Background: an optimization exercise with open tools, aiming at small area. Do not read the settings as production practice.
The RTL was checked by simulation tests, not by an equivalence proof against the original design.
Not every run is shown, and edits may drop behaviour that the tests do not exercise.
Power and IR drop assume default switching activity.

==> flow/design.v <==
`timescale 1ns / 1ps
module ram(
    input clk,
    input we,
    input rst,
    input [5:0] addr,
    input [7:0] din,
    output [7:0] dout
    );
 reg [7:0] mem [63:0];
 reg [7:0] temp;
 integer i;
 always@(posedge clk)
 begin   
    if(rst == 1'b1)
     begin
      for(i=0; i< 64; i = i + 1)
       begin
       mem[i] <= 8'h00;
       end
      temp <= 8'h00;
     end
     else
       begin
         if(we == 1'b1)
           mem[addr] <= din;
         else
           temp  <= mem[addr];     
       end   
 end   
 assign dout = temp;
endmodule
==> flow/run.sh <==
#!/bin/bash
# synth_recipe.tcl (not shown) runs the flow's synth.tcl, then flattens the netlist and writes it again
# the make line also repeats each setting of config.mk as NAME=value (left out here)
make -C /OpenROAD-flow-scripts/flow DESIGN_CONFIG=/design/flow/config.mk WORK_HOME=/design/flow/orfs CLKGATE_MAP_FILE= SYNTH_SCRIPT=/design/flow/synth_recipe.tcl finish
==> flow/config.mk <==
export PLATFORM = sky130hd
export DESIGN_NAME = ram
export DESIGN_NICKNAME = ram
export VERILOG_FILES = /design/flow/design.v
export SDC_FILE = /design/flow/constraint.sdc
export NUM_CORES = 4
export LEC_CHECK = 0
export CAP_MARGIN = 20
export CORE_MARGIN = 2
export CORE_UTILIZATION = 40
export SLEW_MARGIN = 20
==> flow/constraint.sdc <==
create_clock -name core_clock -period 3.0 [get_ports {clk}]
set_input_delay 0.6000 -clock core_clock [delete_from_list [all_inputs] [get_ports {clk}]]
set_output_delay 0.6000 -clock core_clock [all_outputs]
set_load 0.01 [all_outputs]
**Run 1: cells by drive strength**

(3 px per µm)
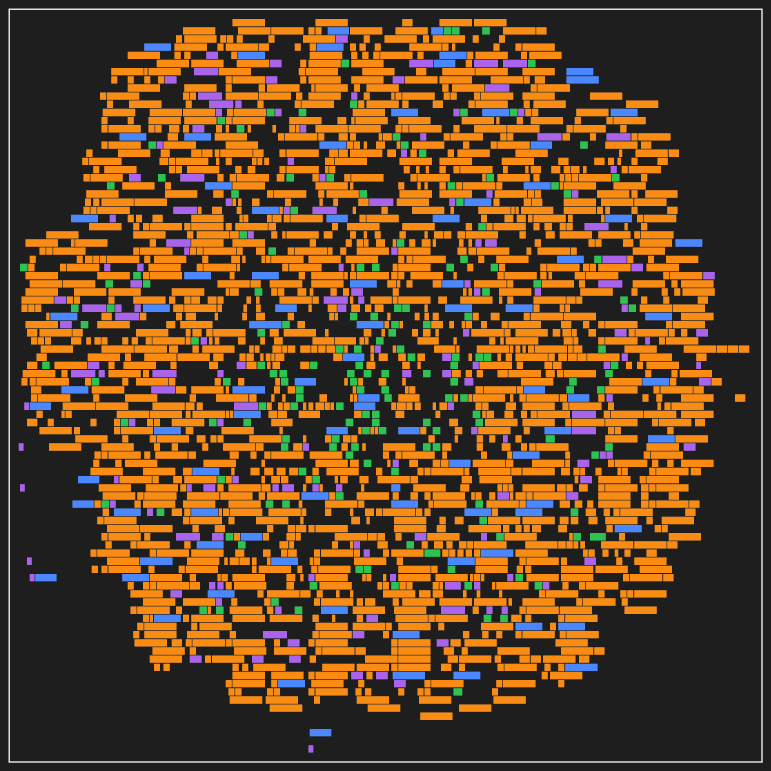
legend:
  green:
    size: x3 and x4
    cells: 162
    share: 8.3%
    most_used: buf_4
  purple:
    size: x2
    cells: 157
    share: 8.0%
    most_used: or2_2
  orange:
    size: x1 and smaller
    cells: 1555
    share: 79%
    most_used: and2_1
  blue:
    size: x6 and larger
    cells: 87
    share: 4.4%
    most_used: clkbuf_16

**Run 1: routed clock nets over the placement**

(2 px per µm)
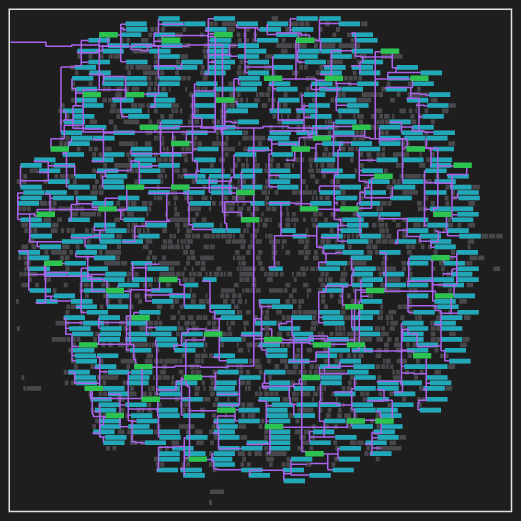
legend:
  purple:
    item: clock wires
    length: 6450 µm
  green:
    item: clock-net drivers
    count: 55
  cyan:
    item: flip-flops
    count: 520
flops lie: widely spread

==> metrics.md, run 1 <==
| Metric | Value |
|---|---|
| Clk network pwr share | `~41%` |
| Final instance area | `about 28000 µm²` |
| Slowest CP cell | `clkdlybuf4s50_1` |
| Lkg Pwr | `between 10 and 15 nW` |
| Logic gate share of total power | `between 8 and 9%` |
| Outcome | `complete, no violations` |
| Worst vdd ir | `about 0.00039 V` |
| Most common cell on crit path | `buf_4` |
| GRT Total Usage | `23.5%` |
| Critical Path Source Type | `input port` |
| Pre-Repair DR Iteration Count | `5` |
| Routed WL per cell | `around 27 µm` |
| Crit path max-delay family | `simple AND/OR/NAND/NOR gates` |
| Multi-input combinational cell area | `between 8000 and 9000 µm²` |
| Synthesized area per cell | `between 10 and 15 µm²` |
| Placed cell count | `2647` |
| Max_cap viols | `0` |
| Via density | `between 5 and 6` |
| Post-synth EDFFs | `between 500 and 600` |
| CTS-repair resized insts | `0` |
| Post-place setup slack | `roughly 0.088 ns` |
| PortBufs | `24` |
| Yosys cell types | `61` |
| Remaining DRCs | `0` |
| CP Class | `in -> reg` |
| Final setup viols | `0` |
| Fillers | `5396` |
| CP peak stage delay | `around 0.54 ns` |
| Diode count | `0` |
| Area after DPL | `about 26000 µm²` |
| Post-CTS setup buffers | `0` |
| Clk sinks | `520` |
| CTS tree | `yes` |
| Setup TNS | `0 ns` |
| Final Non-Filler Cells | `approximately 2700` |
| Longest Clk Path Bufs | `3` |
| P_int | `approximately 13 mW` |
| Starting density of the core | `40.4%` |
| Worst path arrival time | `between 2 and 3 ns` |
| Largest net degree at the start of global routing | `65` |
| RSZ-0062 raised after global routing | `no` |
| Nets | `between 1500 and 2000` |
| Initial antenna violation count | `2` |
| DP HPWL | `approximately 49000 µm` |
| Max-slew violations | `0` |
| Vias in the first global route | `15500` |
| Sw Ratio | `23.1%` |
| Core Region | `60100 µm²` |
| Worst-Margin Slew | `0.928 ns` |
| Clk_skew | `around 0.018 ns` |
| Seq cells post-synth | `520` |
| Area Overhead vs Synth | `15.8%` |
| First-pass GRT wire length | `roughly 110000 µm` |
| CP max FO | `11` |
| Max Freq | `413 MHz` |
| Final ANT Viol Nets | `0` |
| Setup ws final | `0.576 ns` |
| Die Wd | `250 µm` |
| CP Capture Type | `flip-flop` |
| CTS buffer count | `55` |
| Post-Syn Area | `24300 µm²` |
| Flip-flop and latch area | `approximately 16000 µm²` |
| PwrDens | `slightly below 600 nW/µm²` |
| Min Hold Slack | `between 0.4 and 0.5 ns` |
| Tcrit/Tclk final | `between 80% and 90%` |
| Fin crit period | `around 2.4 ns` |
| Reg power frac | `50.8%` |
| Layout cells sized above 1 | `20.7%` |
| Die area | `between 60000 and 70000 µm²` |
| Yosys warning count | `1` |
| Die H | `approximately 250 µm` |
| # IOs | `25` |
| Net Sw Power | `around 3.9 mW` |
| Global placement routability congestion | `0.901` |
| Final Total Pwr | `approximately 17 mW` |
| Fraction of registers with async set/reset | `0%` |
| Final WL | `about 73000 µm` |
| Row Count | `90` |
| Hold crit path type | `in -> reg` |
| Initial drt markers | `around 1700` |
| Cells after Synth | `1811` |
| Final Hold Fails | `0` |
| Critical path data required time | `3.29 ns` |
| Top FF cell, synth | `edfxtp_1` |
| Rel. slew slack | `about two fifths` |
| H-tree depth | `2` |
| Finished Core Util | `about 47%` |
| Total grt overflow | `0` |
| Hold_buf cts | `0` |
| Latest clock arrival within the worst-skew pair | `0.61 ns` |
| Crit-path cells | `clkdlybuf4s50_1 -> buf_4 -> or3b_2 -> buf_4 -> nor2_1 -> or2_2` |
| Root buf cell | `clkbuf_16` |
| Clock transition at path regs | `~0.06 ns` |
| Via count | `15700` |
| Sequential-to-total area share from yosys stat | `64.0%` |
| CP bufs+invs | `3` |
**Run 1: local utilization**

(1.5 px per µm) The die is cut into 25 by 25 equal tiles; dark purple is low, yellow is high, 0 to 100% covered.
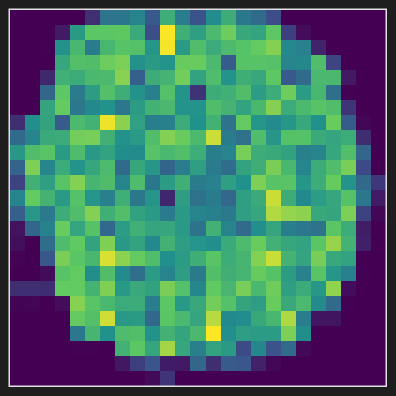
mean over tiles: 43%
nearly empty tiles: 22%
fullest tile: 100%
tiles over 75% full: 11%

run 1: metal layers:
layer / global-route usage [%] / up-vias / share of wire (%)
met5: 0 / - / 0.022
li1: - / 6869 / -
met1: 32.8 / 7958 / 42
met2: 37.1 / 706 / 46
met4: 7.54 / 2 / 3.4
met3: 4.69 / 140 / 8.4
run 1: worst paths after layout:
| path | start | end | slack [ns] | cells past startpoint |
|---|---|---|---|---|
| hold / removal | addr[0] | temp[5] | 0.49 | 3 |
| setup reg to reg | mem[24][5] | temp[5] | 0.81 | 6 |
| setup / recovery | addr[4] | mem[39][3] | 0.58 | 6 |
| hold reg to reg | temp[5] | temp[5] | 0.59 | 2 |
run 1: state kept, by name, summed over array words and instances (netlist names):
signal  cells
mem       512
temp        8
run 1: cell usage in the layout (no fill, tap or decap), types with 4 or more instances in the layout:
cell type / count
o221ai_1: 5
clkdlybuf4s50_1: 12
dfxtp_1: 8
clkinv_2: 6
clkbuf_1: 10
or2_2: 66
inv_1: 10
clkbuf_16: 57
buf_12: 21
nor2b_1: 6
and2_1: 516
buf_4: 157
a22oi_1: 37
bufinv_16: 7
mux2_2: 40
mux4_2: 29
clkinv_1: 12
nand3_1: 11
a211oi_1: 4
mux2i_1: 62
a311oi_1: 5
a221oi_1: 55
edfxtp_1: 512
nor3_1: 8
a31oi_1: 15
buf_2: 7
o211ai_1: 5
a21oi_1: 33
o22ai_1: 14
o21ai_0: 24
nand2_1: 36
a221o_1: 6
o2bb2ai_1: 4
a22o_1: 18
nor2_1: 87
run 1: power by group through the flow:
stage | logic (mW) | clock network (mW) | registers (mW)
after floorplan | 0.768 | 0 | 8.56
after global placement | 1.36 | 0 | 8.65
after detailed placement | 1.37 | 0 | 8.65
after CTS | 1.37 | 6.95 | 8.51
after global routing | 1.45 | 7.21 | 8.53
final | 1.38 | 6.86 | 8.51
run 1: cells in the mapped netlist (6+ instances only):
master,n,area (µm²)
dfxtp_1,8,160
nor2_1,89,334
and2_1,516,3230
clkbuf_1,79,297
o21ai_0,24,120
a22oi_1,37,278
buf_1,9,33.8
nand2_1,36,135
buf_4,10,75.1
mux4_2,29,653
a22o_1,18,158
nor2b_1,9,56.3
mux2i_1,62,621
nand3_1,11,55.1
a221o_1,6,60.1
inv_1,10,37.5
a21oi_1,33,165
mux2_2,40,450
a31oi_1,15,93.8
edfxtp_1,512,15400
a221oi_1,55,482
nor3_1,8,40.0
buf_6,9,101
o22ai_1,14,87.6
buf_2,37,185
or2_2,66,413
run 1: worst register-to-register path: stages (launching register included):
cell and delay, ns:
edfxtp_1 0.38, mux4_2 0.51, nor3b_1 0.20, a311oi_1 0.26, o211ai_1 0.24, a211oi_1 0.32, a311oi_1 0.13
run 1: kinds of logic after synthesis:
group	count (synthesis)	share of synthesized area (%)
AND/OR/NAND/NOR	754	18.1
buffers and inverters	154	3.00
AO/OA/AOI/OAI	249	7.61
flip-flops	520	64.0
multiplexers	134	7.27
run 1: cell type report:
cell class,count,share of cell area [%]
clock buffer,67,5.20
clock inverter,29,1.13
inverter,10,0.133
multi-input combinational,1137,28.6
sequential,520,55.2
tap,782,3.48
timing repair buffer,198,6.28
**Run 1: routing congestion map**

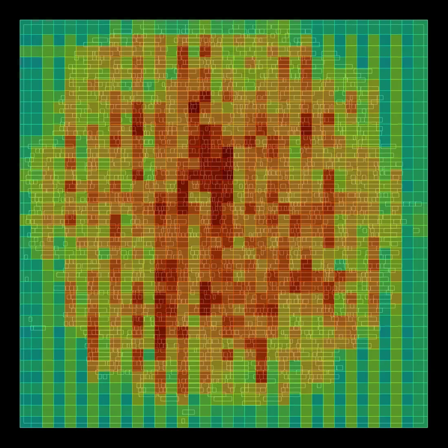

==> run 2, diff against run 1 <==
==> flow/design.v (replaced) <==
`timescale 1ns / 1ps
module ram_oai22(input a1, input a2, input b1, input b2, output y);
  assign y = ~((a1 | a2) & (b1 | b2));
endmodule
module ram_aoi222(input a1, input b1, input a2, input b2, input a3, input b3,
                  output y);
  assign y = ~((a1 & b1) | (a2 & b2) | (a3 & b3));
endmodule
module ram_aoi21(input a1, input a2, input b1, output y);
  assign y = ~((a1 & a2) | b1);
endmodule
module ram_nand4(input a, input b, input c, input d, output y);
  assign y = ~(a & b & c & d);
endmodule
module ram_nand2(input a, input b, output y);
  assign y = ~(a & b);
endmodule
module ram_nor3(input a, input b, input c, output y);
  assign y = ~(a | b | c);
endmodule
module ram(
    input clk,
    input we,
    input rst,
    input [5:0] addr,
    input [7:0] din,
    output [7:0] dout
    );
  reg          p;          
  reg  [511:0] s;          
  reg  [7:0]   temp;       
  wire [7:0] hi = 8'd1 << addr[5:3];
  wire [7:0] lo = 8'd1 << addr[2:0];
  wire [7:0] whi = hi & {8{we}};
  wire [63:0] rs;          
  wire [63:0] wd;          
  wire [63:0] nwd;
  genvar w, b;
  generate
    for (w = 0; w < 64; w = w + 1) begin : g_dec
      assign rs[w] = hi[w/8] & lo[w%8];
      ram_aoi21 u_nwd (.a1(whi[w/8]), .a2(lo[w%8]), .b1(rst), .y(nwd[w]));
      assign wd[w] = ~nwd[w];
    end
  endgenerate
  wire [7:0] x = rst ? 8'hff : (din ^ {8{p}});
  wire [511:0] s_next;
  generate
    for (w = 0; w < 64; w = w + 1) begin : g_w
      for (b = 0; b < 8; b = b + 1) begin : g_b
        ram_oai22 u_nx (.a1(s[8*w+b]), .a2(wd[w]), .b1(nwd[w]), .b2(x[b]),
                        .y(s_next[8*w+b]));
      end
    end
  endgenerate
  wire [7:0] rd;
  generate
    for (b = 0; b < 8; b = b + 1) begin : g_rd
      wire [21:0] t;
      wire [5:0]  u;
      wire [1:0]  n;
      for (w = 0; w < 21; w = w + 1) begin : g_t
        ram_aoi222 u_rd (.a1(rs[3*w]),   .b1(s[8*(3*w)+b]),
                         .a2(rs[3*w+1]), .b2(s[8*(3*w+1)+b]),
                         .a3(rs[3*w+2]), .b3(s[8*(3*w+2)+b]),
                         .y(t[w]));
      end
      assign t[21] = ~(rs[63] & s[8*63+b]);
      for (w = 0; w < 5; w = w + 1) begin : g_u
        ram_nand4 u_u (.a(t[4*w]), .b(t[4*w+1]), .c(t[4*w+2]), .d(t[4*w+3]),
                       .y(u[w]));
      end
      ram_nand2 u_u5 (.a(t[20]), .b(t[21]), .y(u[5]));
      ram_nor3 u_n0 (.a(u[0]), .b(u[1]), .c(u[2]), .y(n[0]));
      ram_nor3 u_n1 (.a(u[3]), .b(u[4]), .c(u[5]), .y(n[1]));
      assign rd[b] = ~(n[0] & n[1]);
    end
  endgenerate
  always @(posedge clk) begin
    p <= ~(rst | p);
    s <= s_next;
    if (rst)
      temp <= 8'h00;
    else if (!we)
      temp <= rd ^ {8{p}};
  end
  assign dout = temp;
endmodule
==> flow/flow/run.sh (new file) <==
#!/bin/bash
# Standard ORFS flow (standard.sh, standard synthesis unchanged) with:
#  - port buffers of the smallest plain buffer instead of a delay cell,
#  - a clock tree of small clock buffers without dummy balancing loads.
set -euo pipefail
B=sky130_fd_sc_hd
bash standard.sh finish \
  "BUFFER_PORTS_ARGS=-buffer_cell ${B}__buf_1" \
  "CTS_ARGS=-sink_clustering_enable -repair_clock_nets -buf_list ${B}__clkbuf_4 -root_buf ${B}__clkbuf_8 -sink_clustering_size 16 -dont_use_dummy_load" \
  > flow_make.log 2>&1
==> flow/standard.sh (new file) <==
#!/bin/bash
# synth_recipe.tcl (not shown) runs the flow's synth.tcl, then flattens the netlist and writes it again
# the make line also repeats each setting of config.mk as NAME=value (left out here)
make -C /OpenROAD-flow-scripts/flow DESIGN_CONFIG=/design/flow/config.mk WORK_HOME=/design/flow/orfs CLKGATE_MAP_FILE= SYNTH_SCRIPT=/design/flow/synth_recipe.tcl "${@:-finish}"
--- a/flow/config.mk
+++ b/flow/config.mk
@@ -8,4 +8,6 @@
 export CAP_MARGIN = 20
 export CORE_MARGIN = 2
 export CORE_UTILIZATION = 40
+export GPL_TIMING_DRIVEN = 0
 export SLEW_MARGIN = 20
+export SYNTH_HIERARCHICAL = 1
removed: flow/run.sh
**Run 2: routing congestion map**

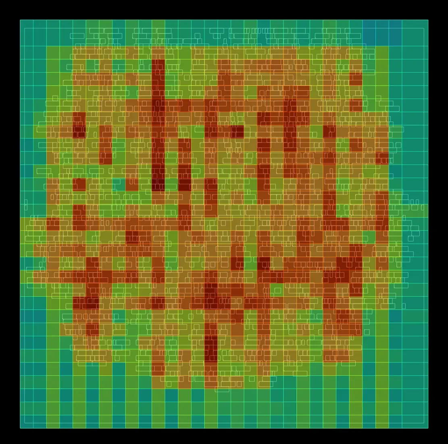
grt met3 use: 6.37%
busiest layer in global routing: met2
met2 global-route usage: 36.6%
Routed WL per cell: 24.6 µm
met1 Use GR: 35.1%

**Run 2: where the registers sit**

(2 px per µm) Other sequential cells in the stronger gray, the rest of the logic in the fainter gray.
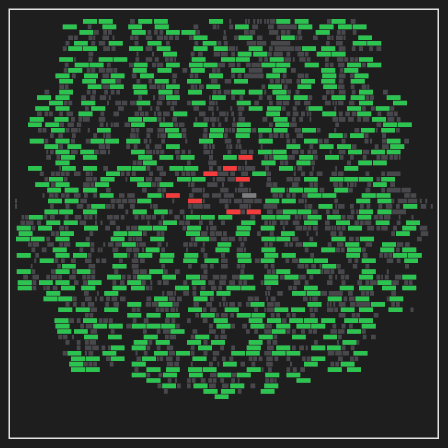
legend:
  red:
    signal: `temp`
    sequential_cells: 8
    where: center
  green:
    signal: `s`
    sequential_cells: 512
    where: widely spread

==> run 2 against run 1 <==
Against the previous run: now fails the layout checks on setup timing; clock skew rose by 0.031 ns; non-clock buffer count shrank 151; clock-buffer cell count grew 65; synthesized cell count decreased by 14%; worst hold slack worse by 0.17 ns; combinational power is 15% higher; worst setup slack lost 0.60 ns; synthesized area fell by 27%; critical path type unchanged; critical endpoint is now temp[4]; largest power group unchanged.
==> metrics.md, run 2 <==
| Metric | Value |
|---|---|
| Outcome | `finished with violations` |
| SO Viols | `setup timing` |
| Core Region | `between 40000 and 50000 µm²` |
| Worst R2R Path Depth | `5` |
| Seq cells post-synth | `521` |
| Clk network pwr share | `a little under a third` |
| Fillers | `4084` |
| CTS-repair resized insts | `0` |
| Row Count | `between 70 and 80` |
| Commonest cells after routing, fill and taps aside | `521 x dfxtp_1, 512 x o22ai_1, 168 x a222oi_1` |
| Yosys top cell by area | `dfxtp_1` |
| Yosys warning count | `7` |
| First-pass GRT wire length | `a little under 90000 µm` |
| Rel. slew slack | `31.4%` |
| Nets | `about 1700` |
| Most common cell after layout, fill and taps aside | `dfxtp_1` |
| Sink of the worst hold path | `s[198]` |
| Via count | `15400` |
| Reg-to-Reg End | `temp[0]` |
| Final Non-Filler Cells | `around 2300` |
| DP HPWL | `between 30000 and 40000 µm` |
| Synth area leaders | `dfxtp_1 59%, o22ai_1 18%, a222oi_1 9.6%, a21oi_2 3.2%, inv_1 1.4%` |
| Synthesized area per cell | `~11 µm²` |
| Via density | `between 6 and 7` |
| PwrDens | `~730 nW/µm²` |
| Yosys cell types | `27` |
| Total grt overflow | `0` |
| Max Freq | `~330 MHz` |
| Registers with the most flip-flops | `s (512), temp (8), p (1)` |
| CTS tree | `yes` |
| Sw Ratio | `27.2%` |
| Vias in the first global route | `approximately 15000` |
| Post-Syn Area | `17600 µm²` |
| Latest clock arrival within the worst-skew pair | `between 0.6 and 0.7 ns` |
| Largest register FFs | `~500` |
| P_int | `between 10 and 15 mW` |
| Top cells by count, synth | `521 x dfxtp_1, 512 x o22ai_1, 168 x a222oi_1, 68 x inv_1, 66 x nor2_1` |
| Pre-Repair DR Iteration Count | `7` |
| CP max FO | `9` |
| Area Overhead vs Synth | `12.0%` |
| PortBufs | `18` |
| Hold Path Origin | `rst` |
| Worst-Margin Slew | `roughly 1.0 ns` |
| CP Capture Type | `flip-flop` |
| Global placement routability congestion | `around 0.9` |
| Final setup viols | `1` |
| Remaining DRCs | `0` |
| Lkg Pwr | `between 7 and 8 nW` |
| Net Sw Power | `3.91 mW` |
| Initial antenna violation count | `1` |
| Min Hold Slack | `0.321 ns` |
| Final instance area | `between 15000 and 20000 µm²` |
| Cells after Synth | `between 1500 and 2000` |
| Final ANT Viol Nets | `0` |
| H-tree depth | `4` |
| R2R Setup Slk | `~0.94 ns` |
| Clk_skew | `~0.050 ns` |
| Final WL | `around 57000 µm` |
| Count leader, synth | `dfxtp_1` |
| Hold_buf cts | `0` |
| Initial drt markers | `around 2200` |
| Largest net degree at the start of global routing | `51` |
| Placed cell count | `~2200` |
| Max_cap viols | `0` |
| Area after DPL | `about 19000 µm²` |
| RSZ-0062 raised after global routing | `no` |
| Critical Path Source Type | `input port` |
| Worst path arrival time | `approximately 3.6 ns` |
| Fraction of registers with async set/reset | `0%` |
| Hold crit path type | `in -> reg` |
| Setup ws final | `-0.0276 ns` |
| Worst vdd ir | `0.000367 V` |
| GRT Total Usage | `24.8%` |
| Synth top area share | `just under 60%` |
| Post-synth EDFFs | `0` |
| Sequential-to-total area share from yosys stat | `59.2%` |
| Logic gate share of total power | `roughly 11%` |
| CTS buffer count | `~130` |
| Die area | `45700 µm²` |
| Critical path data required time | `about 3.5 ns` |
| Post-CTS setup buffers | `0` |
| CP Class | `in -> reg` |
| Tcrit/Tclk final | `101%` |
| Die H | `about 210 µm` |
| Longest Clk Path Bufs | `3` |
| Root buf cell | `clkbuf_8` |
| Hold path depth | `3` |
| Clk sinks | `521` |
| # IOs | `25` |
| Top FF cell, synth | `dfxtp_1` |
| Die Wd | `approximately 210 µm` |
| Final Hold Fails | `0` |
| Layout cells sized above 1 | `15.5%` |
| Setup TNS | `-0.0276 ns` |
| Fin crit period | `3.03 ns` |
| Starting density of the core | `40.7%` |
| Clock transition at path regs | `around 0.06 ns` |
| Reg-to-Reg Start | `s[312]` |
| Max-slew violations | `0` |
| Top reg by flops | `s` |
| Reg power frac | `57.9%` |
**Run 2: routed clock nets over the placement**

(3 px per µm)
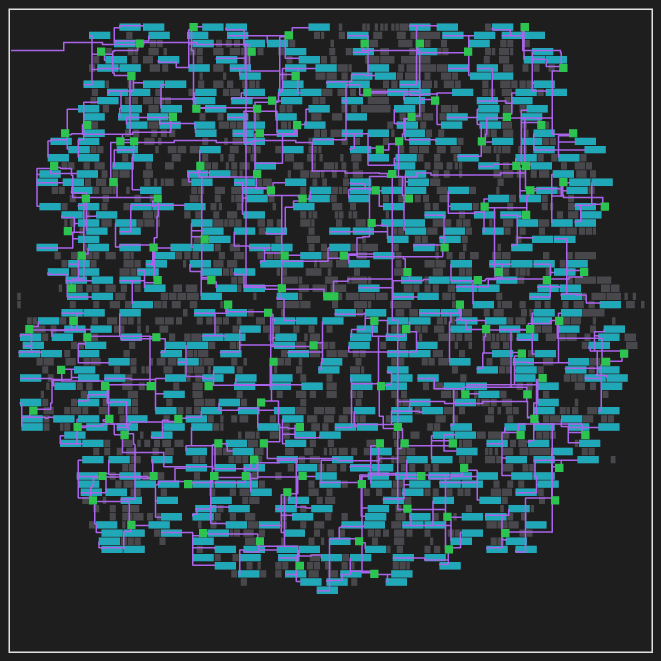
legend:
  green:
    item: clock-net drivers
    count: 132
  purple:
    item: clock wires
    length: 6250 µm
  cyan:
    item: flip-flops
    count: 521
flops lie: widely spread

-- run 2: worst max-delay path by stage --
| stage | start | slack [ns] | cells after the start | endpoint |
|---|---|---|---|---|
| final | addr[1] | -0.03 | 8 | temp[4] |
| after detailed placement | addr[1] | -0.56 | 8 | temp[4] |
| after floorplan | addr[5] | 0.51 | 7 | s[256] |
| after CTS | addr[1] | 0.14 | 8 | temp[6] |
| after global placement | rst | -4.98 | 4 | s[456] |
| after global routing | addr[1] | 0.004 | 8 | temp[6] |
-- run 2: cell families after synthesis --
family / after synthesis / share of synthesized area, %
buffers and inverters: 91 / 2.35
DFF: 521 / 59.2
xor gates and xnor gates: 8 / 0.398
and+or+nand+nor: 194 / 6.41
AOI/OAI and AO/OA: 752 / 31.6
-- run 2: power groups by stage --
stage | registers, mW | clock network, mW | logic, mW
6_report | 8.30 | 4.45 | 1.59
5_1_grt | 8.38 | 4.93 | 1.71
4_1_cts | 8.28 | 4.57 | 1.56
3_5_place_dp | 8.42 | 0 | 1.56
3_3_place_gp | 8.41 | 0 | 1.47
2_1_floorplan | 8.27 | 0 | 1.06
-- run 2: cell type report --
type	count	area, µm²	area share [%]
antenna	1	2.50	0.0127
buffer	18	139	0.704
clock buffer	132	997	5.06
inverter	73	274	1.39
multi-input combinational	954	6820	34.6
sequential	521	10400	52.9
tap	585	732	3.71
timing repair buffer	29	319	1.62
-- run 2: metal layers --
layer	up-vias	GRT usage [%]	routed length (µm)	share of wire (%)
li1	7002	-	-	-
met1	7553	35.1	25600	45
met2	764	36.6	24700	43
met3	120	6.37	5250	9.2
met4	0	8.33	1450	2.5
met5	-	0	0	0
-- run 2: through the flow --
stage               util [%]  setup slack (ns)  power, mW
floorplan                  -             0.509       9.32
global placement        42.5             -4.98       9.88
detailed placement      43.3            -0.558       9.98
CTS                     45.6             0.143       14.4
global route            45.6           0.00357       15.0
finish                  45.6           -0.0276       14.3
-- run 2: worst max-delay path, cell delays in order --
cell       delay, ns
buf_2           0.17
nand3b_1        0.74
nor2_1          0.33
a222oi_1        0.60
nand4_1         0.28
nor3_2          0.33
nor4bb_1        0.40
a2111oi_2       0.09
-- run 2: Yosys stat by module, one instance, submodules excluded --
module,cells inside,flip-flops and latches
ram_aoi21,1,0
ram_nand4,1,0
ram,758,521
ram_nand2,1,0
ram_oai22,1,0
ram_aoi222,1,0
ram_nor3,1,0
**Run 2: cells by drive strength**

(4 px per µm)
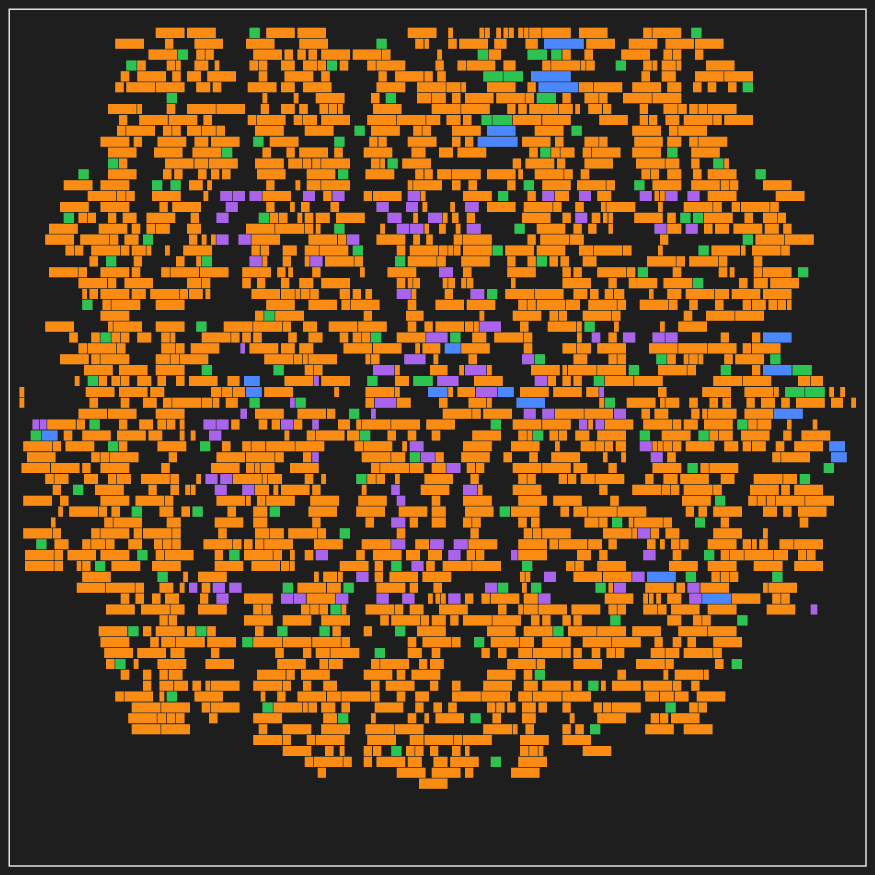

==> run 3, diff against run 2 <==
==> flow/flow/run.sh (replaced) <==
#!/bin/bash
# Standard ORFS flow (standard.sh, standard synthesis unchanged) with:
#  - port buffers of the smallest plain buffer instead of a delay cell,
#  - a clock tree of clkbuf_8 cells on small sink clusters, without dummy
#    balancing loads,
#  - downsizing of gates off the critical paths after global routing.
# make's output goes to flow_make.log; each step's tool log is under orfs/logs.
set -euo pipefail
B=sky130_fd_sc_hd
bash standard.sh finish \
  "BUFFER_PORTS_ARGS=-buffer_cell ${B}__buf_1" \
  "CTS_ARGS=-sink_clustering_enable -repair_clock_nets -buf_list ${B}__clkbuf_8 -root_buf ${B}__clkbuf_8 -sink_clustering_size 18 -sink_clustering_max_diameter 50 -sink_buffer_max_cap_derate 1.0 -dont_use_dummy_load" \
  RECOVER_POWER=100 \
  > flow_make.log 2>&1
--- a/flow/config.mk
+++ b/flow/config.mk
@@ -7,7 +7,9 @@
 export LEC_CHECK = 0
 export CAP_MARGIN = 20
 export CORE_MARGIN = 2
-export CORE_UTILIZATION = 40
+export CORE_UTILIZATION = 65
 export GPL_TIMING_DRIVEN = 0
+export PLACE_DENSITY = 0.75
+export SETUP_SLACK_MARGIN = 0.2
 export SLEW_MARGIN = 20
 export SYNTH_HIERARCHICAL = 1
**Run 3: cells by drive strength**

(4 px per µm)
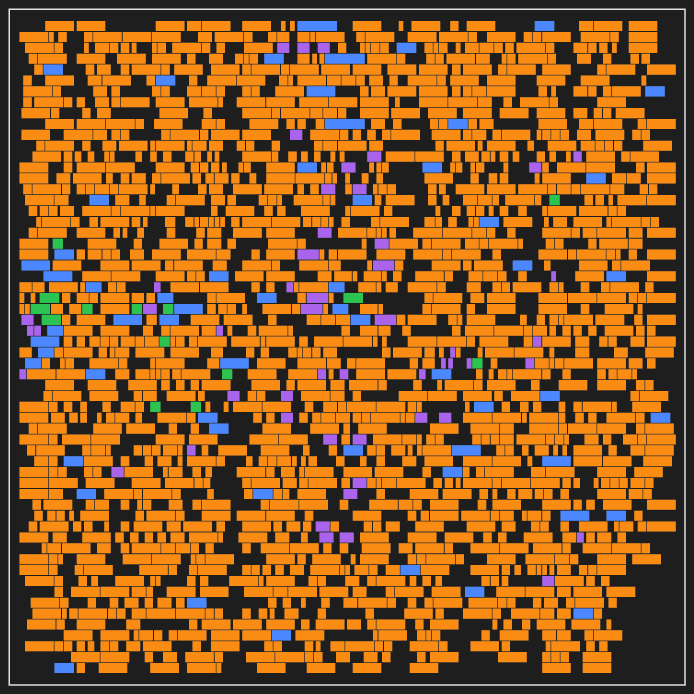
legend:
  purple:
    size: x2
    cells: 51
    share: 3.1%
    most_used: nor3_2
  orange:
    size: x1 and smaller
    cells: 1519
    share: 92%
    most_used: dfxtp_1
  green:
    size: x3 and x4
    cells: 14
    share: 0.85%
    most_used: buf_4
  blue:
    size: x6 and larger
    cells: 59
    share: 3.6%
    most_used: clkbuf_8

**Run 3: routing congestion map**

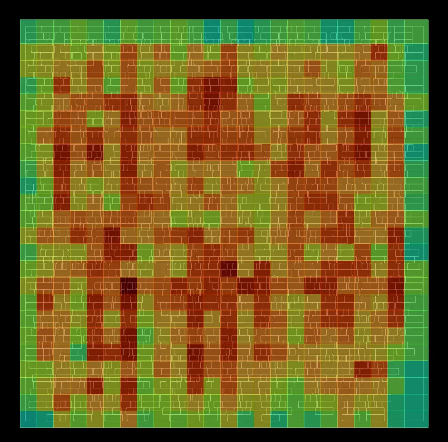
Routed WL per cell: 27.0 µm
Finished Core Util: 70.0%

==> run 3 against run 2 <==
Against the previous run: the run now finishes clean; combinational power hardly changed; worst hold slack better by 0.12 ns; core utilization increased by 24 points; critical path depth is 1 higher; worst setup slack improved by 0.25 ns; routed wire length fell by 6.0%; largest power group unchanged.
==> metrics.md, run 3 <==
| Metric | Value |
|---|---|
| Worst path arrival time | `around 3.3 ns` |
| Seq cells post-synth | `521` |
| Count leader, synth | `dfxtp_1` |
| Area Overhead vs Synth | `6.62%` |
| Largest net degree at the start of global routing | `47` |
| Via count | `about 15000` |
| Max Freq | `360 MHz` |
| Worst-Margin Slew | `a little under 1 ns` |
| Yosys warning count | `7` |
| Critical Path Source Type | `input port` |
| Synth top area share | `between 50 and 60%` |
| Pre-Repair DR Iteration Count | `9` |
| Clock transition at path regs | `0.11 ns` |
| Fin crit period | `2.78 ns` |
| Diode count | `0` |
| Layout cells sized above 1 | `under 10%` |
| Post-Synth Simple-Gate Area | `6.41%` |
| Setup TNS | `0 ns` |
| CTS buffer count | `39` |
| Remaining DRCs | `0` |
| Final setup viols | `0` |
| Setup ws final | `0.219 ns` |
| Lkg Pwr | `around 7 nW` |
| Top FF cell, synth | `dfxtp_1` |
| First-pass GRT wire length | `between 80000 and 90000 µm` |
| Adder-Cell Fraction of Synth Area | `0%` |
| Cells after Synth | `about 1600` |
| Latest clock arrival within the worst-skew pair | `around 0.57 ns` |
| CP Capture Type | `flip-flop` |
| H-tree depth | `2` |
| DP HPWL | `~35000 µm` |
| Hold_buf cts | `0` |
| PortBufs | `18` |
| Rel. slew slack | `roughly 36%` |
| Worst vdd ir | `about 0.0005 V` |
| Die Wd | `about 170 µm` |
| Largest register FFs | `between 500 and 600` |
| Root buf cell | `clkbuf_8` |
| Max_cap viols | `0` |
| Starting density of the core | `approximately two thirds` |
| Post-synth EDFFs | `0` |
| Largest family of logic cells by synthesized area | `compound AO/OA/AOI/OAI gates` |
| Vias in the first global route | `~14000` |
| Post-synthesis compound-gate area fraction | `between 30% and 40%` |
| Synth area leaders | `dfxtp_1 59%, o22ai_1 18%, a222oi_1 9.6%, a21oi_2 3.2%, inv_1 1.4%` |
| CTS tree | `yes` |
| Initial antenna violation count | `0` |
| PwrDens | `roughly 700 nW/µm²` |
| Fraction of registers with async set/reset | `0%` |
| Synthesized area per cell | `roughly 11 µm²` |
| Hold crit path type | `reg -> reg` |
| Outcome | `complete, no violations` |
| Initial drt markers | `approximately 2600` |
| Final Hold Fails | `0` |
| CP Class | `in -> reg` |
| Clk_skew | `0.0410 ns` |
| Max-slew violations | `0` |
| Commonest cells after routing, fill and taps aside | `521 x dfxtp_1, 512 x o22ai_1, 168 x a222oi_1` |
| Core Region | `roughly 27000 µm²` |
| Tcrit/Tclk final | `approximately 93%` |
| GRT Total Usage | `between 30% and 40%` |
| Registers with the most flip-flops | `s (512), temp (8), p (1)` |
| Longest Clk Path Bufs | `3` |
| Top cells by count, synth | `521 x dfxtp_1, 512 x o22ai_1, 168 x a222oi_1, 68 x inv_1, 66 x nor2_1` |
| Yosys top cell by area | `dfxtp_1` |
| Critical path data required time | `approximately 3.5 ns` |
| Die area | `around 28000 µm²` |
| # IOs | `25` |
| Post-place setup slack | `-0.442 ns` |
| Nets | `1662` |
| Most common cell after layout, fill and taps aside | `dfxtp_1` |
| Via density | `7.72` |
| Sequential-to-total area share from yosys stat | `59.2%` |
| CP max FO | `9` |
| Final ANT Viol Nets | `0` |
| Final Total Pwr | `~13 mW` |
| Final WL | `53600 µm` |
| Top reg by flops | `s` |
| Global placement routability congestion | `slightly above 0.9` |
| Post-synthesis xor/xnor area fraction | `less than 1%` |
| Post-Syn Area | `~18000 µm²` |
| RSZ-0062 raised after global routing | `no` |
| Post-synthesis mux area share | `0%` |
| Die H | `between 150 and 200 µm` |
| Clk sinks | `~520` |
| Total grt overflow | `0` |
| Yosys cell types | `27` |
| Row Count | `60` |
**Run 3: local utilization**

(2 px per µm) The die is cut into 17 by 17 equal tiles; dark purple is low, yellow is high, 0 to 100% covered.
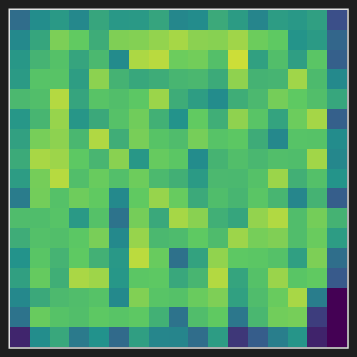
fullest tile: 92%
tiles over 75% full: 27%
nearly empty tiles: 1.0%

-- run 3: cell types whose count changed in the layout (fill, tap and decap cells not counted), moves of 2 or more --
cell       delta
a2111oi_0     +3
a21oi_2      -56
clkbuf_4    -130
a2111oi_2     -3
clkbuf_8     +38
buf_12        +3
nand2b_2      +5
buf_4         +6
clkbuf_2      +2
nand2b_4      -5
nor3_2        -3
a21oi_1      +56
nor3_1        +3
buf_1         -2
-- run 3: per-stage QoR --
stage | hold slack [ns] | utilization (%) | area [µm²] | instances
4_1_cts | 0.444 | 71.0 | 19000 | 1980
6_report | 0.442 | 70.0 | 18800 | 1984
2_1_floorplan | 0.421 | - | 17600 | 1566
3_3_place_gp | 0.428 | 67.5 | 18100 | 1925
5_1_grt | 0.456 | 70.0 | 18800 | 1984
3_5_place_dp | 0.436 | 68.7 | 18400 | 1936
-- run 3: logic make-up after synthesis --
logic type,after synthesis
XOR/XNOR,8
buffers and inverters,91
AO/OA/AOI/OAI,752
flip-flops,521
AND/OR/NAND/NOR,194
-- run 3: layout make-up --
class                           count  area (µm²)
Sequential cell                   521       10400
Fill cell                        2050        8030
Multi-Input combinational cell    954        6560
Clock buffer                       39         537
Tap cell                          341         427
Timing Repair Buffer               38         404
Inverter                           73         274
Buffer                             18         140
-- run 3: power by group --
group	switching, mW	internal, mW	total (mW)	leakage (nW)
clock	2.06	1.17	3.24	0.280
combinational	0.956	0.607	1.56	2.30
sequential	0.510	7.79	8.30	4.38
total	3.53	9.57	13.1	6.96
-- run 3: critical path: stages --
cell	delay [ns]
buf_2	0.16
or3_1	0.13
clkbuf_2	0.42
nor2_1	0.28
a222oi_1	0.57
nand4_1	0.24
nor3_1	0.37
nand2_1	0.11
a2111oi_2	0.36
-- run 3: Yosys stat by module (local to each module, per instance) --
module      times used  cell area, µm²  cells  flops+latches
ram_aoi21           64            8.76      1              0
ram_nand4           40            6.26      1              0
ram_aoi222         168            10.0      1              0
ram                  1           11700    758            521
ram_nand2            8            3.75      1              0
ram_nor3            16            10.0      1              0
ram_oai22          512            6.26      1              0
-- run 3: worst paths after layout --
| path | end | slack, ns | start | cells after the start |
|---|---|---|---|---|
| min reg2reg | s[380] | 0.44 | s[380] | 1 |
| max reg2reg | s[42] | 0.80 | p | 5 |
| min | s[380] | 0.44 | s[380] | 1 |
| max | temp[2] | 0.22 | addr[2] | 9 |
-- run 3: routing by layer --
layer	share of wire [%]	GRT usage, %
met2	43	54.4
met3	12	7.76
met4	4.5	15.7
met5	0	0
met1	41	51.7
-- run 3: what timing repair did --
action                     CTS  global route
pin swaps                    1             0
setup buffers                5             4
gates resized for setup      0             3
setup endpoints to repair    3           182
**Run 3: where the registers sit**

(2 px per µm) Other sequential cells in the stronger gray, the rest of the logic in the fainter gray.
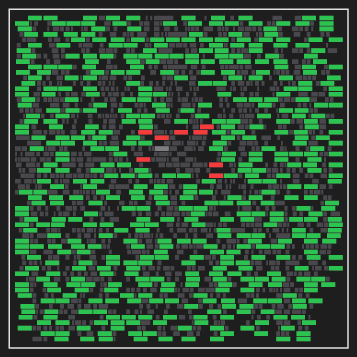

==> run 4, diff against run 3 <==
==> flow/design.v (replaced) <==
`timescale 1ns / 1ps
module ram_oai22(input a1, input a2, input b1, input b2, output y);
  assign y = ~((a1 | a2) & (b1 | b2));
endmodule
module ram_aoi222(input a1, input b1, input a2, input b2, input a3, input b3,
                  output y);
  assign y = ~((a1 & b1) | (a2 & b2) | (a3 & b3));
endmodule
module ram_nand4(input a, input b, input c, input d, output y);
  assign y = ~(a & b & c & d);
endmodule
module ram_nand2(input a, input b, output y);
  assign y = ~(a & b);
endmodule
module ram_nand3(input a, input b, input c, output y);
  assign y = ~(a & b & c);
endmodule
module ram_nor2(input a, input b, output y);
  assign y = ~(a | b);
endmodule
module ram_aoi21(input a1, input a2, input b1, output y);
  assign y = ~((a1 & a2) | b1);
endmodule
module ram_mux2i(input a0, input a1, input s, output y);
  assign y = ~(s ? a1 : a0);
endmodule
module ram(
    input clk,
    input we,
    input rst,
    input [5:0] addr,
    input [7:0] din,
    output [7:0] dout
    );
  reg          p;          
  reg  [511:0] s;          
  reg  [7:0]   temp;       
  wire [7:0] hi = 8'd1 << addr[5:3];
  wire [7:0] lo = 8'd1 << addr[2:0];
  wire [7:0] whi = hi & {8{we}};
  wire       rstn = ~rst;
  wire [63:0] rs;          
  wire [63:0] nw;          
  wire [63:0] wr;          
  genvar w, b;
  generate
    for (w = 0; w < 64; w = w + 1) begin : g_dec
      assign rs[w] = hi[w/8] & lo[w%8];
      ram_nand2 u_nw (.a(whi[w/8]), .b(lo[w%8]), .y(nw[w]));
      ram_nand2 u_wr (.a(nw[w]), .b(rstn), .y(wr[w]));
    end
  endgenerate
  wire [7:0] xn = ~(din ^ {8{p}});
  wire [31:0] x;
  generate
    for (b = 0; b < 32; b = b + 1) begin : g_x
      ram_nand2 u_x (.a(xn[b%8]), .b(rstn), .y(x[b]));
    end
  endgenerate
  wire [511:0] s_next;
  generate
    for (w = 0; w < 64; w = w + 1) begin : g_w
      for (b = 0; b < 8; b = b + 1) begin : g_b
        ram_oai22 u_nx (.a1(s[8*w+b]), .a2(wr[w]), .b1(nw[w]), .b2(x[8*(w/16)+b]),
                        .y(s_next[8*w+b]));
      end
    end
  endgenerate
  wire [7:0] rd;
  generate
    for (b = 0; b < 8; b = b + 1) begin : g_rd
      wire [21:0] t;
      wire [5:0]  u;
      wire [2:0]  n;
      for (w = 0; w < 21; w = w + 1) begin : g_t
        ram_aoi222 u_rd (.a1(rs[3*w]),   .b1(s[8*(3*w)+b]),
                         .a2(rs[3*w+1]), .b2(s[8*(3*w+1)+b]),
                         .a3(rs[3*w+2]), .b3(s[8*(3*w+2)+b]),
                         .y(t[w]));
      end
      assign t[21] = ~(rs[63] & s[8*63+b]);
      for (w = 0; w < 5; w = w + 1) begin : g_u
        ram_nand4 u_u (.a(t[4*w]), .b(t[4*w+1]), .c(t[4*w+2]), .d(t[4*w+3]),
                       .y(u[w]));
      end
      ram_nand2 u_u5 (.a(t[20]), .b(t[21]), .y(u[5]));
      for (w = 0; w < 3; w = w + 1) begin : g_n
        ram_nor2 u_n (.a(u[2*w]), .b(u[2*w+1]), .y(n[w]));
      end
      ram_nand3 u_rd (.a(n[0]), .b(n[1]), .c(n[2]), .y(rd[b]));
    end
  endgenerate
  wire hold = we & ~rst;
  wire rd_p  = ~we & ~rst & p;      
  wire rd_np = ~we & ~rst & ~p;     
  wire [7:0] temp_n;
  generate
    for (b = 0; b < 8; b = b + 1) begin : g_o
      wire c1, c0;                  
      ram_aoi21 u_c1 (.a1(hold), .a2(temp[b]), .b1(rd_np), .y(c1));
      ram_aoi21 u_c0 (.a1(hold), .a2(temp[b]), .b1(rd_p),  .y(c0));
      ram_mux2i u_m  (.a0(c0), .a1(c1), .s(rd[b]), .y(temp_n[b]));
    end
  endgenerate
  always @(posedge clk) begin
    p <= ~(rst | p);
    s <= s_next;
    temp <= temp_n;
  end
  assign dout = temp;
endmodule
**Run 4: where the registers sit**

(2 px per µm) Other sequential cells in the stronger gray, the rest of the logic in the fainter gray.
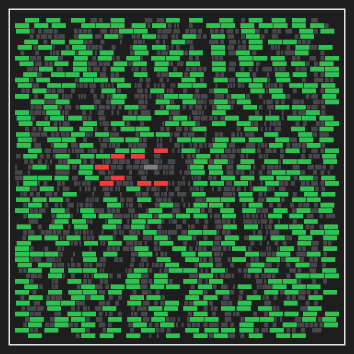
legend:
  green:
    signal: `s`
    sequential_cells: 512
    where: widely spread
  red:
    signal: `temp`
    sequential_cells: 8

**Run 4: routed clock nets over the placement**

(3 px per µm)
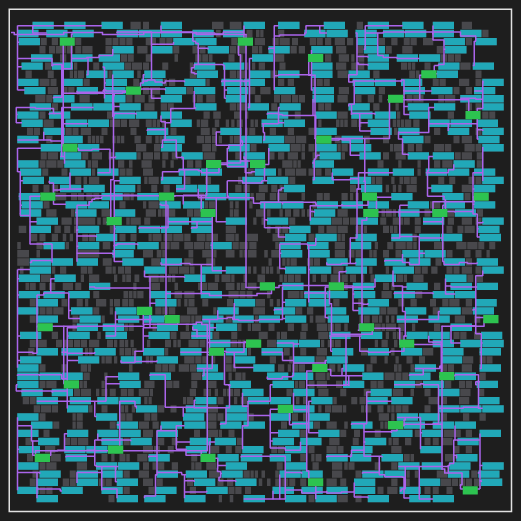
legend:
  cyan:
    item: flip-flops
    count: 521
  purple:
    item: clock wires
    length: 4810 µm
  green:
    item: clock-net drivers
    count: 39
flops lie: widely spread
routed clock nets: 40

**Run 4: local utilization**

(2 px per µm) The die is cut into 17 by 17 equal tiles; dark purple is low, yellow is high, 0 to 100% covered.
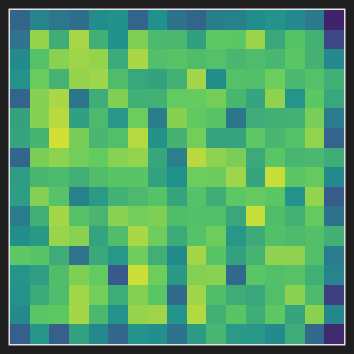
tiles over 75% full: 27%
fullest tile: 93%
mean over tiles: 64%

==> run 4 against run 3 <==
Against the previous run: still clean; global-route usage up 0.15 points; critical path depth down 3; sequential share of layout area up 1.3 points; synthesized cell count up 2.2%; critical path type unchanged.
==> metrics.md, run 4 <==
| Metric | Value |
|---|---|
| Outcome | `complete, no violations` |
| Cells after Synth | `between 1500 and 2000` |
| PwrDens | `between 600 and 700 nW/µm²` |
| Synth top area share | `approximately 60%` |
| Seq cells post-synth | `~520` |
| Die area | `between 20000 and 30000 µm²` |
| Setup ws final | `~0.14 ns` |
| Clk_skew | `roughly 0.052 ns` |
| Clock transition at path regs | `around 0.09 ns` |
| Yosys cell types | `23` |
| Critical path data required time | `around 3.4 ns` |
| Worst path arrival time | `3.25 ns` |
| First-pass GRT wire length | `about 81000 µm` |
| Final setup viols | `0` |
| Placed cell count | `roughly 2000` |
| Final Non-Filler Cells | `1995` |
| Count leader, synth | `dfxtp_1` |
| Flip-flop and latch area | `roughly 10000 µm²` |
| Largest net degree at the start of global routing | `43` |
| RSZ-0062 raised after global routing | `no` |
| Post-CTS setup buffers | `0` |
| Fraction of registers with async set/reset | `0%` |
| Tcrit/Tclk final | `95.2%` |
| Final instance area | `18300 µm²` |
| Final Hold Fails | `0` |
| Max_cap viols | `0` |
| Layout cells sized above 1 | `approximately 4.8%` |
| Sequential-to-total area share from yosys stat | `60.4%` |
| Synthesized area per cell | `10.8 µm²` |
| Pre-Repair DR Iteration Count | `7` |
| Lkg Pwr | `around 6.5 nW` |
| Commonest cells after routing, fill and taps aside | `521 x dfxtp_1, 512 x o22ai_1, 169 x nand2_1` |
| Diode count | `0` |
| Via count | `roughly 15000` |
| Yosys warning count | `7` |
| Remaining DRCs | `0` |
| Longest Clk Path Bufs | `3` |
| Max-slew violations | `0` |
| PortBufs | `18` |
| Clk sinks | `~520` |
| CP Class | `in -> reg` |
| Initial drt markers | `2757` |
| Post-Syn Area | `approximately 17000 µm²` |
| Vias in the first global route | `roughly 14000` |
| Top reg by flops | `s` |
| Most common cell after layout, fill and taps aside | `dfxtp_1` |
| Initial antenna violation count | `0` |
| Die Wd | `167 µm` |
| CTS buffer count | `39` |
| Post-place setup slack | `-0.281 ns` |
| Final Total Pwr | `approximately 12 mW` |
| Post-synthesis xor/xnor area fraction | `0.406%` |
| Fin crit period | `2.86 ns` |
| CP Capture Type | `flip-flop` |
| Post-synthesis compound-gate area fraction | `just under 30%` |
| Finished Core Util | `between 70% and 80%` |
| Synth area leaders | `dfxtp_1 60%, o22ai_1 19%, a222oi_1 9.7%, nand2_1 3.7%, nor2_1 2.0%` |
| Routed WL per cell | `~26 µm` |
| GRT Total Usage | `between 30% and 40%` |
| Multi-input combinational cell area | `6660 µm²` |
| CP max FO | `9` |
| Row Count | `59` |
| Largest register FFs | `512` |
| Core Region | `26100 µm²` |
| # IOs | `25` |
| Largest family of logic cells by synthesized area | `compound AO/OA/AOI/OAI gates` |
| Yosys top cell by area | `dfxtp_1` |
| Post-synthesis mux area share | `less than 1%` |
| Final WL | `between 50000 and 60000 µm` |
| Max Freq | `~350 MHz` |
| DP HPWL | `~35000 µm` |
| H-tree depth | `2` |
| Nets | `roughly 1700` |
| Latest clock arrival within the worst-skew pair | `0.58 ns` |
| Hold_buf cts | `0` |
| Top FF cell, synth | `dfxtp_1` |
| Rel. slew slack | `between 30% and 40%` |
| Min Hold Slack | `0.383 ns` |
| Hold crit path type | `in -> reg` |
| Setup TNS | `0 ns` |
| Critical Path Source Type | `input port` |
| Root buf cell | `clkbuf_8` |
| Worst-Margin Slew | `approximately 0.95 ns` |
| Registers with the most flip-flops | `s (512), temp (8), p (1)` |
| Top cells by count, synth | `521 x dfxtp_1, 512 x o22ai_1, 169 x nand2_1, 168 x a222oi_1, 94 x nor2_1` |
| CTS tree | `yes` |
| Post-synth EDFFs | `0` |
| Fillers | `between 2000 and 2500` |
| Post-Synth Simple-Gate Area | `between 8 and 9%` |
| Area Overhead vs Synth | `6.29%` |
| Total grt overflow | `0` |
| Global placement routability congestion | `0.925` |
| Worst vdd ir | `between 0.0005 and 0.0006 V` |
| Adder-Cell Fraction of Synth Area | `0%` |
| Starting density of the core | `around two thirds` |
| Area after DPL | `17800 µm²` |
| Final ANT Viol Nets | `0` |
| Die H | `~170 µm` |
run 4: cell types whose count changed after synthesis, sizes merged, moves of 3 or more:
cell     before  now
nand3        10   17
inv          73    8
nor4bb        3    0
and4bb        5    0
nor2b         9    0
a2111oi       8    0
nand2b        8    0
nor3         16    1
nor2         72   97
a21oi        64   16
nand2        16  169
mux2i         0    8
run 4: Yosys stat by module, one instance, submodules excluded, a selection:
module / cell area [µm²] / cells / flops+latches / times used
ram_nor2: 3.75 / 1 / 0 / 24
ram_nand3: 5.00 / 1 / 0 / 8
ram_aoi21: 8.76 / 1 / 0 / 16
ram_oai22: 6.26 / 1 / 0 / 512
ram: 11100 / 656 / 521 / 1
ram_aoi222: 10.0 / 1 / 0 / 168
ram_nand4: 6.26 / 1 / 0 / 40
run 4: routing by layer:
metal	global-route usage [%]	vias up	routed length, µm
li1	-	6845	-
met1	52.8	7354	21600
met2	54.6	924	22700
met3	6.84	157	5940
met4	15.4	0	2390
met5	0	-	0
run 4: worst max-delay path: stages:
cell      delay (ns)
buf_6           0.11
nand3b_1        0.73
inv_1           0.84
nand2_1         0.41
nand2_1         0.38
o22ai_1         0.17
run 4: final cells by class:
| class | instances | share of cell area, % |
|---|---|---|
| Inverter | 10 | 0.232 |
| Buffer | 16 | 0.743 |
| Timing Repair Buffer | 21 | 0.648 |
| Clock buffer | 39 | 2.93 |
| Multi-Input combinational cell | 1053 | 36.3 |
| Sequential cell | 521 | 56.9 |
| Tap cell | 335 | 2.28 |
run 4: logic make-up after synthesis:
| kind of cell | Yosys count |
|---|---|
| AOI/OAI and AO/OA | 696 |
| xor gates and xnor gates | 8 |
| buffers and inverters | 26 |
| DFF | 521 |
| muxes | 8 |
| and+or+nand+nor | 341 |
run 4: where the power goes:
part	total (mW)	internal, mW	switching (mW)
clock	3.22	1.17	2.04
combinational	1.14	0.404	0.734
sequential	7.78	7.46	0.321
total	12.1	9.04	3.10
run 4: path summary, 6_finish.rpt:
| check | depth (start not counted) | from | slack (ns) | endpoint |
|---|---|---|---|---|
| max | 6 | addr[2] | 0.14 | s[216] |
| min | 2 | rst | 0.38 | p |
| min reg2reg | 1 | s[39] | 0.44 | s[39] |
| max reg2reg | 4 | p | 0.72 | s[435] |
run 4: timing repair:
| action | CTS | global route |
|---|---|---|
| resized for setup | 0 | 1 |
| endpoints found under the setup margin | 0 | 32 |
| endpoints found under the hold margin | 0 | 0 |
**Run 4: routing congestion map**

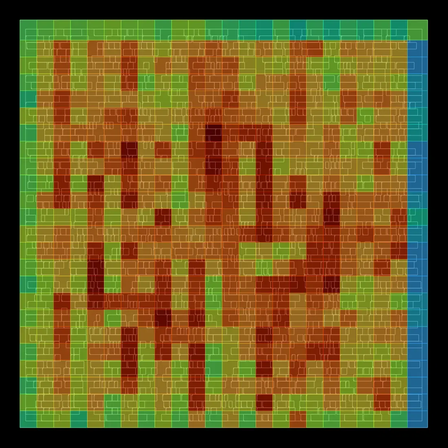

==> run 5, diff against run 4 <==
==> flow/flow/run.sh (replaced) <==
#!/bin/bash
# Standard ORFS flow (standard.sh, standard synthesis unchanged) with:
#  - port buffers of the smallest plain buffer instead of a delay cell,
#  - a clock tree of clkbuf_8 cells on small sink clusters, without dummy
#    balancing loads,
# make's output goes to flow_make.log; each step's tool log is under orfs/logs.
set -euo pipefail
B=sky130_fd_sc_hd
bash standard.sh finish \
  "BUFFER_PORTS_ARGS=-buffer_cell ${B}__buf_1" \
  "CTS_ARGS=-sink_clustering_enable -repair_clock_nets -buf_list ${B}__clkbuf_8 -root_buf ${B}__clkbuf_8 -sink_clustering_size 18 -sink_clustering_max_diameter 50 -sink_buffer_max_cap_derate 1.0 -dont_use_dummy_load" \
  > flow_make.log 2>&1
--- a/flow/config.mk
+++ b/flow/config.mk
@@ -10,6 +10,6 @@
 export CORE_UTILIZATION = 65
 export GPL_TIMING_DRIVEN = 0
 export PLACE_DENSITY = 0.75
-export SETUP_SLACK_MARGIN = 0.2
+export SETUP_SLACK_MARGIN = 0.3
 export SLEW_MARGIN = 20
 export SYNTH_HIERARCHICAL = 1
**Run 5: routing congestion map**

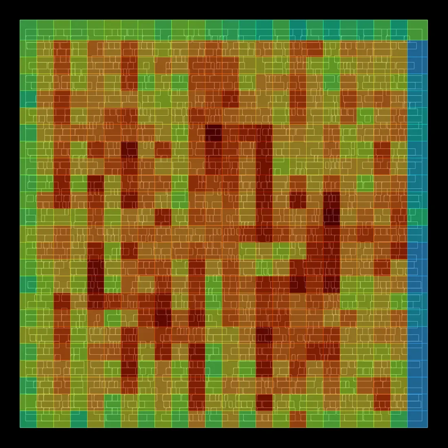
Finished Core Util: 70.5%
Routed WL per cell: 26.4 µm

**Run 5: routed clock nets over the placement**

(3 px per µm)
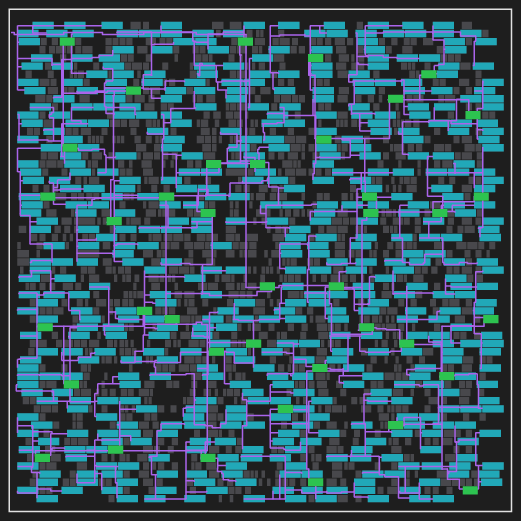
legend:
  purple:
    item: clock wires
    length: 4830 µm
  cyan:
    item: flip-flops
    count: 521
  green:
    item: clock-net drivers
    count: 39
flops lie: widely spread
routed clock nets: 40

==> run 5 against run 4 <==
Against the previous run: largest cell class unchanged; total power increased by 0.10%; clock power about the same; critical path depth increased by 2; synthesized area unchanged; non-clock buffer count increased by 3; highest routed layer unchanged; cell count increased by 0.15%; via count increased by 0.62%; critical path type unchanged; critical endpoint is now temp[5]; still clean.
==> metrics.md, run 5 <==
| Metric | Value |
|---|---|
| Outcome | `complete, no violations` |
| Max-slew violations | `0` |
| Top cells by count, synth | `521 x dfxtp_1, 512 x o22ai_1, 169 x nand2_1, 168 x a222oi_1, 94 x nor2_1` |
| Remaining DRCs | `0` |
| Global placement routability congestion | `just over 0.9` |
| Core Region | `~26000 µm²` |
| Latest clock arrival within the worst-skew pair | `between 0.5 and 0.6 ns` |
| Rel. slew slack | `40.6%` |
| Tcrit/Tclk final | `between 90% and 100%` |
| Starting density of the core | `between 60% and 70%` |
| Sequential-to-total area share from yosys stat | `between 60% and 70%` |
| GRT Total Usage | `a little under two fifths` |
| Most common cell after layout, fill and taps aside | `dfxtp_1` |
| Initial drt markers | `~2900` |
| Clk_skew | `between 0.04 and 0.05 ns` |
| Yosys top cell by area | `dfxtp_1` |
| Setup TNS | `0 ns` |
| Via count | `15400` |
| Commonest cells after routing, fill and taps aside | `521 x dfxtp_1, 512 x o22ai_1, 169 x nand2_1` |
| Registers with the most flip-flops | `s (512), temp (8), p (1)` |
| Hold crit path type | `in -> reg` |
| DP HPWL | `35000 µm` |
| Worst-Margin Slew | `a little under 0.9 ns` |
| Vias in the first global route | `~14000` |
| Synth area leaders | `dfxtp_1 60%, o22ai_1 19%, a222oi_1 9.7%, nand2_1 3.7%, nor2_1 2.0%` |
| Die area | `between 20000 and 30000 µm²` |
| PortBufs | `18` |
| Largest net degree at the start of global routing | `43` |
| Longest Clk Path Bufs | `3` |
| Root buf cell | `clkbuf_8` |
| Final Non-Filler Cells | `roughly 2000` |
| Pre-Repair DR Iteration Count | `10` |
| Clk sinks | `521` |
| Lkg Pwr | `approximately 6.5 nW` |
| Yosys cell types | `23` |
| CP Capture Type | `flip-flop` |
| Hold path depth | `2` |
| Area Overhead vs Synth | `6.50%` |
| RSZ-0062 raised after global routing | `no` |
| Final ANT Viol Nets | `0` |
| Layout cells sized above 1 | `4.99%` |
| Met2 global-route usage | `about 55%` |
| Seq cells post-synth | `around 520` |
| Yosys warning count | `7` |
| CTS tree | `yes` |
| Nets | `between 1500 and 2000` |
| Total grt overflow | `0` |
| PwrDens | `approximately 660 nW/µm²` |
| Die H | `167 µm` |
| CTS buffer count | `39` |
| Critical Path Source Type | `input port` |
| Fin crit period | `approximately 2.7 ns` |
| Clock transition at path regs | `around 0.1 ns` |
| Row Count | `between 50 and 60` |
| Via density | `7.69` |
| Post-synth EDFFs | `0` |
| Final Hold Fails | `0` |
| Final WL | `between 50000 and 60000 µm` |
| Diode count | `0` |
| Initial antenna violation count | `0` |
| Top FF cell, synth | `dfxtp_1` |
| Worst path arrival time | `between 3 and 4 ns` |
| H-tree depth | `2` |
| Cells after Synth | `1600` |
| Final Total Pwr | `approximately 12 mW` |
| Count leader, synth | `dfxtp_1` |
| Max_cap viols | `0` |
| Max Freq | `between 300 and 400 MHz` |
| First-pass GRT wire length | `approximately 81000 µm` |
| Placed cell count | `~2000` |
| CP Class | `in -> reg` |
| Met1 Use GR | `between 50% and 60%` |
| Fraction of registers with async set/reset | `0%` |
| CP max FO | `8` |
| # IOs | `25` |
| Critical path data required time | `3.48 ns` |
| Post-Syn Area | `17300 µm²` |
| Largest register FFs | `512` |
| Top reg by flops | `s` |
| Worst vdd ir | `0.000534 V` |
| Busiest layer in global routing | `met2` |
| Synthesized area per cell | `10.8 µm²` |
| Synth top area share | `60.4%` |
| Final setup viols | `0` |
| Die Wd | `about 170 µm` |
| Grt met3 use | `6.80%` |
| Worst R2R Path Depth | `4` |
**Run 5: cells by drive strength**

(4 px per µm)
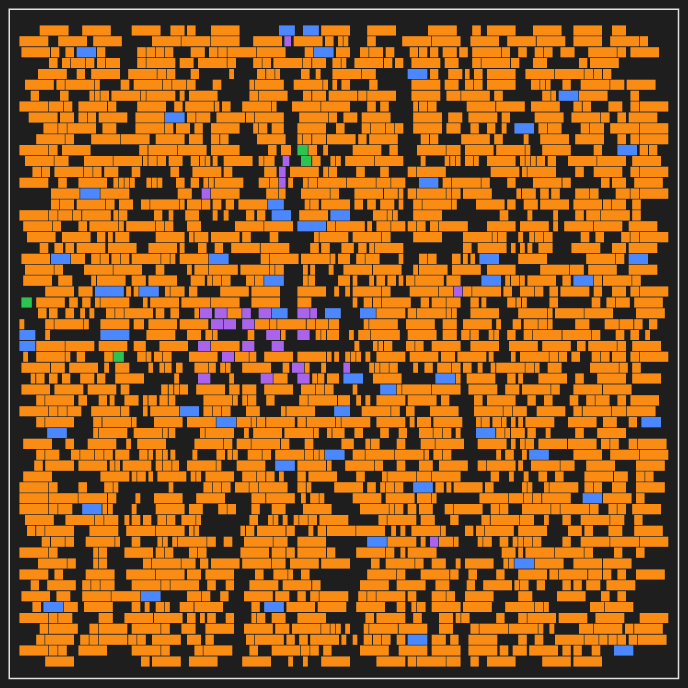
legend:
  orange:
    size: x1 and smaller
    cells: 1580
    share: 95%
    most_used: dfxtp_1
  purple:
    size: x2
    cells: 27
    share: 1.6%
    most_used: a21oi_2
  green:
    size: x3 and x4
    cells: 4
    share: 0.24%
    most_used: buf_4
  blue:
    size: x6 and larger
    cells: 52
    share: 3.1%
    most_used: clkbuf_8

[run 5: through the flow]
stage | setup WS, ns | hold slack, ns | util, % | cell area [µm²]
floorplan | 0.632 | 0.415 | - | 17300
global placement | -0.962 | 0.429 | 68.1 | 17700
detailed placement | -0.281 | 0.436 | 68.3 | 17800
CTS | 0.380 | 0.374 | 70.4 | 18300
global route | 0.361 | 0.401 | 70.5 | 18400
finish | 0.270 | 0.407 | 70.5 | 18400
[run 5: cell families after synthesis]
logic type                share of synthesized area, %
AOI/OAI and AO/OA                                 29.1
DFF                                               60.4
and+or+nand+nor                                   8.56
buffers and inverters                             1.02
xor gates and xnor gates                         0.406
muxes                                            0.464
[run 5: repair_timing]
item                                    4_1_cts  5_1_grt
hold endpoints to repair                      0        0
pin swaps                                     0        1
hold buffers                                  0        0
setup buffers                                 0        3
resized for setup                             1        0
endpoints found under the setup margin       17       16
cloned                                        0        0
[run 5: layout make-up]
| class | instances | area (µm²) |
|---|---|---|
| Buffer | 16 | 138 |
| Clock buffer | 39 | 537 |
| Fill cell | 2006 | 7680 |
| Inverter | 10 | 42.5 |
| Multi-Input combinational cell | 1053 | 6660 |
| Sequential cell | 521 | 10400 |
| Tap cell | 335 | 419 |
| Timing Repair Buffer | 24 | 154 |
[run 5: routing by layer]
layer  routed length (µm)  up-vias
li1                     -     6841
met1                21700     7367
met2                22600      984
met3                 6070      182
met4                 2450        0
met5                    0        -
[run 5: path summary, 6_finish.rpt]
path,to,slack (ns),startpoint
worst max-delay path,temp[5],0.27,addr[0]
worst min-delay path,p,0.41,rst
worst max register to register,s[427],0.97,p
worst min register to register,s[39],0.45,s[39]
[run 5: where the power goes]
| group | switching (mW) | leakage (nW) | internal, mW |
|---|---|---|---|
| Sequential | 0.322 | 4.37 | 7.46 |
| Clock | 2.05 | 0.280 | 1.17 |
| Combinational | 0.737 | 1.88 | 0.407 |
| Total | 3.11 | 6.53 | 9.04 |
[run 5: per-module statistics from Yosys (local to each module, per instance)]
module	flip-flops and latches	copies in the design	cells
ram_nand2	0	168	1
ram_nand4	0	40	1
ram_oai22	0	512	1
ram_nand3	0	8	1
ram_aoi222	0	168	1
ram_nor2	0	24	1
ram_mux2i	0	8	1
ram_aoi21	0	16	1
ram	521	1	656
[run 5: worst max-delay path, stage by stage]
cell and delay, ns:
buf_6 0.11, nand3_1 0.66, nor2_1 0.34, a222oi_1 0.70, nand4_1 0.26, nor2_1 0.27
nand3_1 0.13, mux2i_1 0.13
**Run 5: local utilization**

(2 px per µm) The die is cut into 17 by 17 equal tiles; dark purple is low, yellow is high, 0 to 100% covered.
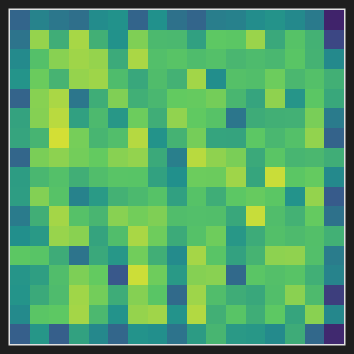

==> run 6, diff against run 5 <==
--- a/flow/flow/run.sh
+++ b/flow/flow/run.sh
@@ -3,10 +3,12 @@
 #  - port buffers of the smallest plain buffer instead of a delay cell,
 #  - a clock tree of clkbuf_8 cells on small sink clusters, without dummy
 #    balancing loads,
+#  - downsizing of gates off the critical paths after global routing.
 # make's output goes to flow_make.log; each step's tool log is under orfs/logs.
 set -euo pipefail
 B=sky130_fd_sc_hd
 bash standard.sh finish \
   "BUFFER_PORTS_ARGS=-buffer_cell ${B}__buf_1" \
   "CTS_ARGS=-sink_clustering_enable -repair_clock_nets -buf_list ${B}__clkbuf_8 -root_buf ${B}__clkbuf_8 -sink_clustering_size 18 -sink_clustering_max_diameter 50 -sink_buffer_max_cap_derate 1.0 -dont_use_dummy_load" \
+  RECOVER_POWER=100 \
   > flow_make.log 2>&1
--- a/flow/config.mk
+++ b/flow/config.mk
@@ -5,11 +5,11 @@
 export SDC_FILE = /design/flow/constraint.sdc
 export NUM_CORES = 4
 export LEC_CHECK = 0
-export CAP_MARGIN = 20
+export CAP_MARGIN = 0
 export CORE_MARGIN = 2
 export CORE_UTILIZATION = 65
 export GPL_TIMING_DRIVEN = 0
 export PLACE_DENSITY = 0.75
 export SETUP_SLACK_MARGIN = 0.3
-export SLEW_MARGIN = 20
+export SLEW_MARGIN = 0
 export SYNTH_HIERARCHICAL = 1
**Run 6: local utilization**

(2 px per µm) The die is cut into 17 by 17 equal tiles; dark purple is low, yellow is high, 0 to 100% covered.
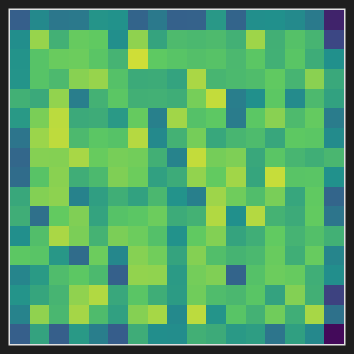
fullest tile: 93%
mean over tiles: 64%
tiles over 75% full: 29%

**Run 6: cells by drive strength**

(4 px per µm)
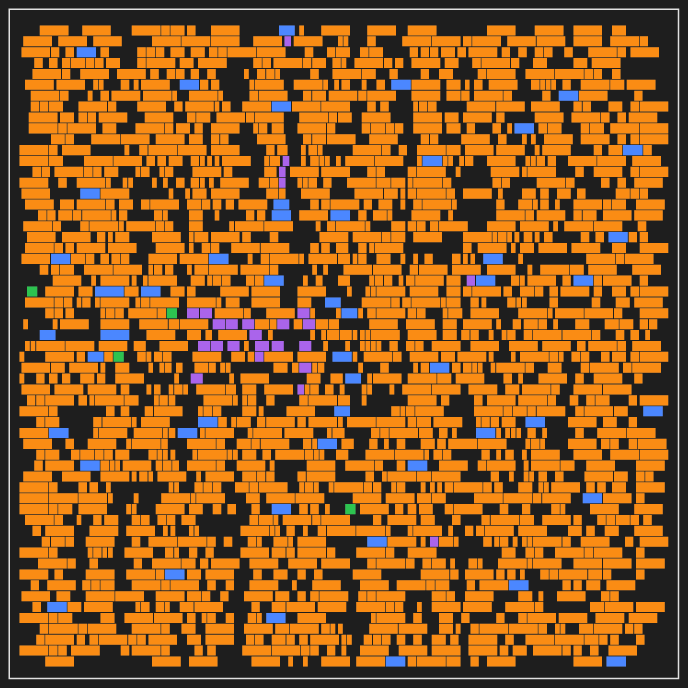
legend:
  purple:
    size: x2
    cells: 25
    share: 1.5%
    most_used: a21oi_2
  orange:
    size: x1 and smaller
    cells: 1581
    share: 95%
    most_used: dfxtp_1
  blue:
    size: x6 and larger
    cells: 49
    share: 3.0%
    most_used: clkbuf_8
  green:
    size: x3 and x4
    cells: 4
    share: 0.24%
    most_used: clkinvlp_4

**Run 6: routing congestion map**

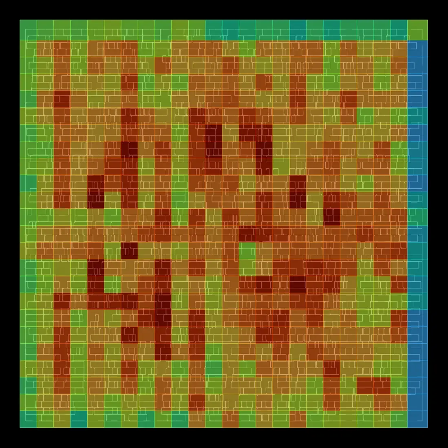
GRT Total Usage: 36.9%
met2 global-route usage: 55.0%
Finished Core Util: 70.3%
Routed WL per cell: 26.6 µm
met1 Use GR: 54.0%

==> run 6 against run 5 <==
Against the previous run: clock-buffer cell count did not move; clock power barely moved; core utilization fell by 0.19 points; die area did not move; sequential power barely moved; largest power group unchanged; highest routed layer unchanged.
==> metrics.md, run 6 <==
| Metric | Value |
|---|---|
| Outcome | `complete, no violations` |
| Longest Clk Path Bufs | `3` |
| Synth area leaders | `dfxtp_1 60%, o22ai_1 19%, a222oi_1 9.7%, nand2_1 3.7%, nor2_1 2.0%` |
| Sequential-to-total area share from yosys stat | `around three fifths` |
| Core Region | `26100 µm²` |
| H-tree depth | `2` |
| Fin crit period | `about 2.9 ns` |
| CP max FO | `9` |
| Yosys warning count | `7` |
| Hold crit path type | `in -> reg` |
| Largest net degree at the start of global routing | `between 40 and 50` |
| Worst path arrival time | `3.36 ns` |
| CP Class | `in -> reg` |
| Pre-Repair DR Iteration Count | `7` |
| Die H | `around 170 µm` |
| PortBufs | `18` |
| Latest clock arrival within the worst-skew pair | `roughly 0.60 ns` |
| Tcrit/Tclk final | `96.7%` |
| Adder-Cell Fraction of Synth Area | `0%` |
| Final WL | `approximately 53000 µm` |
| Diode count | `0` |
| Nets | `between 1500 and 2000` |
| Initial antenna violation count | `0` |
| Area after DPL | `around 18000 µm²` |
| Yosys top cell by area | `dfxtp_1` |
| Post-synthesis compound-gate area fraction | `between 20% and 30%` |
| Count leader, synth | `dfxtp_1` |
| Root buf cell | `clkbuf_8` |
| Rel. slew slack | `between 30% and 40%` |
| DP HPWL | `between 30000 and 40000 µm` |
| Vias in the first global route | `14200` |
| Max Freq | `around 340 MHz` |
| Initial drt markers | `about 2800` |
| Area Overhead vs Synth | `6.21%` |
| Layout cells sized above 1 | `between 4 and 5%` |
| Final setup viols | `0` |
| CP Capture Type | `flip-flop` |
| Largest register FFs | `about 510` |
| Max-slew violations | `0` |
| Hold_buf cts | `0` |
| Post-CTS setup buffers | `0` |
| Largest family of logic cells by synthesized area | `compound AO/OA/AOI/OAI gates` |
| Most common cell on crit path | `nor2_1` |
| Clk sinks | `~520` |
| Clock transition at path regs | `roughly 0.090 ns` |
| Worst vdd ir | `~0.00055 V` |
| Multi-input combinational cell area | `6660 µm²` |
| Via count | `roughly 15000` |
| Seq cells post-synth | `521` |
| Max_cap viols | `0` |
| Clk network pwr share | `26.5%` |
| Lkg Pwr | `6.48 nW` |
| Top FF cell, synth | `dfxtp_1` |
| Critical path data required time | `roughly 3.5 ns` |
| Final instance area | `between 15000 and 20000 µm²` |
| Crit path max-delay family | `simple AND/OR/NAND/NOR gates` |
| Die area | `about 28000 µm²` |
| Post-synthesis xor/xnor area fraction | `less than 1%` |
| Clk_skew | `0.0492 ns` |
| CTS buffer count | `39` |
| Synthesized area per cell | `between 10 and 15 µm²` |
| Logic gate share of total power | `roughly a tenth` |
| Yosys cell types | `23` |
| Critical Path Source Type | `input port` |
| Worst-Margin Slew | `a little over 1 ns` |
| Final ANT Viol Nets | `0` |
| Cells after Synth | `1600` |
| PwrDens | `between 600 and 700 nW/µm²` |
| Sw Ratio | `~26%` |
| RSZ-0062 raised after global routing | `yes` |
| CP peak stage delay | `0.79 ns` |
| Setup ws final | `0.0991 ns` |
| CTS tree | `yes` |
| Post-place setup slack | `-0.291 ns` |
| Starting density of the core | `66.2%` |
| Registers with the most flip-flops | `s (512), temp (8), p (1)` |
| Die Wd | `roughly 170 µm` |
| Post-synth EDFFs | `0` |
| Synth top area share | `about three fifths` |
-- run 6: cell types whose count changed in the layout (fill, tap and decap cells not counted), sizes merged --
| cell | before | now |
|---|---|---|
| clkinvlp | 1 | 3 |
| buf | 39 | 32 |
| clkbuf | 40 | 43 |
| inv | 7 | 5 |
-- run 6: layer usage --
| layer | vias to the layer above | track usage [%] | share of wire, % |
|---|---|---|---|
| li1 | 6849 | - | - |
| met1 | 7506 | 54.0 | 42 |
| met2 | 959 | 55.0 | 43 |
| met3 | 152 | 5.18 | 11 |
| met4 | 0 | 15.3 | 4.4 |
| met5 | - | 0 | 0 |
-- run 6: worst paths after layout --
kind / startpoint / end / slack [ns] / depth (start not counted)
min: rst / p / 0.42 / 2
min reg2reg: s[15] / s[15] / 0.44 / 1
max: addr[0] / temp[7] / 0.1 / 8
max reg2reg: p / s[435] / 0.74 / 4
-- run 6: through the flow --
stage	power, mW	instances	TNS (ns)	utilization, %
finish	12.1	1994	0	70.3
global route	12.5	1994	0	70.3
CTS	12.1	1994	0	70.3
detailed placement	9.03	1955	-25.28	68.3
global placement	8.97	1953	-463.28	68.1
floorplan	8.59	1600	0	-
-- run 6: layout make-up --
class | count | area share [%]
plain buffers | 16 | 0.703
flip-flops and latches | 521 | 56.9
inverters | 10 | 0.273
well taps | 335 | 2.29
multi-input cells | 1053 | 36.3
repair buffers | 20 | 0.587
clock buffers | 39 | 2.93
-- run 6: logic make-up after synthesis --
group,Yosys count
AO/OA/AOI/OAI,696
flip-flops,521
AND/OR/NAND/NOR,341
buffers and inverters,26
XOR/XNOR,8
multiplexers,8
-- run 6: modules after synthesis, one instance, submodules excluded --
module	copies in the design	cells
ram_nand4	40	1
ram_aoi222	168	1
ram	1	656
ram_nor2	24	1
ram_nand2	168	1
ram_nand3	8	1
ram_aoi21	16	1
ram_mux2i	8	1
ram_oai22	512	1
-- run 6: what timing repair did --
action                                  CTS  global route
gates cloned                              0             0
gates resized for setup                   1             2
endpoints found under the setup margin    7            12
pin swaps                                 0             0
-- run 6: power by group through the flow --
stage               clock network, mW  logic, mW  registers [mW]
floorplan                           0      0.760            7.83
global placement                    0       1.06            7.91
detailed placement                  0       1.11            7.92
CTS                              3.25       1.10            7.77
global route                     3.49       1.20            7.84
finish                           3.22       1.14            7.78
**Run 6: where the registers sit**

(2 px per µm) Other sequential cells in the stronger gray, the rest of the logic in the fainter gray.
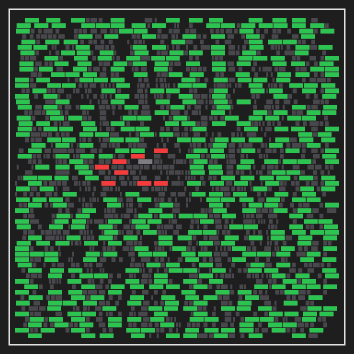

==> run 7, diff against run 6 <==
--- a/flow/design.v
+++ b/flow/design.v
@@ -1,6 +1,15 @@
 `timescale 1ns / 1ps
 module ram_oai22(input a1, input a2, input b1, input b2, output y);
   assign y = ~((a1 | a2) & (b1 | b2));
+endmodule
+module ram_word_nx(input [7:0] q, input wr, input nw, input [7:0] x,
+                   output [7:0] y);
+  genvar b;
+  generate
+    for (b = 0; b < 8; b = b + 1) begin : g_b
+      ram_oai22 u_nx (.a1(q[b]), .a2(wr), .b1(nw), .b2(x[b]), .y(y[b]));
+    end
+  endgenerate
 endmodule
 module ram_aoi222(input a1, input b1, input a2, input b2, input a3, input b3,
                   output y);
@@ -33,37 +42,39 @@
     output [7:0] dout
     );
   reg          p;          
-  reg  [511:0] s;          
   reg  [7:0]   temp;       
   wire [7:0] hi = 8'd1 << addr[5:3];
   wire [7:0] lo = 8'd1 << addr[2:0];
   wire [7:0] whi = hi & {8{we}};
   wire       rstn = ~rst;
-  wire [63:0] rs;          
-  wire [63:0] nw;          
-  wire [63:0] wr;          
+  wire [7:0] xn = ~(din ^ {8{p}});
+  wire [7:0] x0, x1, x2, x3;
   genvar w, b;
   generate
-    for (w = 0; w < 64; w = w + 1) begin : g_dec
-      assign rs[w] = hi[w/8] & lo[w%8];
-      ram_nand2 u_nw (.a(whi[w/8]), .b(lo[w%8]), .y(nw[w]));
-      ram_nand2 u_wr (.a(nw[w]), .b(rstn), .y(wr[w]));
+    for (b = 0; b < 8; b = b + 1) begin : g_x
+      ram_nand2 u_x0 (.a(xn[b]), .b(rstn), .y(x0[b]));
+      ram_nand2 u_x1 (.a(xn[b]), .b(rstn), .y(x1[b]));
+      ram_nand2 u_x2 (.a(xn[b]), .b(rstn), .y(x2[b]));
+      ram_nand2 u_x3 (.a(xn[b]), .b(rstn), .y(x3[b]));
     end
   endgenerate
-  wire [7:0] xn = ~(din ^ {8{p}});
-  wire [31:0] x;
-  generate
-    for (b = 0; b < 32; b = b + 1) begin : g_x
-      ram_nand2 u_x (.a(xn[b%8]), .b(rstn), .y(x[b]));
-    end
-  endgenerate
-  wire [511:0] s_next;
   generate
     for (w = 0; w < 64; w = w + 1) begin : g_w
-      for (b = 0; b < 8; b = b + 1) begin : g_b
-        ram_oai22 u_nx (.a1(s[8*w+b]), .a2(wr[w]), .b1(nw[w]), .b2(x[8*(w/16)+b]),
-                        .y(s_next[8*w+b]));
-      end
+      reg  [7:0] q;
+      wire [7:0] q_next;
+      wire [7:0] x;
+      wire       rs = hi[w/8] & lo[w%8];    
+      wire       nw;                        
+      wire       wr;                        
+      if (w < 16)      begin : g_q0 assign x = x0; end
+      else if (w < 32) begin : g_q1 assign x = x1; end
+      else if (w < 48) begin : g_q2 assign x = x2; end
+      else             begin : g_q3 assign x = x3; end
+      ram_nand2 u_nw (.a(whi[w/8]), .b(lo[w%8]), .y(nw));
+      ram_nand2 u_wr (.a(nw), .b(rstn), .y(wr));
+      ram_word_nx u_nx (.q(q), .wr(wr), .nw(nw), .x(x), .y(q_next));
+      always @(posedge clk)
+        q <= q_next;
     end
   endgenerate
   wire [7:0] rd;
@@ -73,12 +84,12 @@
       wire [5:0]  u;
       wire [2:0]  n;
       for (w = 0; w < 21; w = w + 1) begin : g_t
-        ram_aoi222 u_rd (.a1(rs[3*w]),   .b1(s[8*(3*w)+b]),
-                         .a2(rs[3*w+1]), .b2(s[8*(3*w+1)+b]),
-                         .a3(rs[3*w+2]), .b3(s[8*(3*w+2)+b]),
+        ram_aoi222 u_rd (.a1(g_w[3*w].rs),   .b1(g_w[3*w].q[b]),
+                         .a2(g_w[3*w+1].rs), .b2(g_w[3*w+1].q[b]),
+                         .a3(g_w[3*w+2].rs), .b3(g_w[3*w+2].q[b]),
                          .y(t[w]));
       end
-      assign t[21] = ~(rs[63] & s[8*63+b]);
+      assign t[21] = ~(g_w[63].rs & g_w[63].q[b]);
       for (w = 0; w < 5; w = w + 1) begin : g_u
         ram_nand4 u_u (.a(t[4*w]), .b(t[4*w+1]), .c(t[4*w+2]), .d(t[4*w+3]),
                        .y(u[w]));
@@ -104,7 +115,6 @@
   endgenerate
   always @(posedge clk) begin
     p <= ~(rst | p);
-    s <= s_next;
     temp <= temp_n;
   end
   assign dout = temp;
**Run 7: where the registers sit**

(2 px per µm) Other sequential cells in the stronger gray, the rest of the logic in the fainter gray.
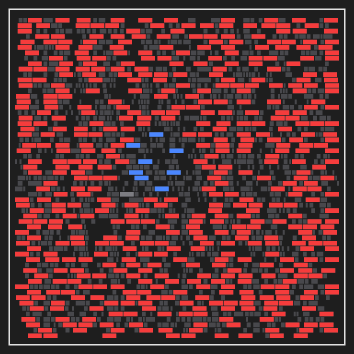
legend:
  blue:
    signal: `temp`
    sequential_cells: 8
    where: center
  red:
    signal: `g_w.q`
    sequential_cells: 512
    where: widely spread
not colored: 1

**Run 7: routed clock nets over the placement**

(3 px per µm)
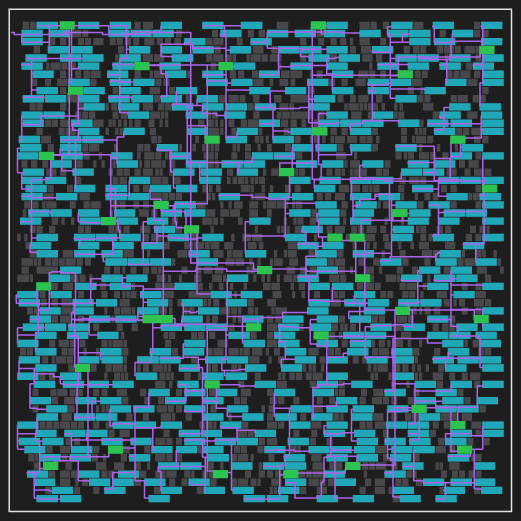
legend:
  green:
    item: clock-net drivers
    count: 38
  purple:
    item: clock wires
    length: 4810 µm
  cyan:
    item: flip-flops
    count: 521
flops lie: widely spread
routed clock nets: 39

==> run 7 against run 6 <==
Against the previous run: register-to-register slack about the same; global-route usage increased by 0.64 points; synthesized area unchanged; die area unchanged.
==> metrics.md, run 7 <==
| Metric | Value |
|---|---|
| CP Class | `in -> reg` |
| Total grt overflow | `0` |
| Placed cell count | `1955` |
| Final setup viols | `0` |
| Final instance area | `around 18000 µm²` |
| CTS tree | `yes` |
| Starting density of the core | `66.2%` |
| Post-synth EDFFs | `0` |
| Area Overhead vs Synth | `6.37%` |
| Die area | `around 28000 µm²` |
| Rel. slew slack | `31.7%` |
| Post-Syn Area | `around 17000 µm²` |
| Setup ws final | `0.0931 ns` |
| Clk_skew | `roughly 0.035 ns` |
| DP HPWL | `35600 µm` |
| Final Non-Filler Cells | `around 2000` |
| Critical Path Source Type | `input port` |
| First-pass GRT wire length | `between 80000 and 90000 µm` |
| Via count | `between 15000 and 20000` |
| Core Region | `roughly 26000 µm²` |
| Setup TNS | `0 ns` |
| Lkg Pwr | `between 6 and 7 nW` |
| Largest net degree at the start of global routing | `55` |
| Cells after Synth | `1600` |
| Largest register FFs | `512` |
| Tcrit/Tclk final | `between 90% and 100%` |
| CP peak stage delay | `between 0.7 and 0.8 ns` |
| Max Freq | `344 MHz` |
| Clk sinks | `~520` |
| Met2 global-route usage | `55.6%` |
| Final WL | `54300 µm` |
| Outcome | `complete, no violations` |
| Hold_buf cts | `0` |
| Busiest layer in global routing | `met2` |
| Slowest CP cell | `a222oi_1` |
| Worst-Margin Slew | `between 1 and 1.5 ns` |
| Sequential-to-total area share from yosys stat | `~60%` |
| Pre-Repair DR Iteration Count | `8` |
| Met1 Use GR | `52.8%` |
| Routed WL per cell | `27.2 µm` |
| Clock transition at path regs | `approximately 0.11 ns` |
| Post-place setup slack | `-0.421 ns` |
| Diode count | `0` |
| Multi-input combinational cell area | `6660 µm²` |
| GRT Total Usage | `37.5%` |
| Registers with the most flip-flops | `g_w.q (512), temp (8), p (1)` |
| Root buf cell | `clkbuf_8` |
| Max_cap viols | `0` |
| Initial antenna violation count | `0` |
| CP Capture Type | `flip-flop` |
| Yosys cell types | `23` |
| Remaining DRCs | `0` |
| # IOs | `25` |
| CP max FO | `9` |
| Vias in the first global route | `about 14000` |
| Final Total Pwr | `about 12 mW` |
| H-tree depth | `2` |
| Yosys top cell by area | `dfxtp_1` |
| Synth top area share | `about three fifths` |
| Critical path data required time | `roughly 3.4 ns` |
**Run 7: cells by drive strength**

(4 px per µm)
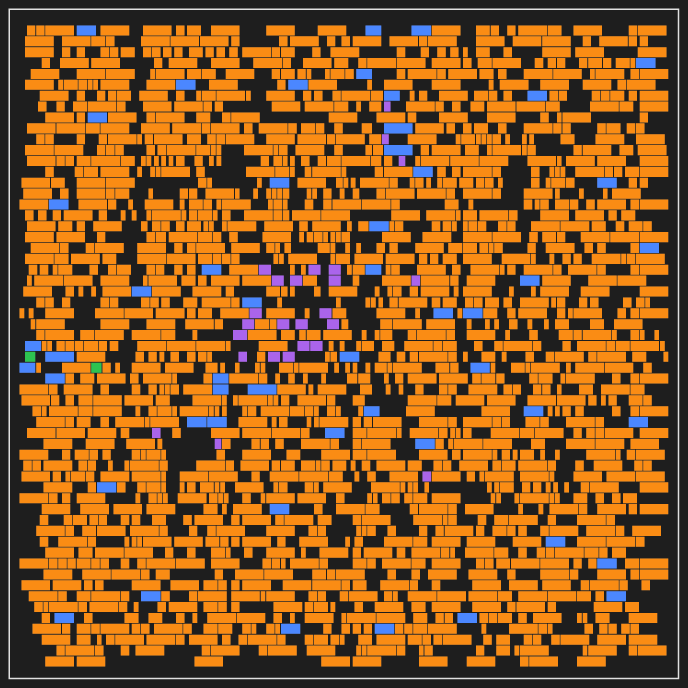
legend:
  green:
    size: x3 and x4
    cells: 2
    share: 0.12%
  purple:
    size: x2
    cells: 25
    share: 1.5%
    most_used: a21oi_2
  orange:
    size: x1 and smaller
    cells: 1582
    share: 95%
    most_used: dfxtp_1
  blue:
    size: x6 and larger
    cells: 51
    share: 3.1%
    most_used: clkbuf_8

run 7: cell counts after synthesis:
No cell type changed its count.
run 7: final timing paths:
check	from	endpoint	slack, ns	cells past startpoint
setup / recovery	addr[1]	temp[7]	0.09	8
hold / removal	rst	p	0.40	2
setup reg to reg	p	g_w[17].q[4]	0.73	4
hold reg to reg	g_w[22].q[3]	g_w[22].q[3]	0.44	1
run 7: area by class of cell:
type | instances | area share (%)
multi-input combinational | 1053 | 36.3
tap | 335 | 2.28
clock buffer | 38 | 2.85
inverter | 10 | 0.232
timing repair buffer | 22 | 0.804
buffer | 16 | 0.736
sequential | 521 | 56.8
run 7: routing by layer:
layer | share of wire, % | wire, µm | vias up
met3 | 12 | 6340 | 170
met2 | 43 | 23200 | 1024
met4 | 5.2 | 2820 | 0
met1 | 40 | 21900 | 7340
met5 | 0 | 0 | -
li1 | - | - | 6843
run 7: per-module statistics from Yosys, one instance, submodules excluded, excerpt:
module,area (µm²),cells inside,flops+latches
ram,11100,656,521
ram_aoi21,8.76,1,0
ram_aoi222,10.0,1,0
ram_mux2i,10.0,1,0
ram_nand2,3.75,1,0
ram_nand3,5.00,1,0
ram_nand4,6.26,1,0
ram_nor2,3.75,1,0
ram_oai22,6.26,1,0
run 7: cells by family (layout without fill, tap and decap cells):
| kind of cell | after synthesis | count (layout) | share of synthesized area (%) |
|---|---|---|---|
| AOI/OAI and AO/OA | 696 | 696 | 29.1 |
| DFF | 521 | 521 | 60.4 |
| buffers and inverters | 26 | 86 | 1.02 |
| and+or+nand+nor | 341 | 341 | 8.56 |
| xor gates and xnor gates | 8 | 8 | 0.406 |
| muxes | 8 | 8 | 0.464 |
run 7: report_power, final:
group | switching (mW) | internal, mW
logic | 0.757 | 0.406
registers | 0.318 | 7.46
clock network | 2.07 | 1.14
run 7: through the flow:
| step | utilization, % | hold WS, ns |
|---|---|---|
| 2_1_floorplan | - | 0.415 |
| 3_3_place_gp | 68.1 | 0.422 |
| 3_5_place_dp | 68.3 | 0.436 |
| 4_1_cts | 70.3 | 0.343 |
| 5_1_grt | 70.4 | 0.398 |
| 6_report | 70.4 | 0.396 |
run 7: repair_timing:
item                                    CTS  global route
buffers inserted                          0             2
pin swaps                                 0             2
resized for setup                         1             0
endpoints found under the setup margin   60            13
run 7: critical path: cells and delay by family:
kind                   cells  cell delay (ns)
AND/OR/NAND/NOR            5             1.67
AO/OA/AOI/OAI              1             0.72
multiplexers               1             0.14
buffers and inverters      1             0.21
**Run 7: routing congestion map**

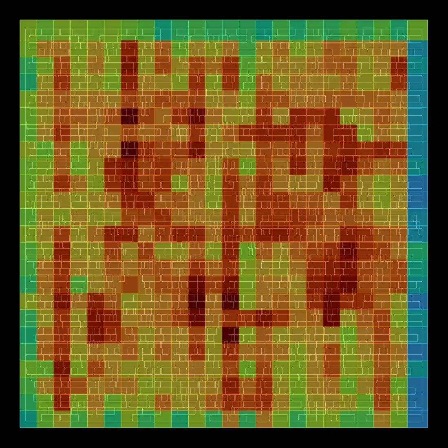

==> run 8, diff against run 7 <==
--- a/flow/design.v
+++ b/flow/design.v
@@ -105,11 +105,12 @@
   wire rd_p  = ~we & ~rst & p;      
   wire rd_np = ~we & ~rst & ~p;     
   wire [7:0] temp_n;
+  wire [7:0] ht = temp & {8{hold}};
   generate
     for (b = 0; b < 8; b = b + 1) begin : g_o
       wire c1, c0;                  
-      ram_aoi21 u_c1 (.a1(hold), .a2(temp[b]), .b1(rd_np), .y(c1));
-      ram_aoi21 u_c0 (.a1(hold), .a2(temp[b]), .b1(rd_p),  .y(c0));
+      ram_nor2 u_c1 (.a(ht[b]), .b(rd_np), .y(c1));
+      ram_nor2 u_c0 (.a(ht[b]), .b(rd_p),  .y(c0));
       ram_mux2i u_m  (.a0(c0), .a1(c1), .s(rd[b]), .y(temp_n[b]));
     end
   endgenerate
--- a/flow/flow/run.sh
+++ b/flow/flow/run.sh
@@ -1,5 +1,7 @@
 #!/bin/bash
 # Standard ORFS flow (standard.sh, standard synthesis unchanged) with:
+#  - the buffers ABC put into the netlist removed at floorplan (the resizer
+#    re-buffers where timing or slew needs it),
 #  - port buffers of the smallest plain buffer instead of a delay cell,
 #  - a clock tree of clkbuf_8 cells on small sink clusters, without dummy
 #    balancing loads,
@@ -8,6 +10,7 @@
 set -euo pipefail
 B=sky130_fd_sc_hd
 bash standard.sh finish \
+  REMOVE_ABC_BUFFERS=1 \
   "BUFFER_PORTS_ARGS=-buffer_cell ${B}__buf_1" \
   "CTS_ARGS=-sink_clustering_enable -repair_clock_nets -buf_list ${B}__clkbuf_8 -root_buf ${B}__clkbuf_8 -sink_clustering_size 18 -sink_clustering_max_diameter 50 -sink_buffer_max_cap_derate 1.0 -dont_use_dummy_load" \
   RECOVER_POWER=100 \
**Run 8: routing congestion map**

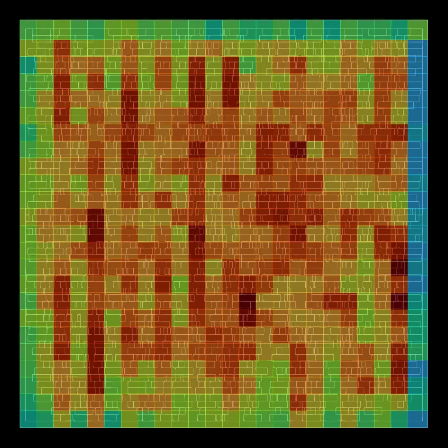
grt met3 use: 8.77%
met2 global-route usage: 55.4%

**Run 8: routed clock nets over the placement**

(3 px per µm)
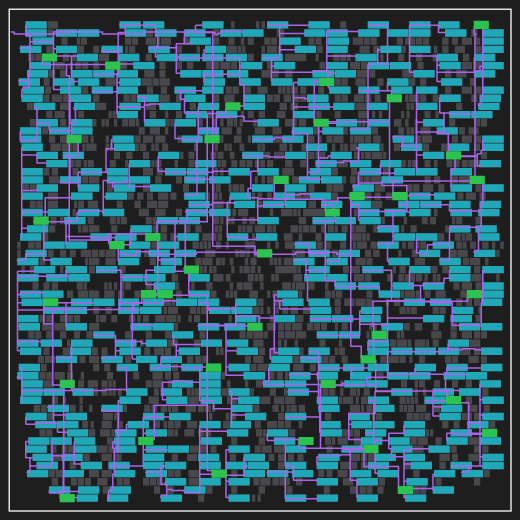
legend:
  purple:
    item: clock wires
    length: 4720 µm
  green:
    item: clock-net drivers
    count: 38
  cyan:
    item: flip-flops
    count: 521
flops lie: widely spread

==> run 8 against run 7 <==
Against the previous run: clock skew up 0.0065 ns; synthesized area down 0.20%; final area is 0.31% lower; worst hold slack lost 0.081 ns; core utilization shrank 0.22 points; non-clock buffer count is 1 higher; sequential power about the same; critical path depth shrank 2; cell count grew 0.45%; sequential share of layout area grew 0.17 points; largest cell class unchanged.
==> metrics.md, run 8 <==
| Metric | Value |
|---|---|
| Outcome | `complete, no violations` |
| Lkg Pwr | `6.47 nW` |
| Vias in the first global route | `14200` |
| Nets | `1687` |
| Latest clock arrival within the worst-skew pair | `about 0.58 ns` |
| Clock transition at path regs | `0.10 ns` |
| P_int | `9.00 mW` |
| Final WL | `53800 µm` |
| PwrDens | `about 660 nW/µm²` |
| Pre-Repair DR Iteration Count | `9` |
| Critical Path Source Type | `input port` |
| Max_cap viols | `0` |
| Clk_skew | `about 0.041 ns` |
| Largest register FFs | `a little over 500` |
| Yosys warning count | `7` |
| Core Region | `~26000 µm²` |
| Layout cells sized above 1 | `under 10%` |
| Fraction of registers with async set/reset | `0%` |
| Hold_buf cts | `0` |
| Cells after Synth | `about 1600` |
| Routed WL per cell | `26.9 µm` |
| Remaining DRCs | `0` |
| Tcrit/Tclk final | `approximately 94%` |
| CTS buffer count | `38` |
| Commonest cells after routing, fill and taps aside | `521 x dfxtp_1, 512 x o22ai_1, 168 x a222oi_1, 168 x nand2_1, 109 x nor2_1` |
| Initial antenna violation count | `1` |
| Worst path arrival time | `3.30 ns` |
| Sw Ratio | `about a quarter` |
| Die Wd | `between 150 and 200 µm` |
| Die H | `~170 µm` |
| Worst vdd ir | `about 0.00057 V` |
| GRT Total Usage | `between 30% and 40%` |
| Largest net degree at the start of global routing | `slightly above 50` |
| Clk network pwr share | `26.3%` |
| Top reg by flops | `g_w.q` |
| Die area | `27800 µm²` |
| Setup TNS | `0 ns` |
| Reg power frac | `between 60% and 70%` |
| CTS tree | `yes` |
| Min Hold Slack | `0.314 ns` |
| Row Count | `59` |
| Worst-Margin Slew | `0.886 ns` |
| Fin crit period | `2.83 ns` |
| Longest Clk Path Bufs | `3` |
| CP max FO | `9` |
| Final ANT Viol Nets | `0` |
| Finished Core Util | `between 70% and 80%` |
| Top FF cell, synth | `dfxtp_1` |
| Top cells by count, synth | `521 x dfxtp_1, 512 x o22ai_1, 168 x a222oi_1, 168 x nand2_1, 110 x nor2_1` |
| CP Capture Type | `flip-flop` |
| Max-slew violations | `0` |
| Post-synth EDFFs | `0` |
| Synthesized area per cell | `roughly 11 µm²` |
| Initial drt markers | `between 2000 and 3000` |
| Starting density of the core | `66.1%` |
| Yosys top cell by area | `dfxtp_1` |
| Global placement routability congestion | `slightly above 0.9` |
| Post-Syn Area | `17200 µm²` |
| First-pass GRT wire length | `81400 µm` |
| DP HPWL | `35200 µm` |
| Clk sinks | `521` |
| Critical path data required time | `about 3.5 ns` |
| Final Hold Fails | `0` |
| Final setup viols | `0` |
| Hold crit path type | `in -> reg` |
| Net Sw Power | `3.10 mW` |
| Registers with the most flip-flops | `g_w.q (512), temp (8), p (1)` |
| RSZ-0062 raised after global routing | `yes` |
| CP Class | `in -> reg` |
| # IOs | `25` |
| Via density | `around 7.7` |
| H-tree depth | `2` |
| Area Overhead vs Synth | `6.25%` |
| Yosys cell types | `22` |
| Logic gate share of total power | `under 10%` |
| Synth area leaders | `dfxtp_1 61%, o22ai_1 19%, a222oi_1 9.8%, nand2_1 3.7%, nor2_1 2.4%` |
| Sequential-to-total area share from yosys stat | `between 60% and 70%` |
| Via count | `approximately 15000` |
| PortBufs | `24` |
| Rel. slew slack | `40.8%` |
| Most common cell after layout, fill and taps aside | `dfxtp_1` |
**Run 8: cells by drive strength**

(4 px per µm)
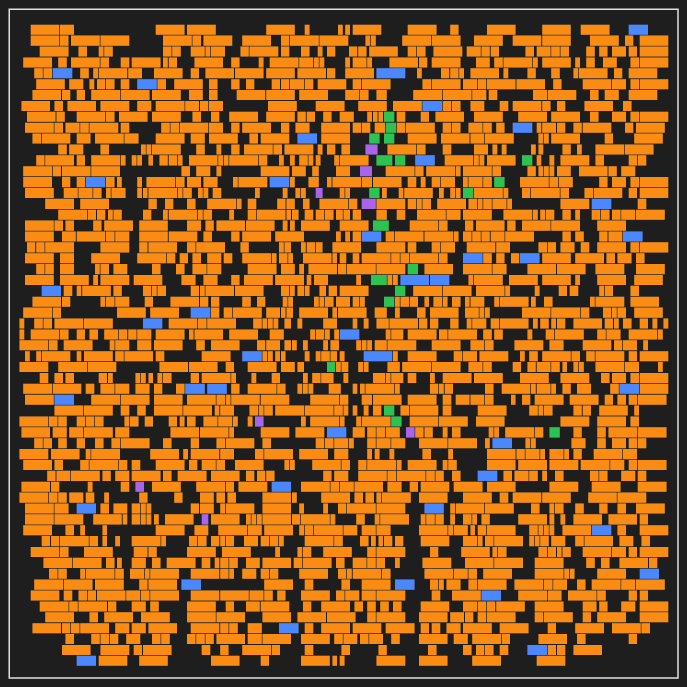
legend:
  green:
    size: x3 and x4
    cells: 19
    share: 1.1%
    most_used: buf_4
  blue:
    size: x6 and larger
    cells: 41
    share: 2.5%
    most_used: clkbuf_8
  orange:
    size: x1 and smaller
    cells: 1600
    share: 96%
    most_used: dfxtp_1
  purple:
    size: x2
    cells: 8
    share: 0.48%
    most_used: nor2_2

==> run 8: changes by cell type in the layout (fill, tap and decap cells not counted), sizes merged <==
cell and change:
nor2b +1, and4 -1, diode +1, nand2 -1
clkinvlp +3, inv -3, nand3 +1, clkbuf -3
buf +4, a21oi -16, and2 +8, nor2 +15
==> run 8: final cells by class <==
class	count	area, µm²
Antenna cell	1	2.50
Timing Repair Buffer	39	240
Clock buffer	38	523
Inverter	10	53.8
Multi-Input combinational cell	1060	6630
Sequential cell	521	10400
Fill cell	2071	7760
Tap cell	335	419
==> run 8: worst paths after layout <==
kind,to,depth (start not counted),slack (ns),startpoint
setup / recovery,g_w[60].q[6],6,0.17,addr[1]
hold / removal,p,2,0.31,rst
setup reg to reg,g_w[43].q[4],3,0.86,p
hold reg to reg,g_w[28].q[7],1,0.44,g_w[28].q[7]
==> run 8: cells by family after synthesis <==
family,Yosys count,synth area share (%)
muxes,8,0.465
xor gates and xnor gates,8,0.407
buffers and inverters,26,1.04
and+or+nand+nor,364,9.17
AOI/OAI and AO/OA,680,28.4
DFF,521,60.6
==> run 8: critical path: stages <==
cell and delay, ns:
buf_1 0.26, or3b_2 0.50, clkinvlp_2 0.80, nand2_1 0.57, nand2_1 0.31, o22ai_1 0.25
==> run 8: Yosys stat by module (local to each module, per instance), a selection <==
module / times used / flops+latches
ram: 1 / 521
ram_aoi222: 168 / 0
ram_mux2i: 8 / 0
ram_nand2: 168 / 0
ram_nand3: 8 / 0
ram_nand4: 40 / 0
ram_nor2: 40 / 0
ram_oai22: 512 / 0
==> run 8: per-layer routing <==
layer	GRT usage [%]	up-vias	wire, µm
met4	16.7	0	2470
met5	0	-	0
met1	51.5	7363	21600
met2	55.4	1052	23400
met3	8.77	183	6360
li1	-	6871	-
==> run 8: what timing repair did <==
item / 4_1_cts / 5_1_grt
buffers inserted: 7 / 7
gates resized for setup: 3 / 11
pin swaps: 0 / 1
setup endpoints to repair: 95 / 171
==> run 8: power groups by stage <==
stage	logic [mW]	clock network (mW)	registers [mW]
2_1_floorplan	0.731	0	7.83
3_3_place_gp	1.04	0	7.90
3_5_place_dp	1.09	0	7.92
4_1_cts	1.09	3.21	7.77
5_1_grt	1.20	3.45	7.83
6_report	1.14	3.18	7.78
==> run 8: metrics by stage <==
step | cell area, µm² | setup slack (ns) | cells | power (mW)
5_1_grt | 18300 | 0.131 | 2004 | 12.5
3_5_place_dp | 17600 | -0.511 | 1951 | 9.01
3_3_place_gp | 17600 | -1.91 | 1950 | 8.95
4_1_cts | 18200 | 0.316 | 1996 | 12.1
2_1_floorplan | 17100 | 0.108 | 1591 | 8.56
6_report | 18300 | 0.173 | 2004 | 12.1
**Run 8: where the registers sit**

(2 px per µm) Other sequential cells in the stronger gray, the rest of the logic in the fainter gray.
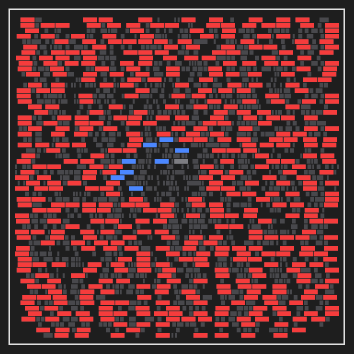

==> run 9, diff against run 8 <==
--- a/flow/config.mk
+++ b/flow/config.mk
@@ -10,6 +10,6 @@
 export CORE_UTILIZATION = 65
 export GPL_TIMING_DRIVEN = 0
 export PLACE_DENSITY = 0.75
-export SETUP_SLACK_MARGIN = 0.3
+export SETUP_SLACK_MARGIN = 0.2
 export SLEW_MARGIN = 0
 export SYNTH_HIERARCHICAL = 1
**Run 9: where the registers sit**

(2 px per µm) Other sequential cells in the stronger gray, the rest of the logic in the fainter gray.
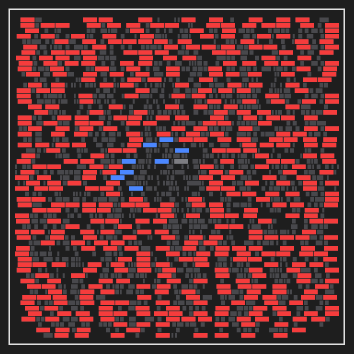
legend:
  red:
    signal: `g_w.q`
    sequential_cells: 512
    where: widely spread
  blue:
    signal: `temp`
    sequential_cells: 8
    where: center
not colored: 1

**Run 9: routing congestion map**

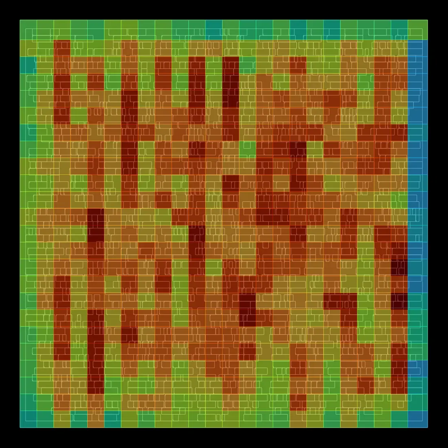
met1 Use GR: 51.4%
GRT Total Usage: 37.0%
grt met3 use: 8.75%
Finished Core Util: 70.0%
met2 global-route usage: 55.4%

**Run 9: cells by drive strength**

(4 px per µm)
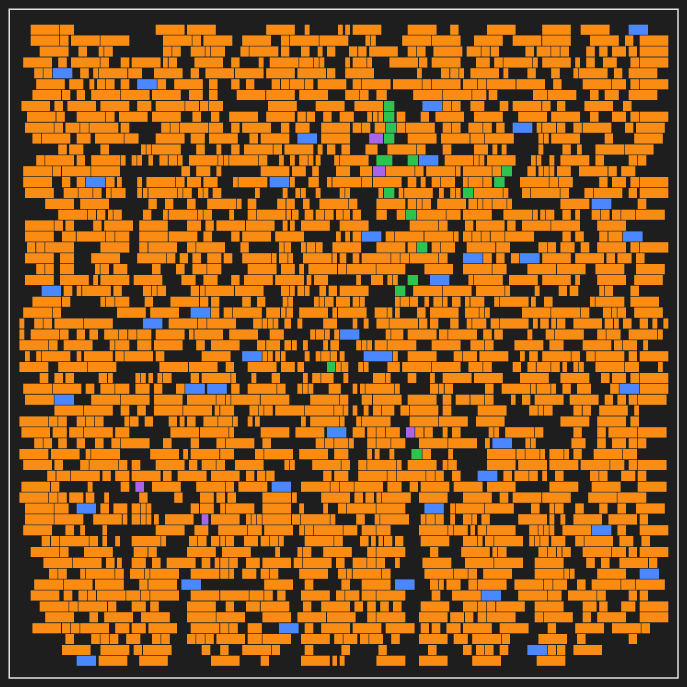
legend:
  purple:
    size: x2
    cells: 5
    share: 0.30%
    most_used: nor2_2
  green:
    size: x3 and x4
    cells: 16
    share: 0.96%
    most_used: buf_4
  blue:
    size: x6 and larger
    cells: 39
    share: 2.3%
    most_used: clkbuf_8
  orange:
    size: x1 and smaller
    cells: 1606
    share: 96%
    most_used: dfxtp_1

==> run 9 against run 8 <==
Against the previous run: worst setup slack worse by 0.023 ns; worst hold slack improved by 0.0029 ns; sequential share of layout area up 0.16 points; routed wire length increased by 0.52%; cell count about the same; combinational power barely moved; synthesized area did not move; first-iteration DRC count increased by 1.3%; die area stayed put; largest cell class unchanged; largest power group unchanged.
==> metrics.md, run 9 <==
| Metric | Value |
|---|---|
| Outcome | `complete, no violations` |
| Worst vdd ir | `0.000569 V` |
| Hold crit path type | `in -> reg` |
| Global placement routability congestion | `0.921` |
| Latest clock arrival within the worst-skew pair | `~0.58 ns` |
| Critical path data required time | `3.42 ns` |
| Most common cell after layout, fill and taps aside | `dfxtp_1` |
| Initial drt markers | `between 2000 and 3000` |
| Starting density of the core | `66.1%` |
| Final ANT Viol Nets | `0` |
| Final Non-Filler Cells | `between 2000 and 2500` |
| Lkg Pwr | `6.47 nW` |
| Via density | `a little under 8` |
| Seq cells post-synth | `521` |
| Setup TNS | `0 ns` |
| Area Overhead vs Synth | `5.95%` |
| # IOs | `25` |
| CP max FO | `9` |
| First-pass GRT wire length | `81300 µm` |
| Max Freq | `351 MHz` |
| Final WL | `~54000 µm` |
| P_int | `approximately 9.0 mW` |
| Root buf cell | `clkbuf_8` |
| Top reg by flops | `g_w.q` |
| Count leader, synth | `dfxtp_1` |
| Die Wd | `167 µm` |
| CTS tree | `yes` |
| CP Class | `in -> reg` |
| DP HPWL | `about 35000 µm` |
| RSZ-0062 raised after global routing | `no` |
| Tcrit/Tclk final | `95.0%` |
| Worst-Margin Slew | `0.899 ns` |
| Final instance area | `18200 µm²` |
| Cells after Synth | `1607` |
| Worst path arrival time | `around 3.3 ns` |
| Yosys cell types | `22` |
| Row Count | `59` |
| Core Region | `approximately 26000 µm²` |
| Fraction of registers with async set/reset | `0%` |
| Initial antenna violation count | `1` |
| Logic gate share of total power | `around a tenth` |
| Most common cell on crit path | `nand2_1` |
| Fin crit period | `about 2.8 ns` |
| Synthesized area per cell | `around 11 µm²` |
| Post-synth EDFFs | `0` |
| Sw Ratio | `approximately a quarter` |
| Max_cap viols | `0` |
| Placed cell count | `~2000` |
| Layout cells sized above 1 | `under 10%` |
| WL met3 | `between 6000 and 7000 µm` |
| Area after DPL | `17600 µm²` |
| H-tree depth | `2` |
| Vias in the first global route | `14200` |
| Final Hold Fails | `0` |
| Routed WL per cell | `about 27 µm` |
| Largest net degree at the start of global routing | `a little over 50` |
| PwrDens | `between 600 and 700 nW/µm²` |
| Crit-path cells | `clkbuf_1 -> or3b_1 -> nor2_1 -> nand2_1 -> nand2_1 -> o22ai_1` |
| Net Sw Power | `~3.1 mW` |
| Final setup viols | `0` |
| Reg power frac | `around 64%` |
| Clk_skew | `roughly 0.044 ns` |
| CP peak stage delay | `between 0.6 and 0.7 ns` |
| Wl on met1 | `~22000 µm` |
| Clk network pwr share | `roughly a quarter` |
| Top FF cell, synth | `dfxtp_1` |
| Hold_buf cts | `0` |
| Pre-Repair DR Iteration Count | `14` |
| Sequential-to-total area share from yosys stat | `between 60 and 70%` |
| CTS buffer count | `38` |
| Registers with the most flip-flops | `g_w.q (512), temp (8), p (1)` |
| Top routing layer in use | `met4` |
| Synth area leaders | `dfxtp_1 61%, o22ai_1 19%, a222oi_1 9.8%, nand2_1 3.7%, nor2_1 2.4%` |
| PortBufs | `24` |
| Remaining DRCs | `0` |
-- run 9: critical path, delay by kind of cell --
family / cells / cell delay (ns)
simple gates: 4 / 2.11
compound gates: 1 / 0.14
buf+inv: 1 / 0.40
-- run 9: timing repair --
item | in CTS | in global routing
pin swaps | 0 | 1
cloned | 0 | 0
setup endpoints to repair | 64 | 144
resized for setup | 1 | 8
buffers inserted | 0 | 12
-- run 9: cell type report --
class,instances,area (µm²)
multi-input combinational,1060,6630
tap,335,419
timing repair buffer,37,200
antenna,1,2.50
clock buffer,38,523
fill,2067,7810
inverter,10,48.8
sequential,521,10400
-- run 9: path summary, 6_finish.rpt --
kind / startpoint / endpoint / slack [ns] / cells past startpoint
setup / recovery: addr[3] / g_w[11].q[4] / 0.15 / 6
hold / removal: rst / p / 0.32 / 2
setup reg to reg: p / g_w[45].q[4] / 0.87 / 3
hold reg to reg: g_w[37].q[1] / g_w[37].q[1] / 0.44 / 1
-- run 9: per-module statistics from Yosys, one instance, submodules excluded, a selection --
module	flip-flops and latches	area [µm²]	copies in the design	cells inside
ram_aoi222	0	10.0	168	1
ram_nand3	0	5.00	8	1
ram_nand4	0	6.26	40	1
ram_nand2	0	3.75	168	1
ram	521	11200	1	663
ram_oai22	0	6.26	512	1
ram_mux2i	0	10.0	8	1
ram_nor2	0	3.75	40	1
-- run 9: power groups by stage --
| stage | clock network, mW | logic, mW | registers [mW] |
|---|---|---|---|
| after CTS | 3.21 | 1.08 | 7.77 |
| after detailed placement | 0 | 1.09 | 7.92 |
| after global routing | 3.45 | 1.19 | 7.83 |
| after global placement | 0 | 1.04 | 7.90 |
| after floorplan | 0 | 0.731 | 7.83 |
| final | 3.20 | 1.14 | 7.78 |
-- run 9: per-stage QoR --
stage                     hold WS (ns)  power [mW]  setup WS [ns]
final                            0.317        12.1          0.150
after global routing             0.321        12.5          0.119
after CTS                        0.302        12.1          0.221
after detailed placement         0.436        9.01         -0.511
after global placement           0.428        8.95          -1.91
after floorplan                  0.421        8.56          0.108
-- run 9: routing by layer --
metal | GRT usage [%] | vias up
met5 | 0 | -
met4 | 16.5 | 0
li1 | - | 6863
met3 | 8.75 | 183
met1 | 51.4 | 7440
met2 | 55.4 | 1039
-- run 9: cell families after synthesis --
group,count (synthesis),synth area share [%]
AO/OA/AOI/OAI,680,28.4
XOR/XNOR,8,0.407
buffers and inverters,26,1.04
flip-flops,521,60.6
multiplexers,8,0.465
AND/OR/NAND/NOR,364,9.17

==> screenshots <==
Local utilization.
picture 1
(2 px per µm) The die is cut into 17 by 17 equal tiles; dark purple is low, yellow is high, 0 to 100% covered.
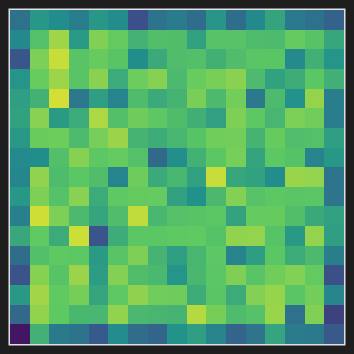
picture 2
(2 px per µm) The die is cut into 21 by 21 equal tiles; dark purple is low, yellow is high, 0 to 100% covered.
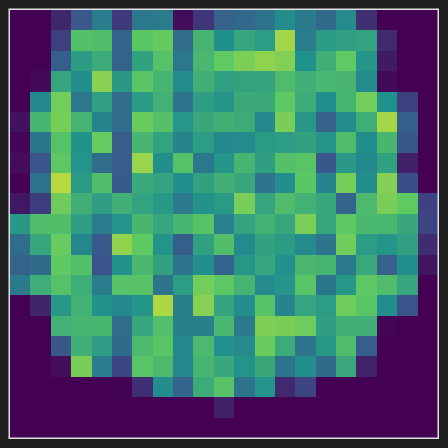
picture 3
(2 px per µm) The die is cut into 17 by 17 equal tiles; dark purple is low, yellow is high, 0 to 100% covered.
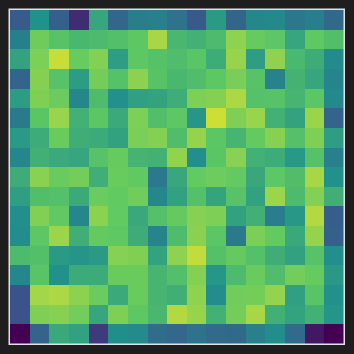
| from | picture |
|---|---|
| run 7 | picture 1 |
| run 2 | picture 2 |
| run 9 | picture 3 |
Of these, lowest utilization: picture 2
Of these, largest die: picture 2

==> afterwards: timing with drivers on the ports <==
The results above use ideal ports. As a check the final layouts listed here were re-extracted and re-timed, cells and wires unchanged. Step 1 assumes that a clkbuf_16 drives the clock port and a buf_2 every other input. Step 2 moves the port delays by t, midway between the first and last clock arrival at a register: inputs arrive t later, outputs are due t later. That takes back most of the time a late clock gives input paths. a / b / c = ideal / step 1 / step 2; a / b = the first two.
run | t, ns | setup slack, ns | worst data-port slew with drivers (ns) | cell pins on the clock port's net
run 1 | 0.661 | 0.576 / 0.571 / -0.090 | 0.08 | 1
run 2 | 0.702 | -0.028 / 0.000 / -0.702 | 0.08 | 1
run 3 | 0.603 | 0.219 / 0.244 / -0.359 | 0.07 | 1
run 4 | 0.605 | 0.144 / 0.157 / -0.447 | 0.04 | 1
run 5 | 0.603 | 0.270 / 0.287 / -0.316 | 0.04 | 1
run 6 | 0.609 | 0.099 / 0.125 / -0.484 | 0.05 | 1
run 7 | 0.605 | 0.093 / 0.109 / -0.496 | 0.04 | 1
run 8 | 0.601 | 0.173 / 0.179 / -0.422 | 0.09 | 1
run 9 | 0.601 | 0.150 / 0.165 / -0.436 | 0.09 | 1
With both steps, setup timing fails in 8 of these runs, where it was met with ideal ports. The setup slack of run 2, which loses most, moves by +0.028 ns with the drivers and by -0.674 ns with both steps.
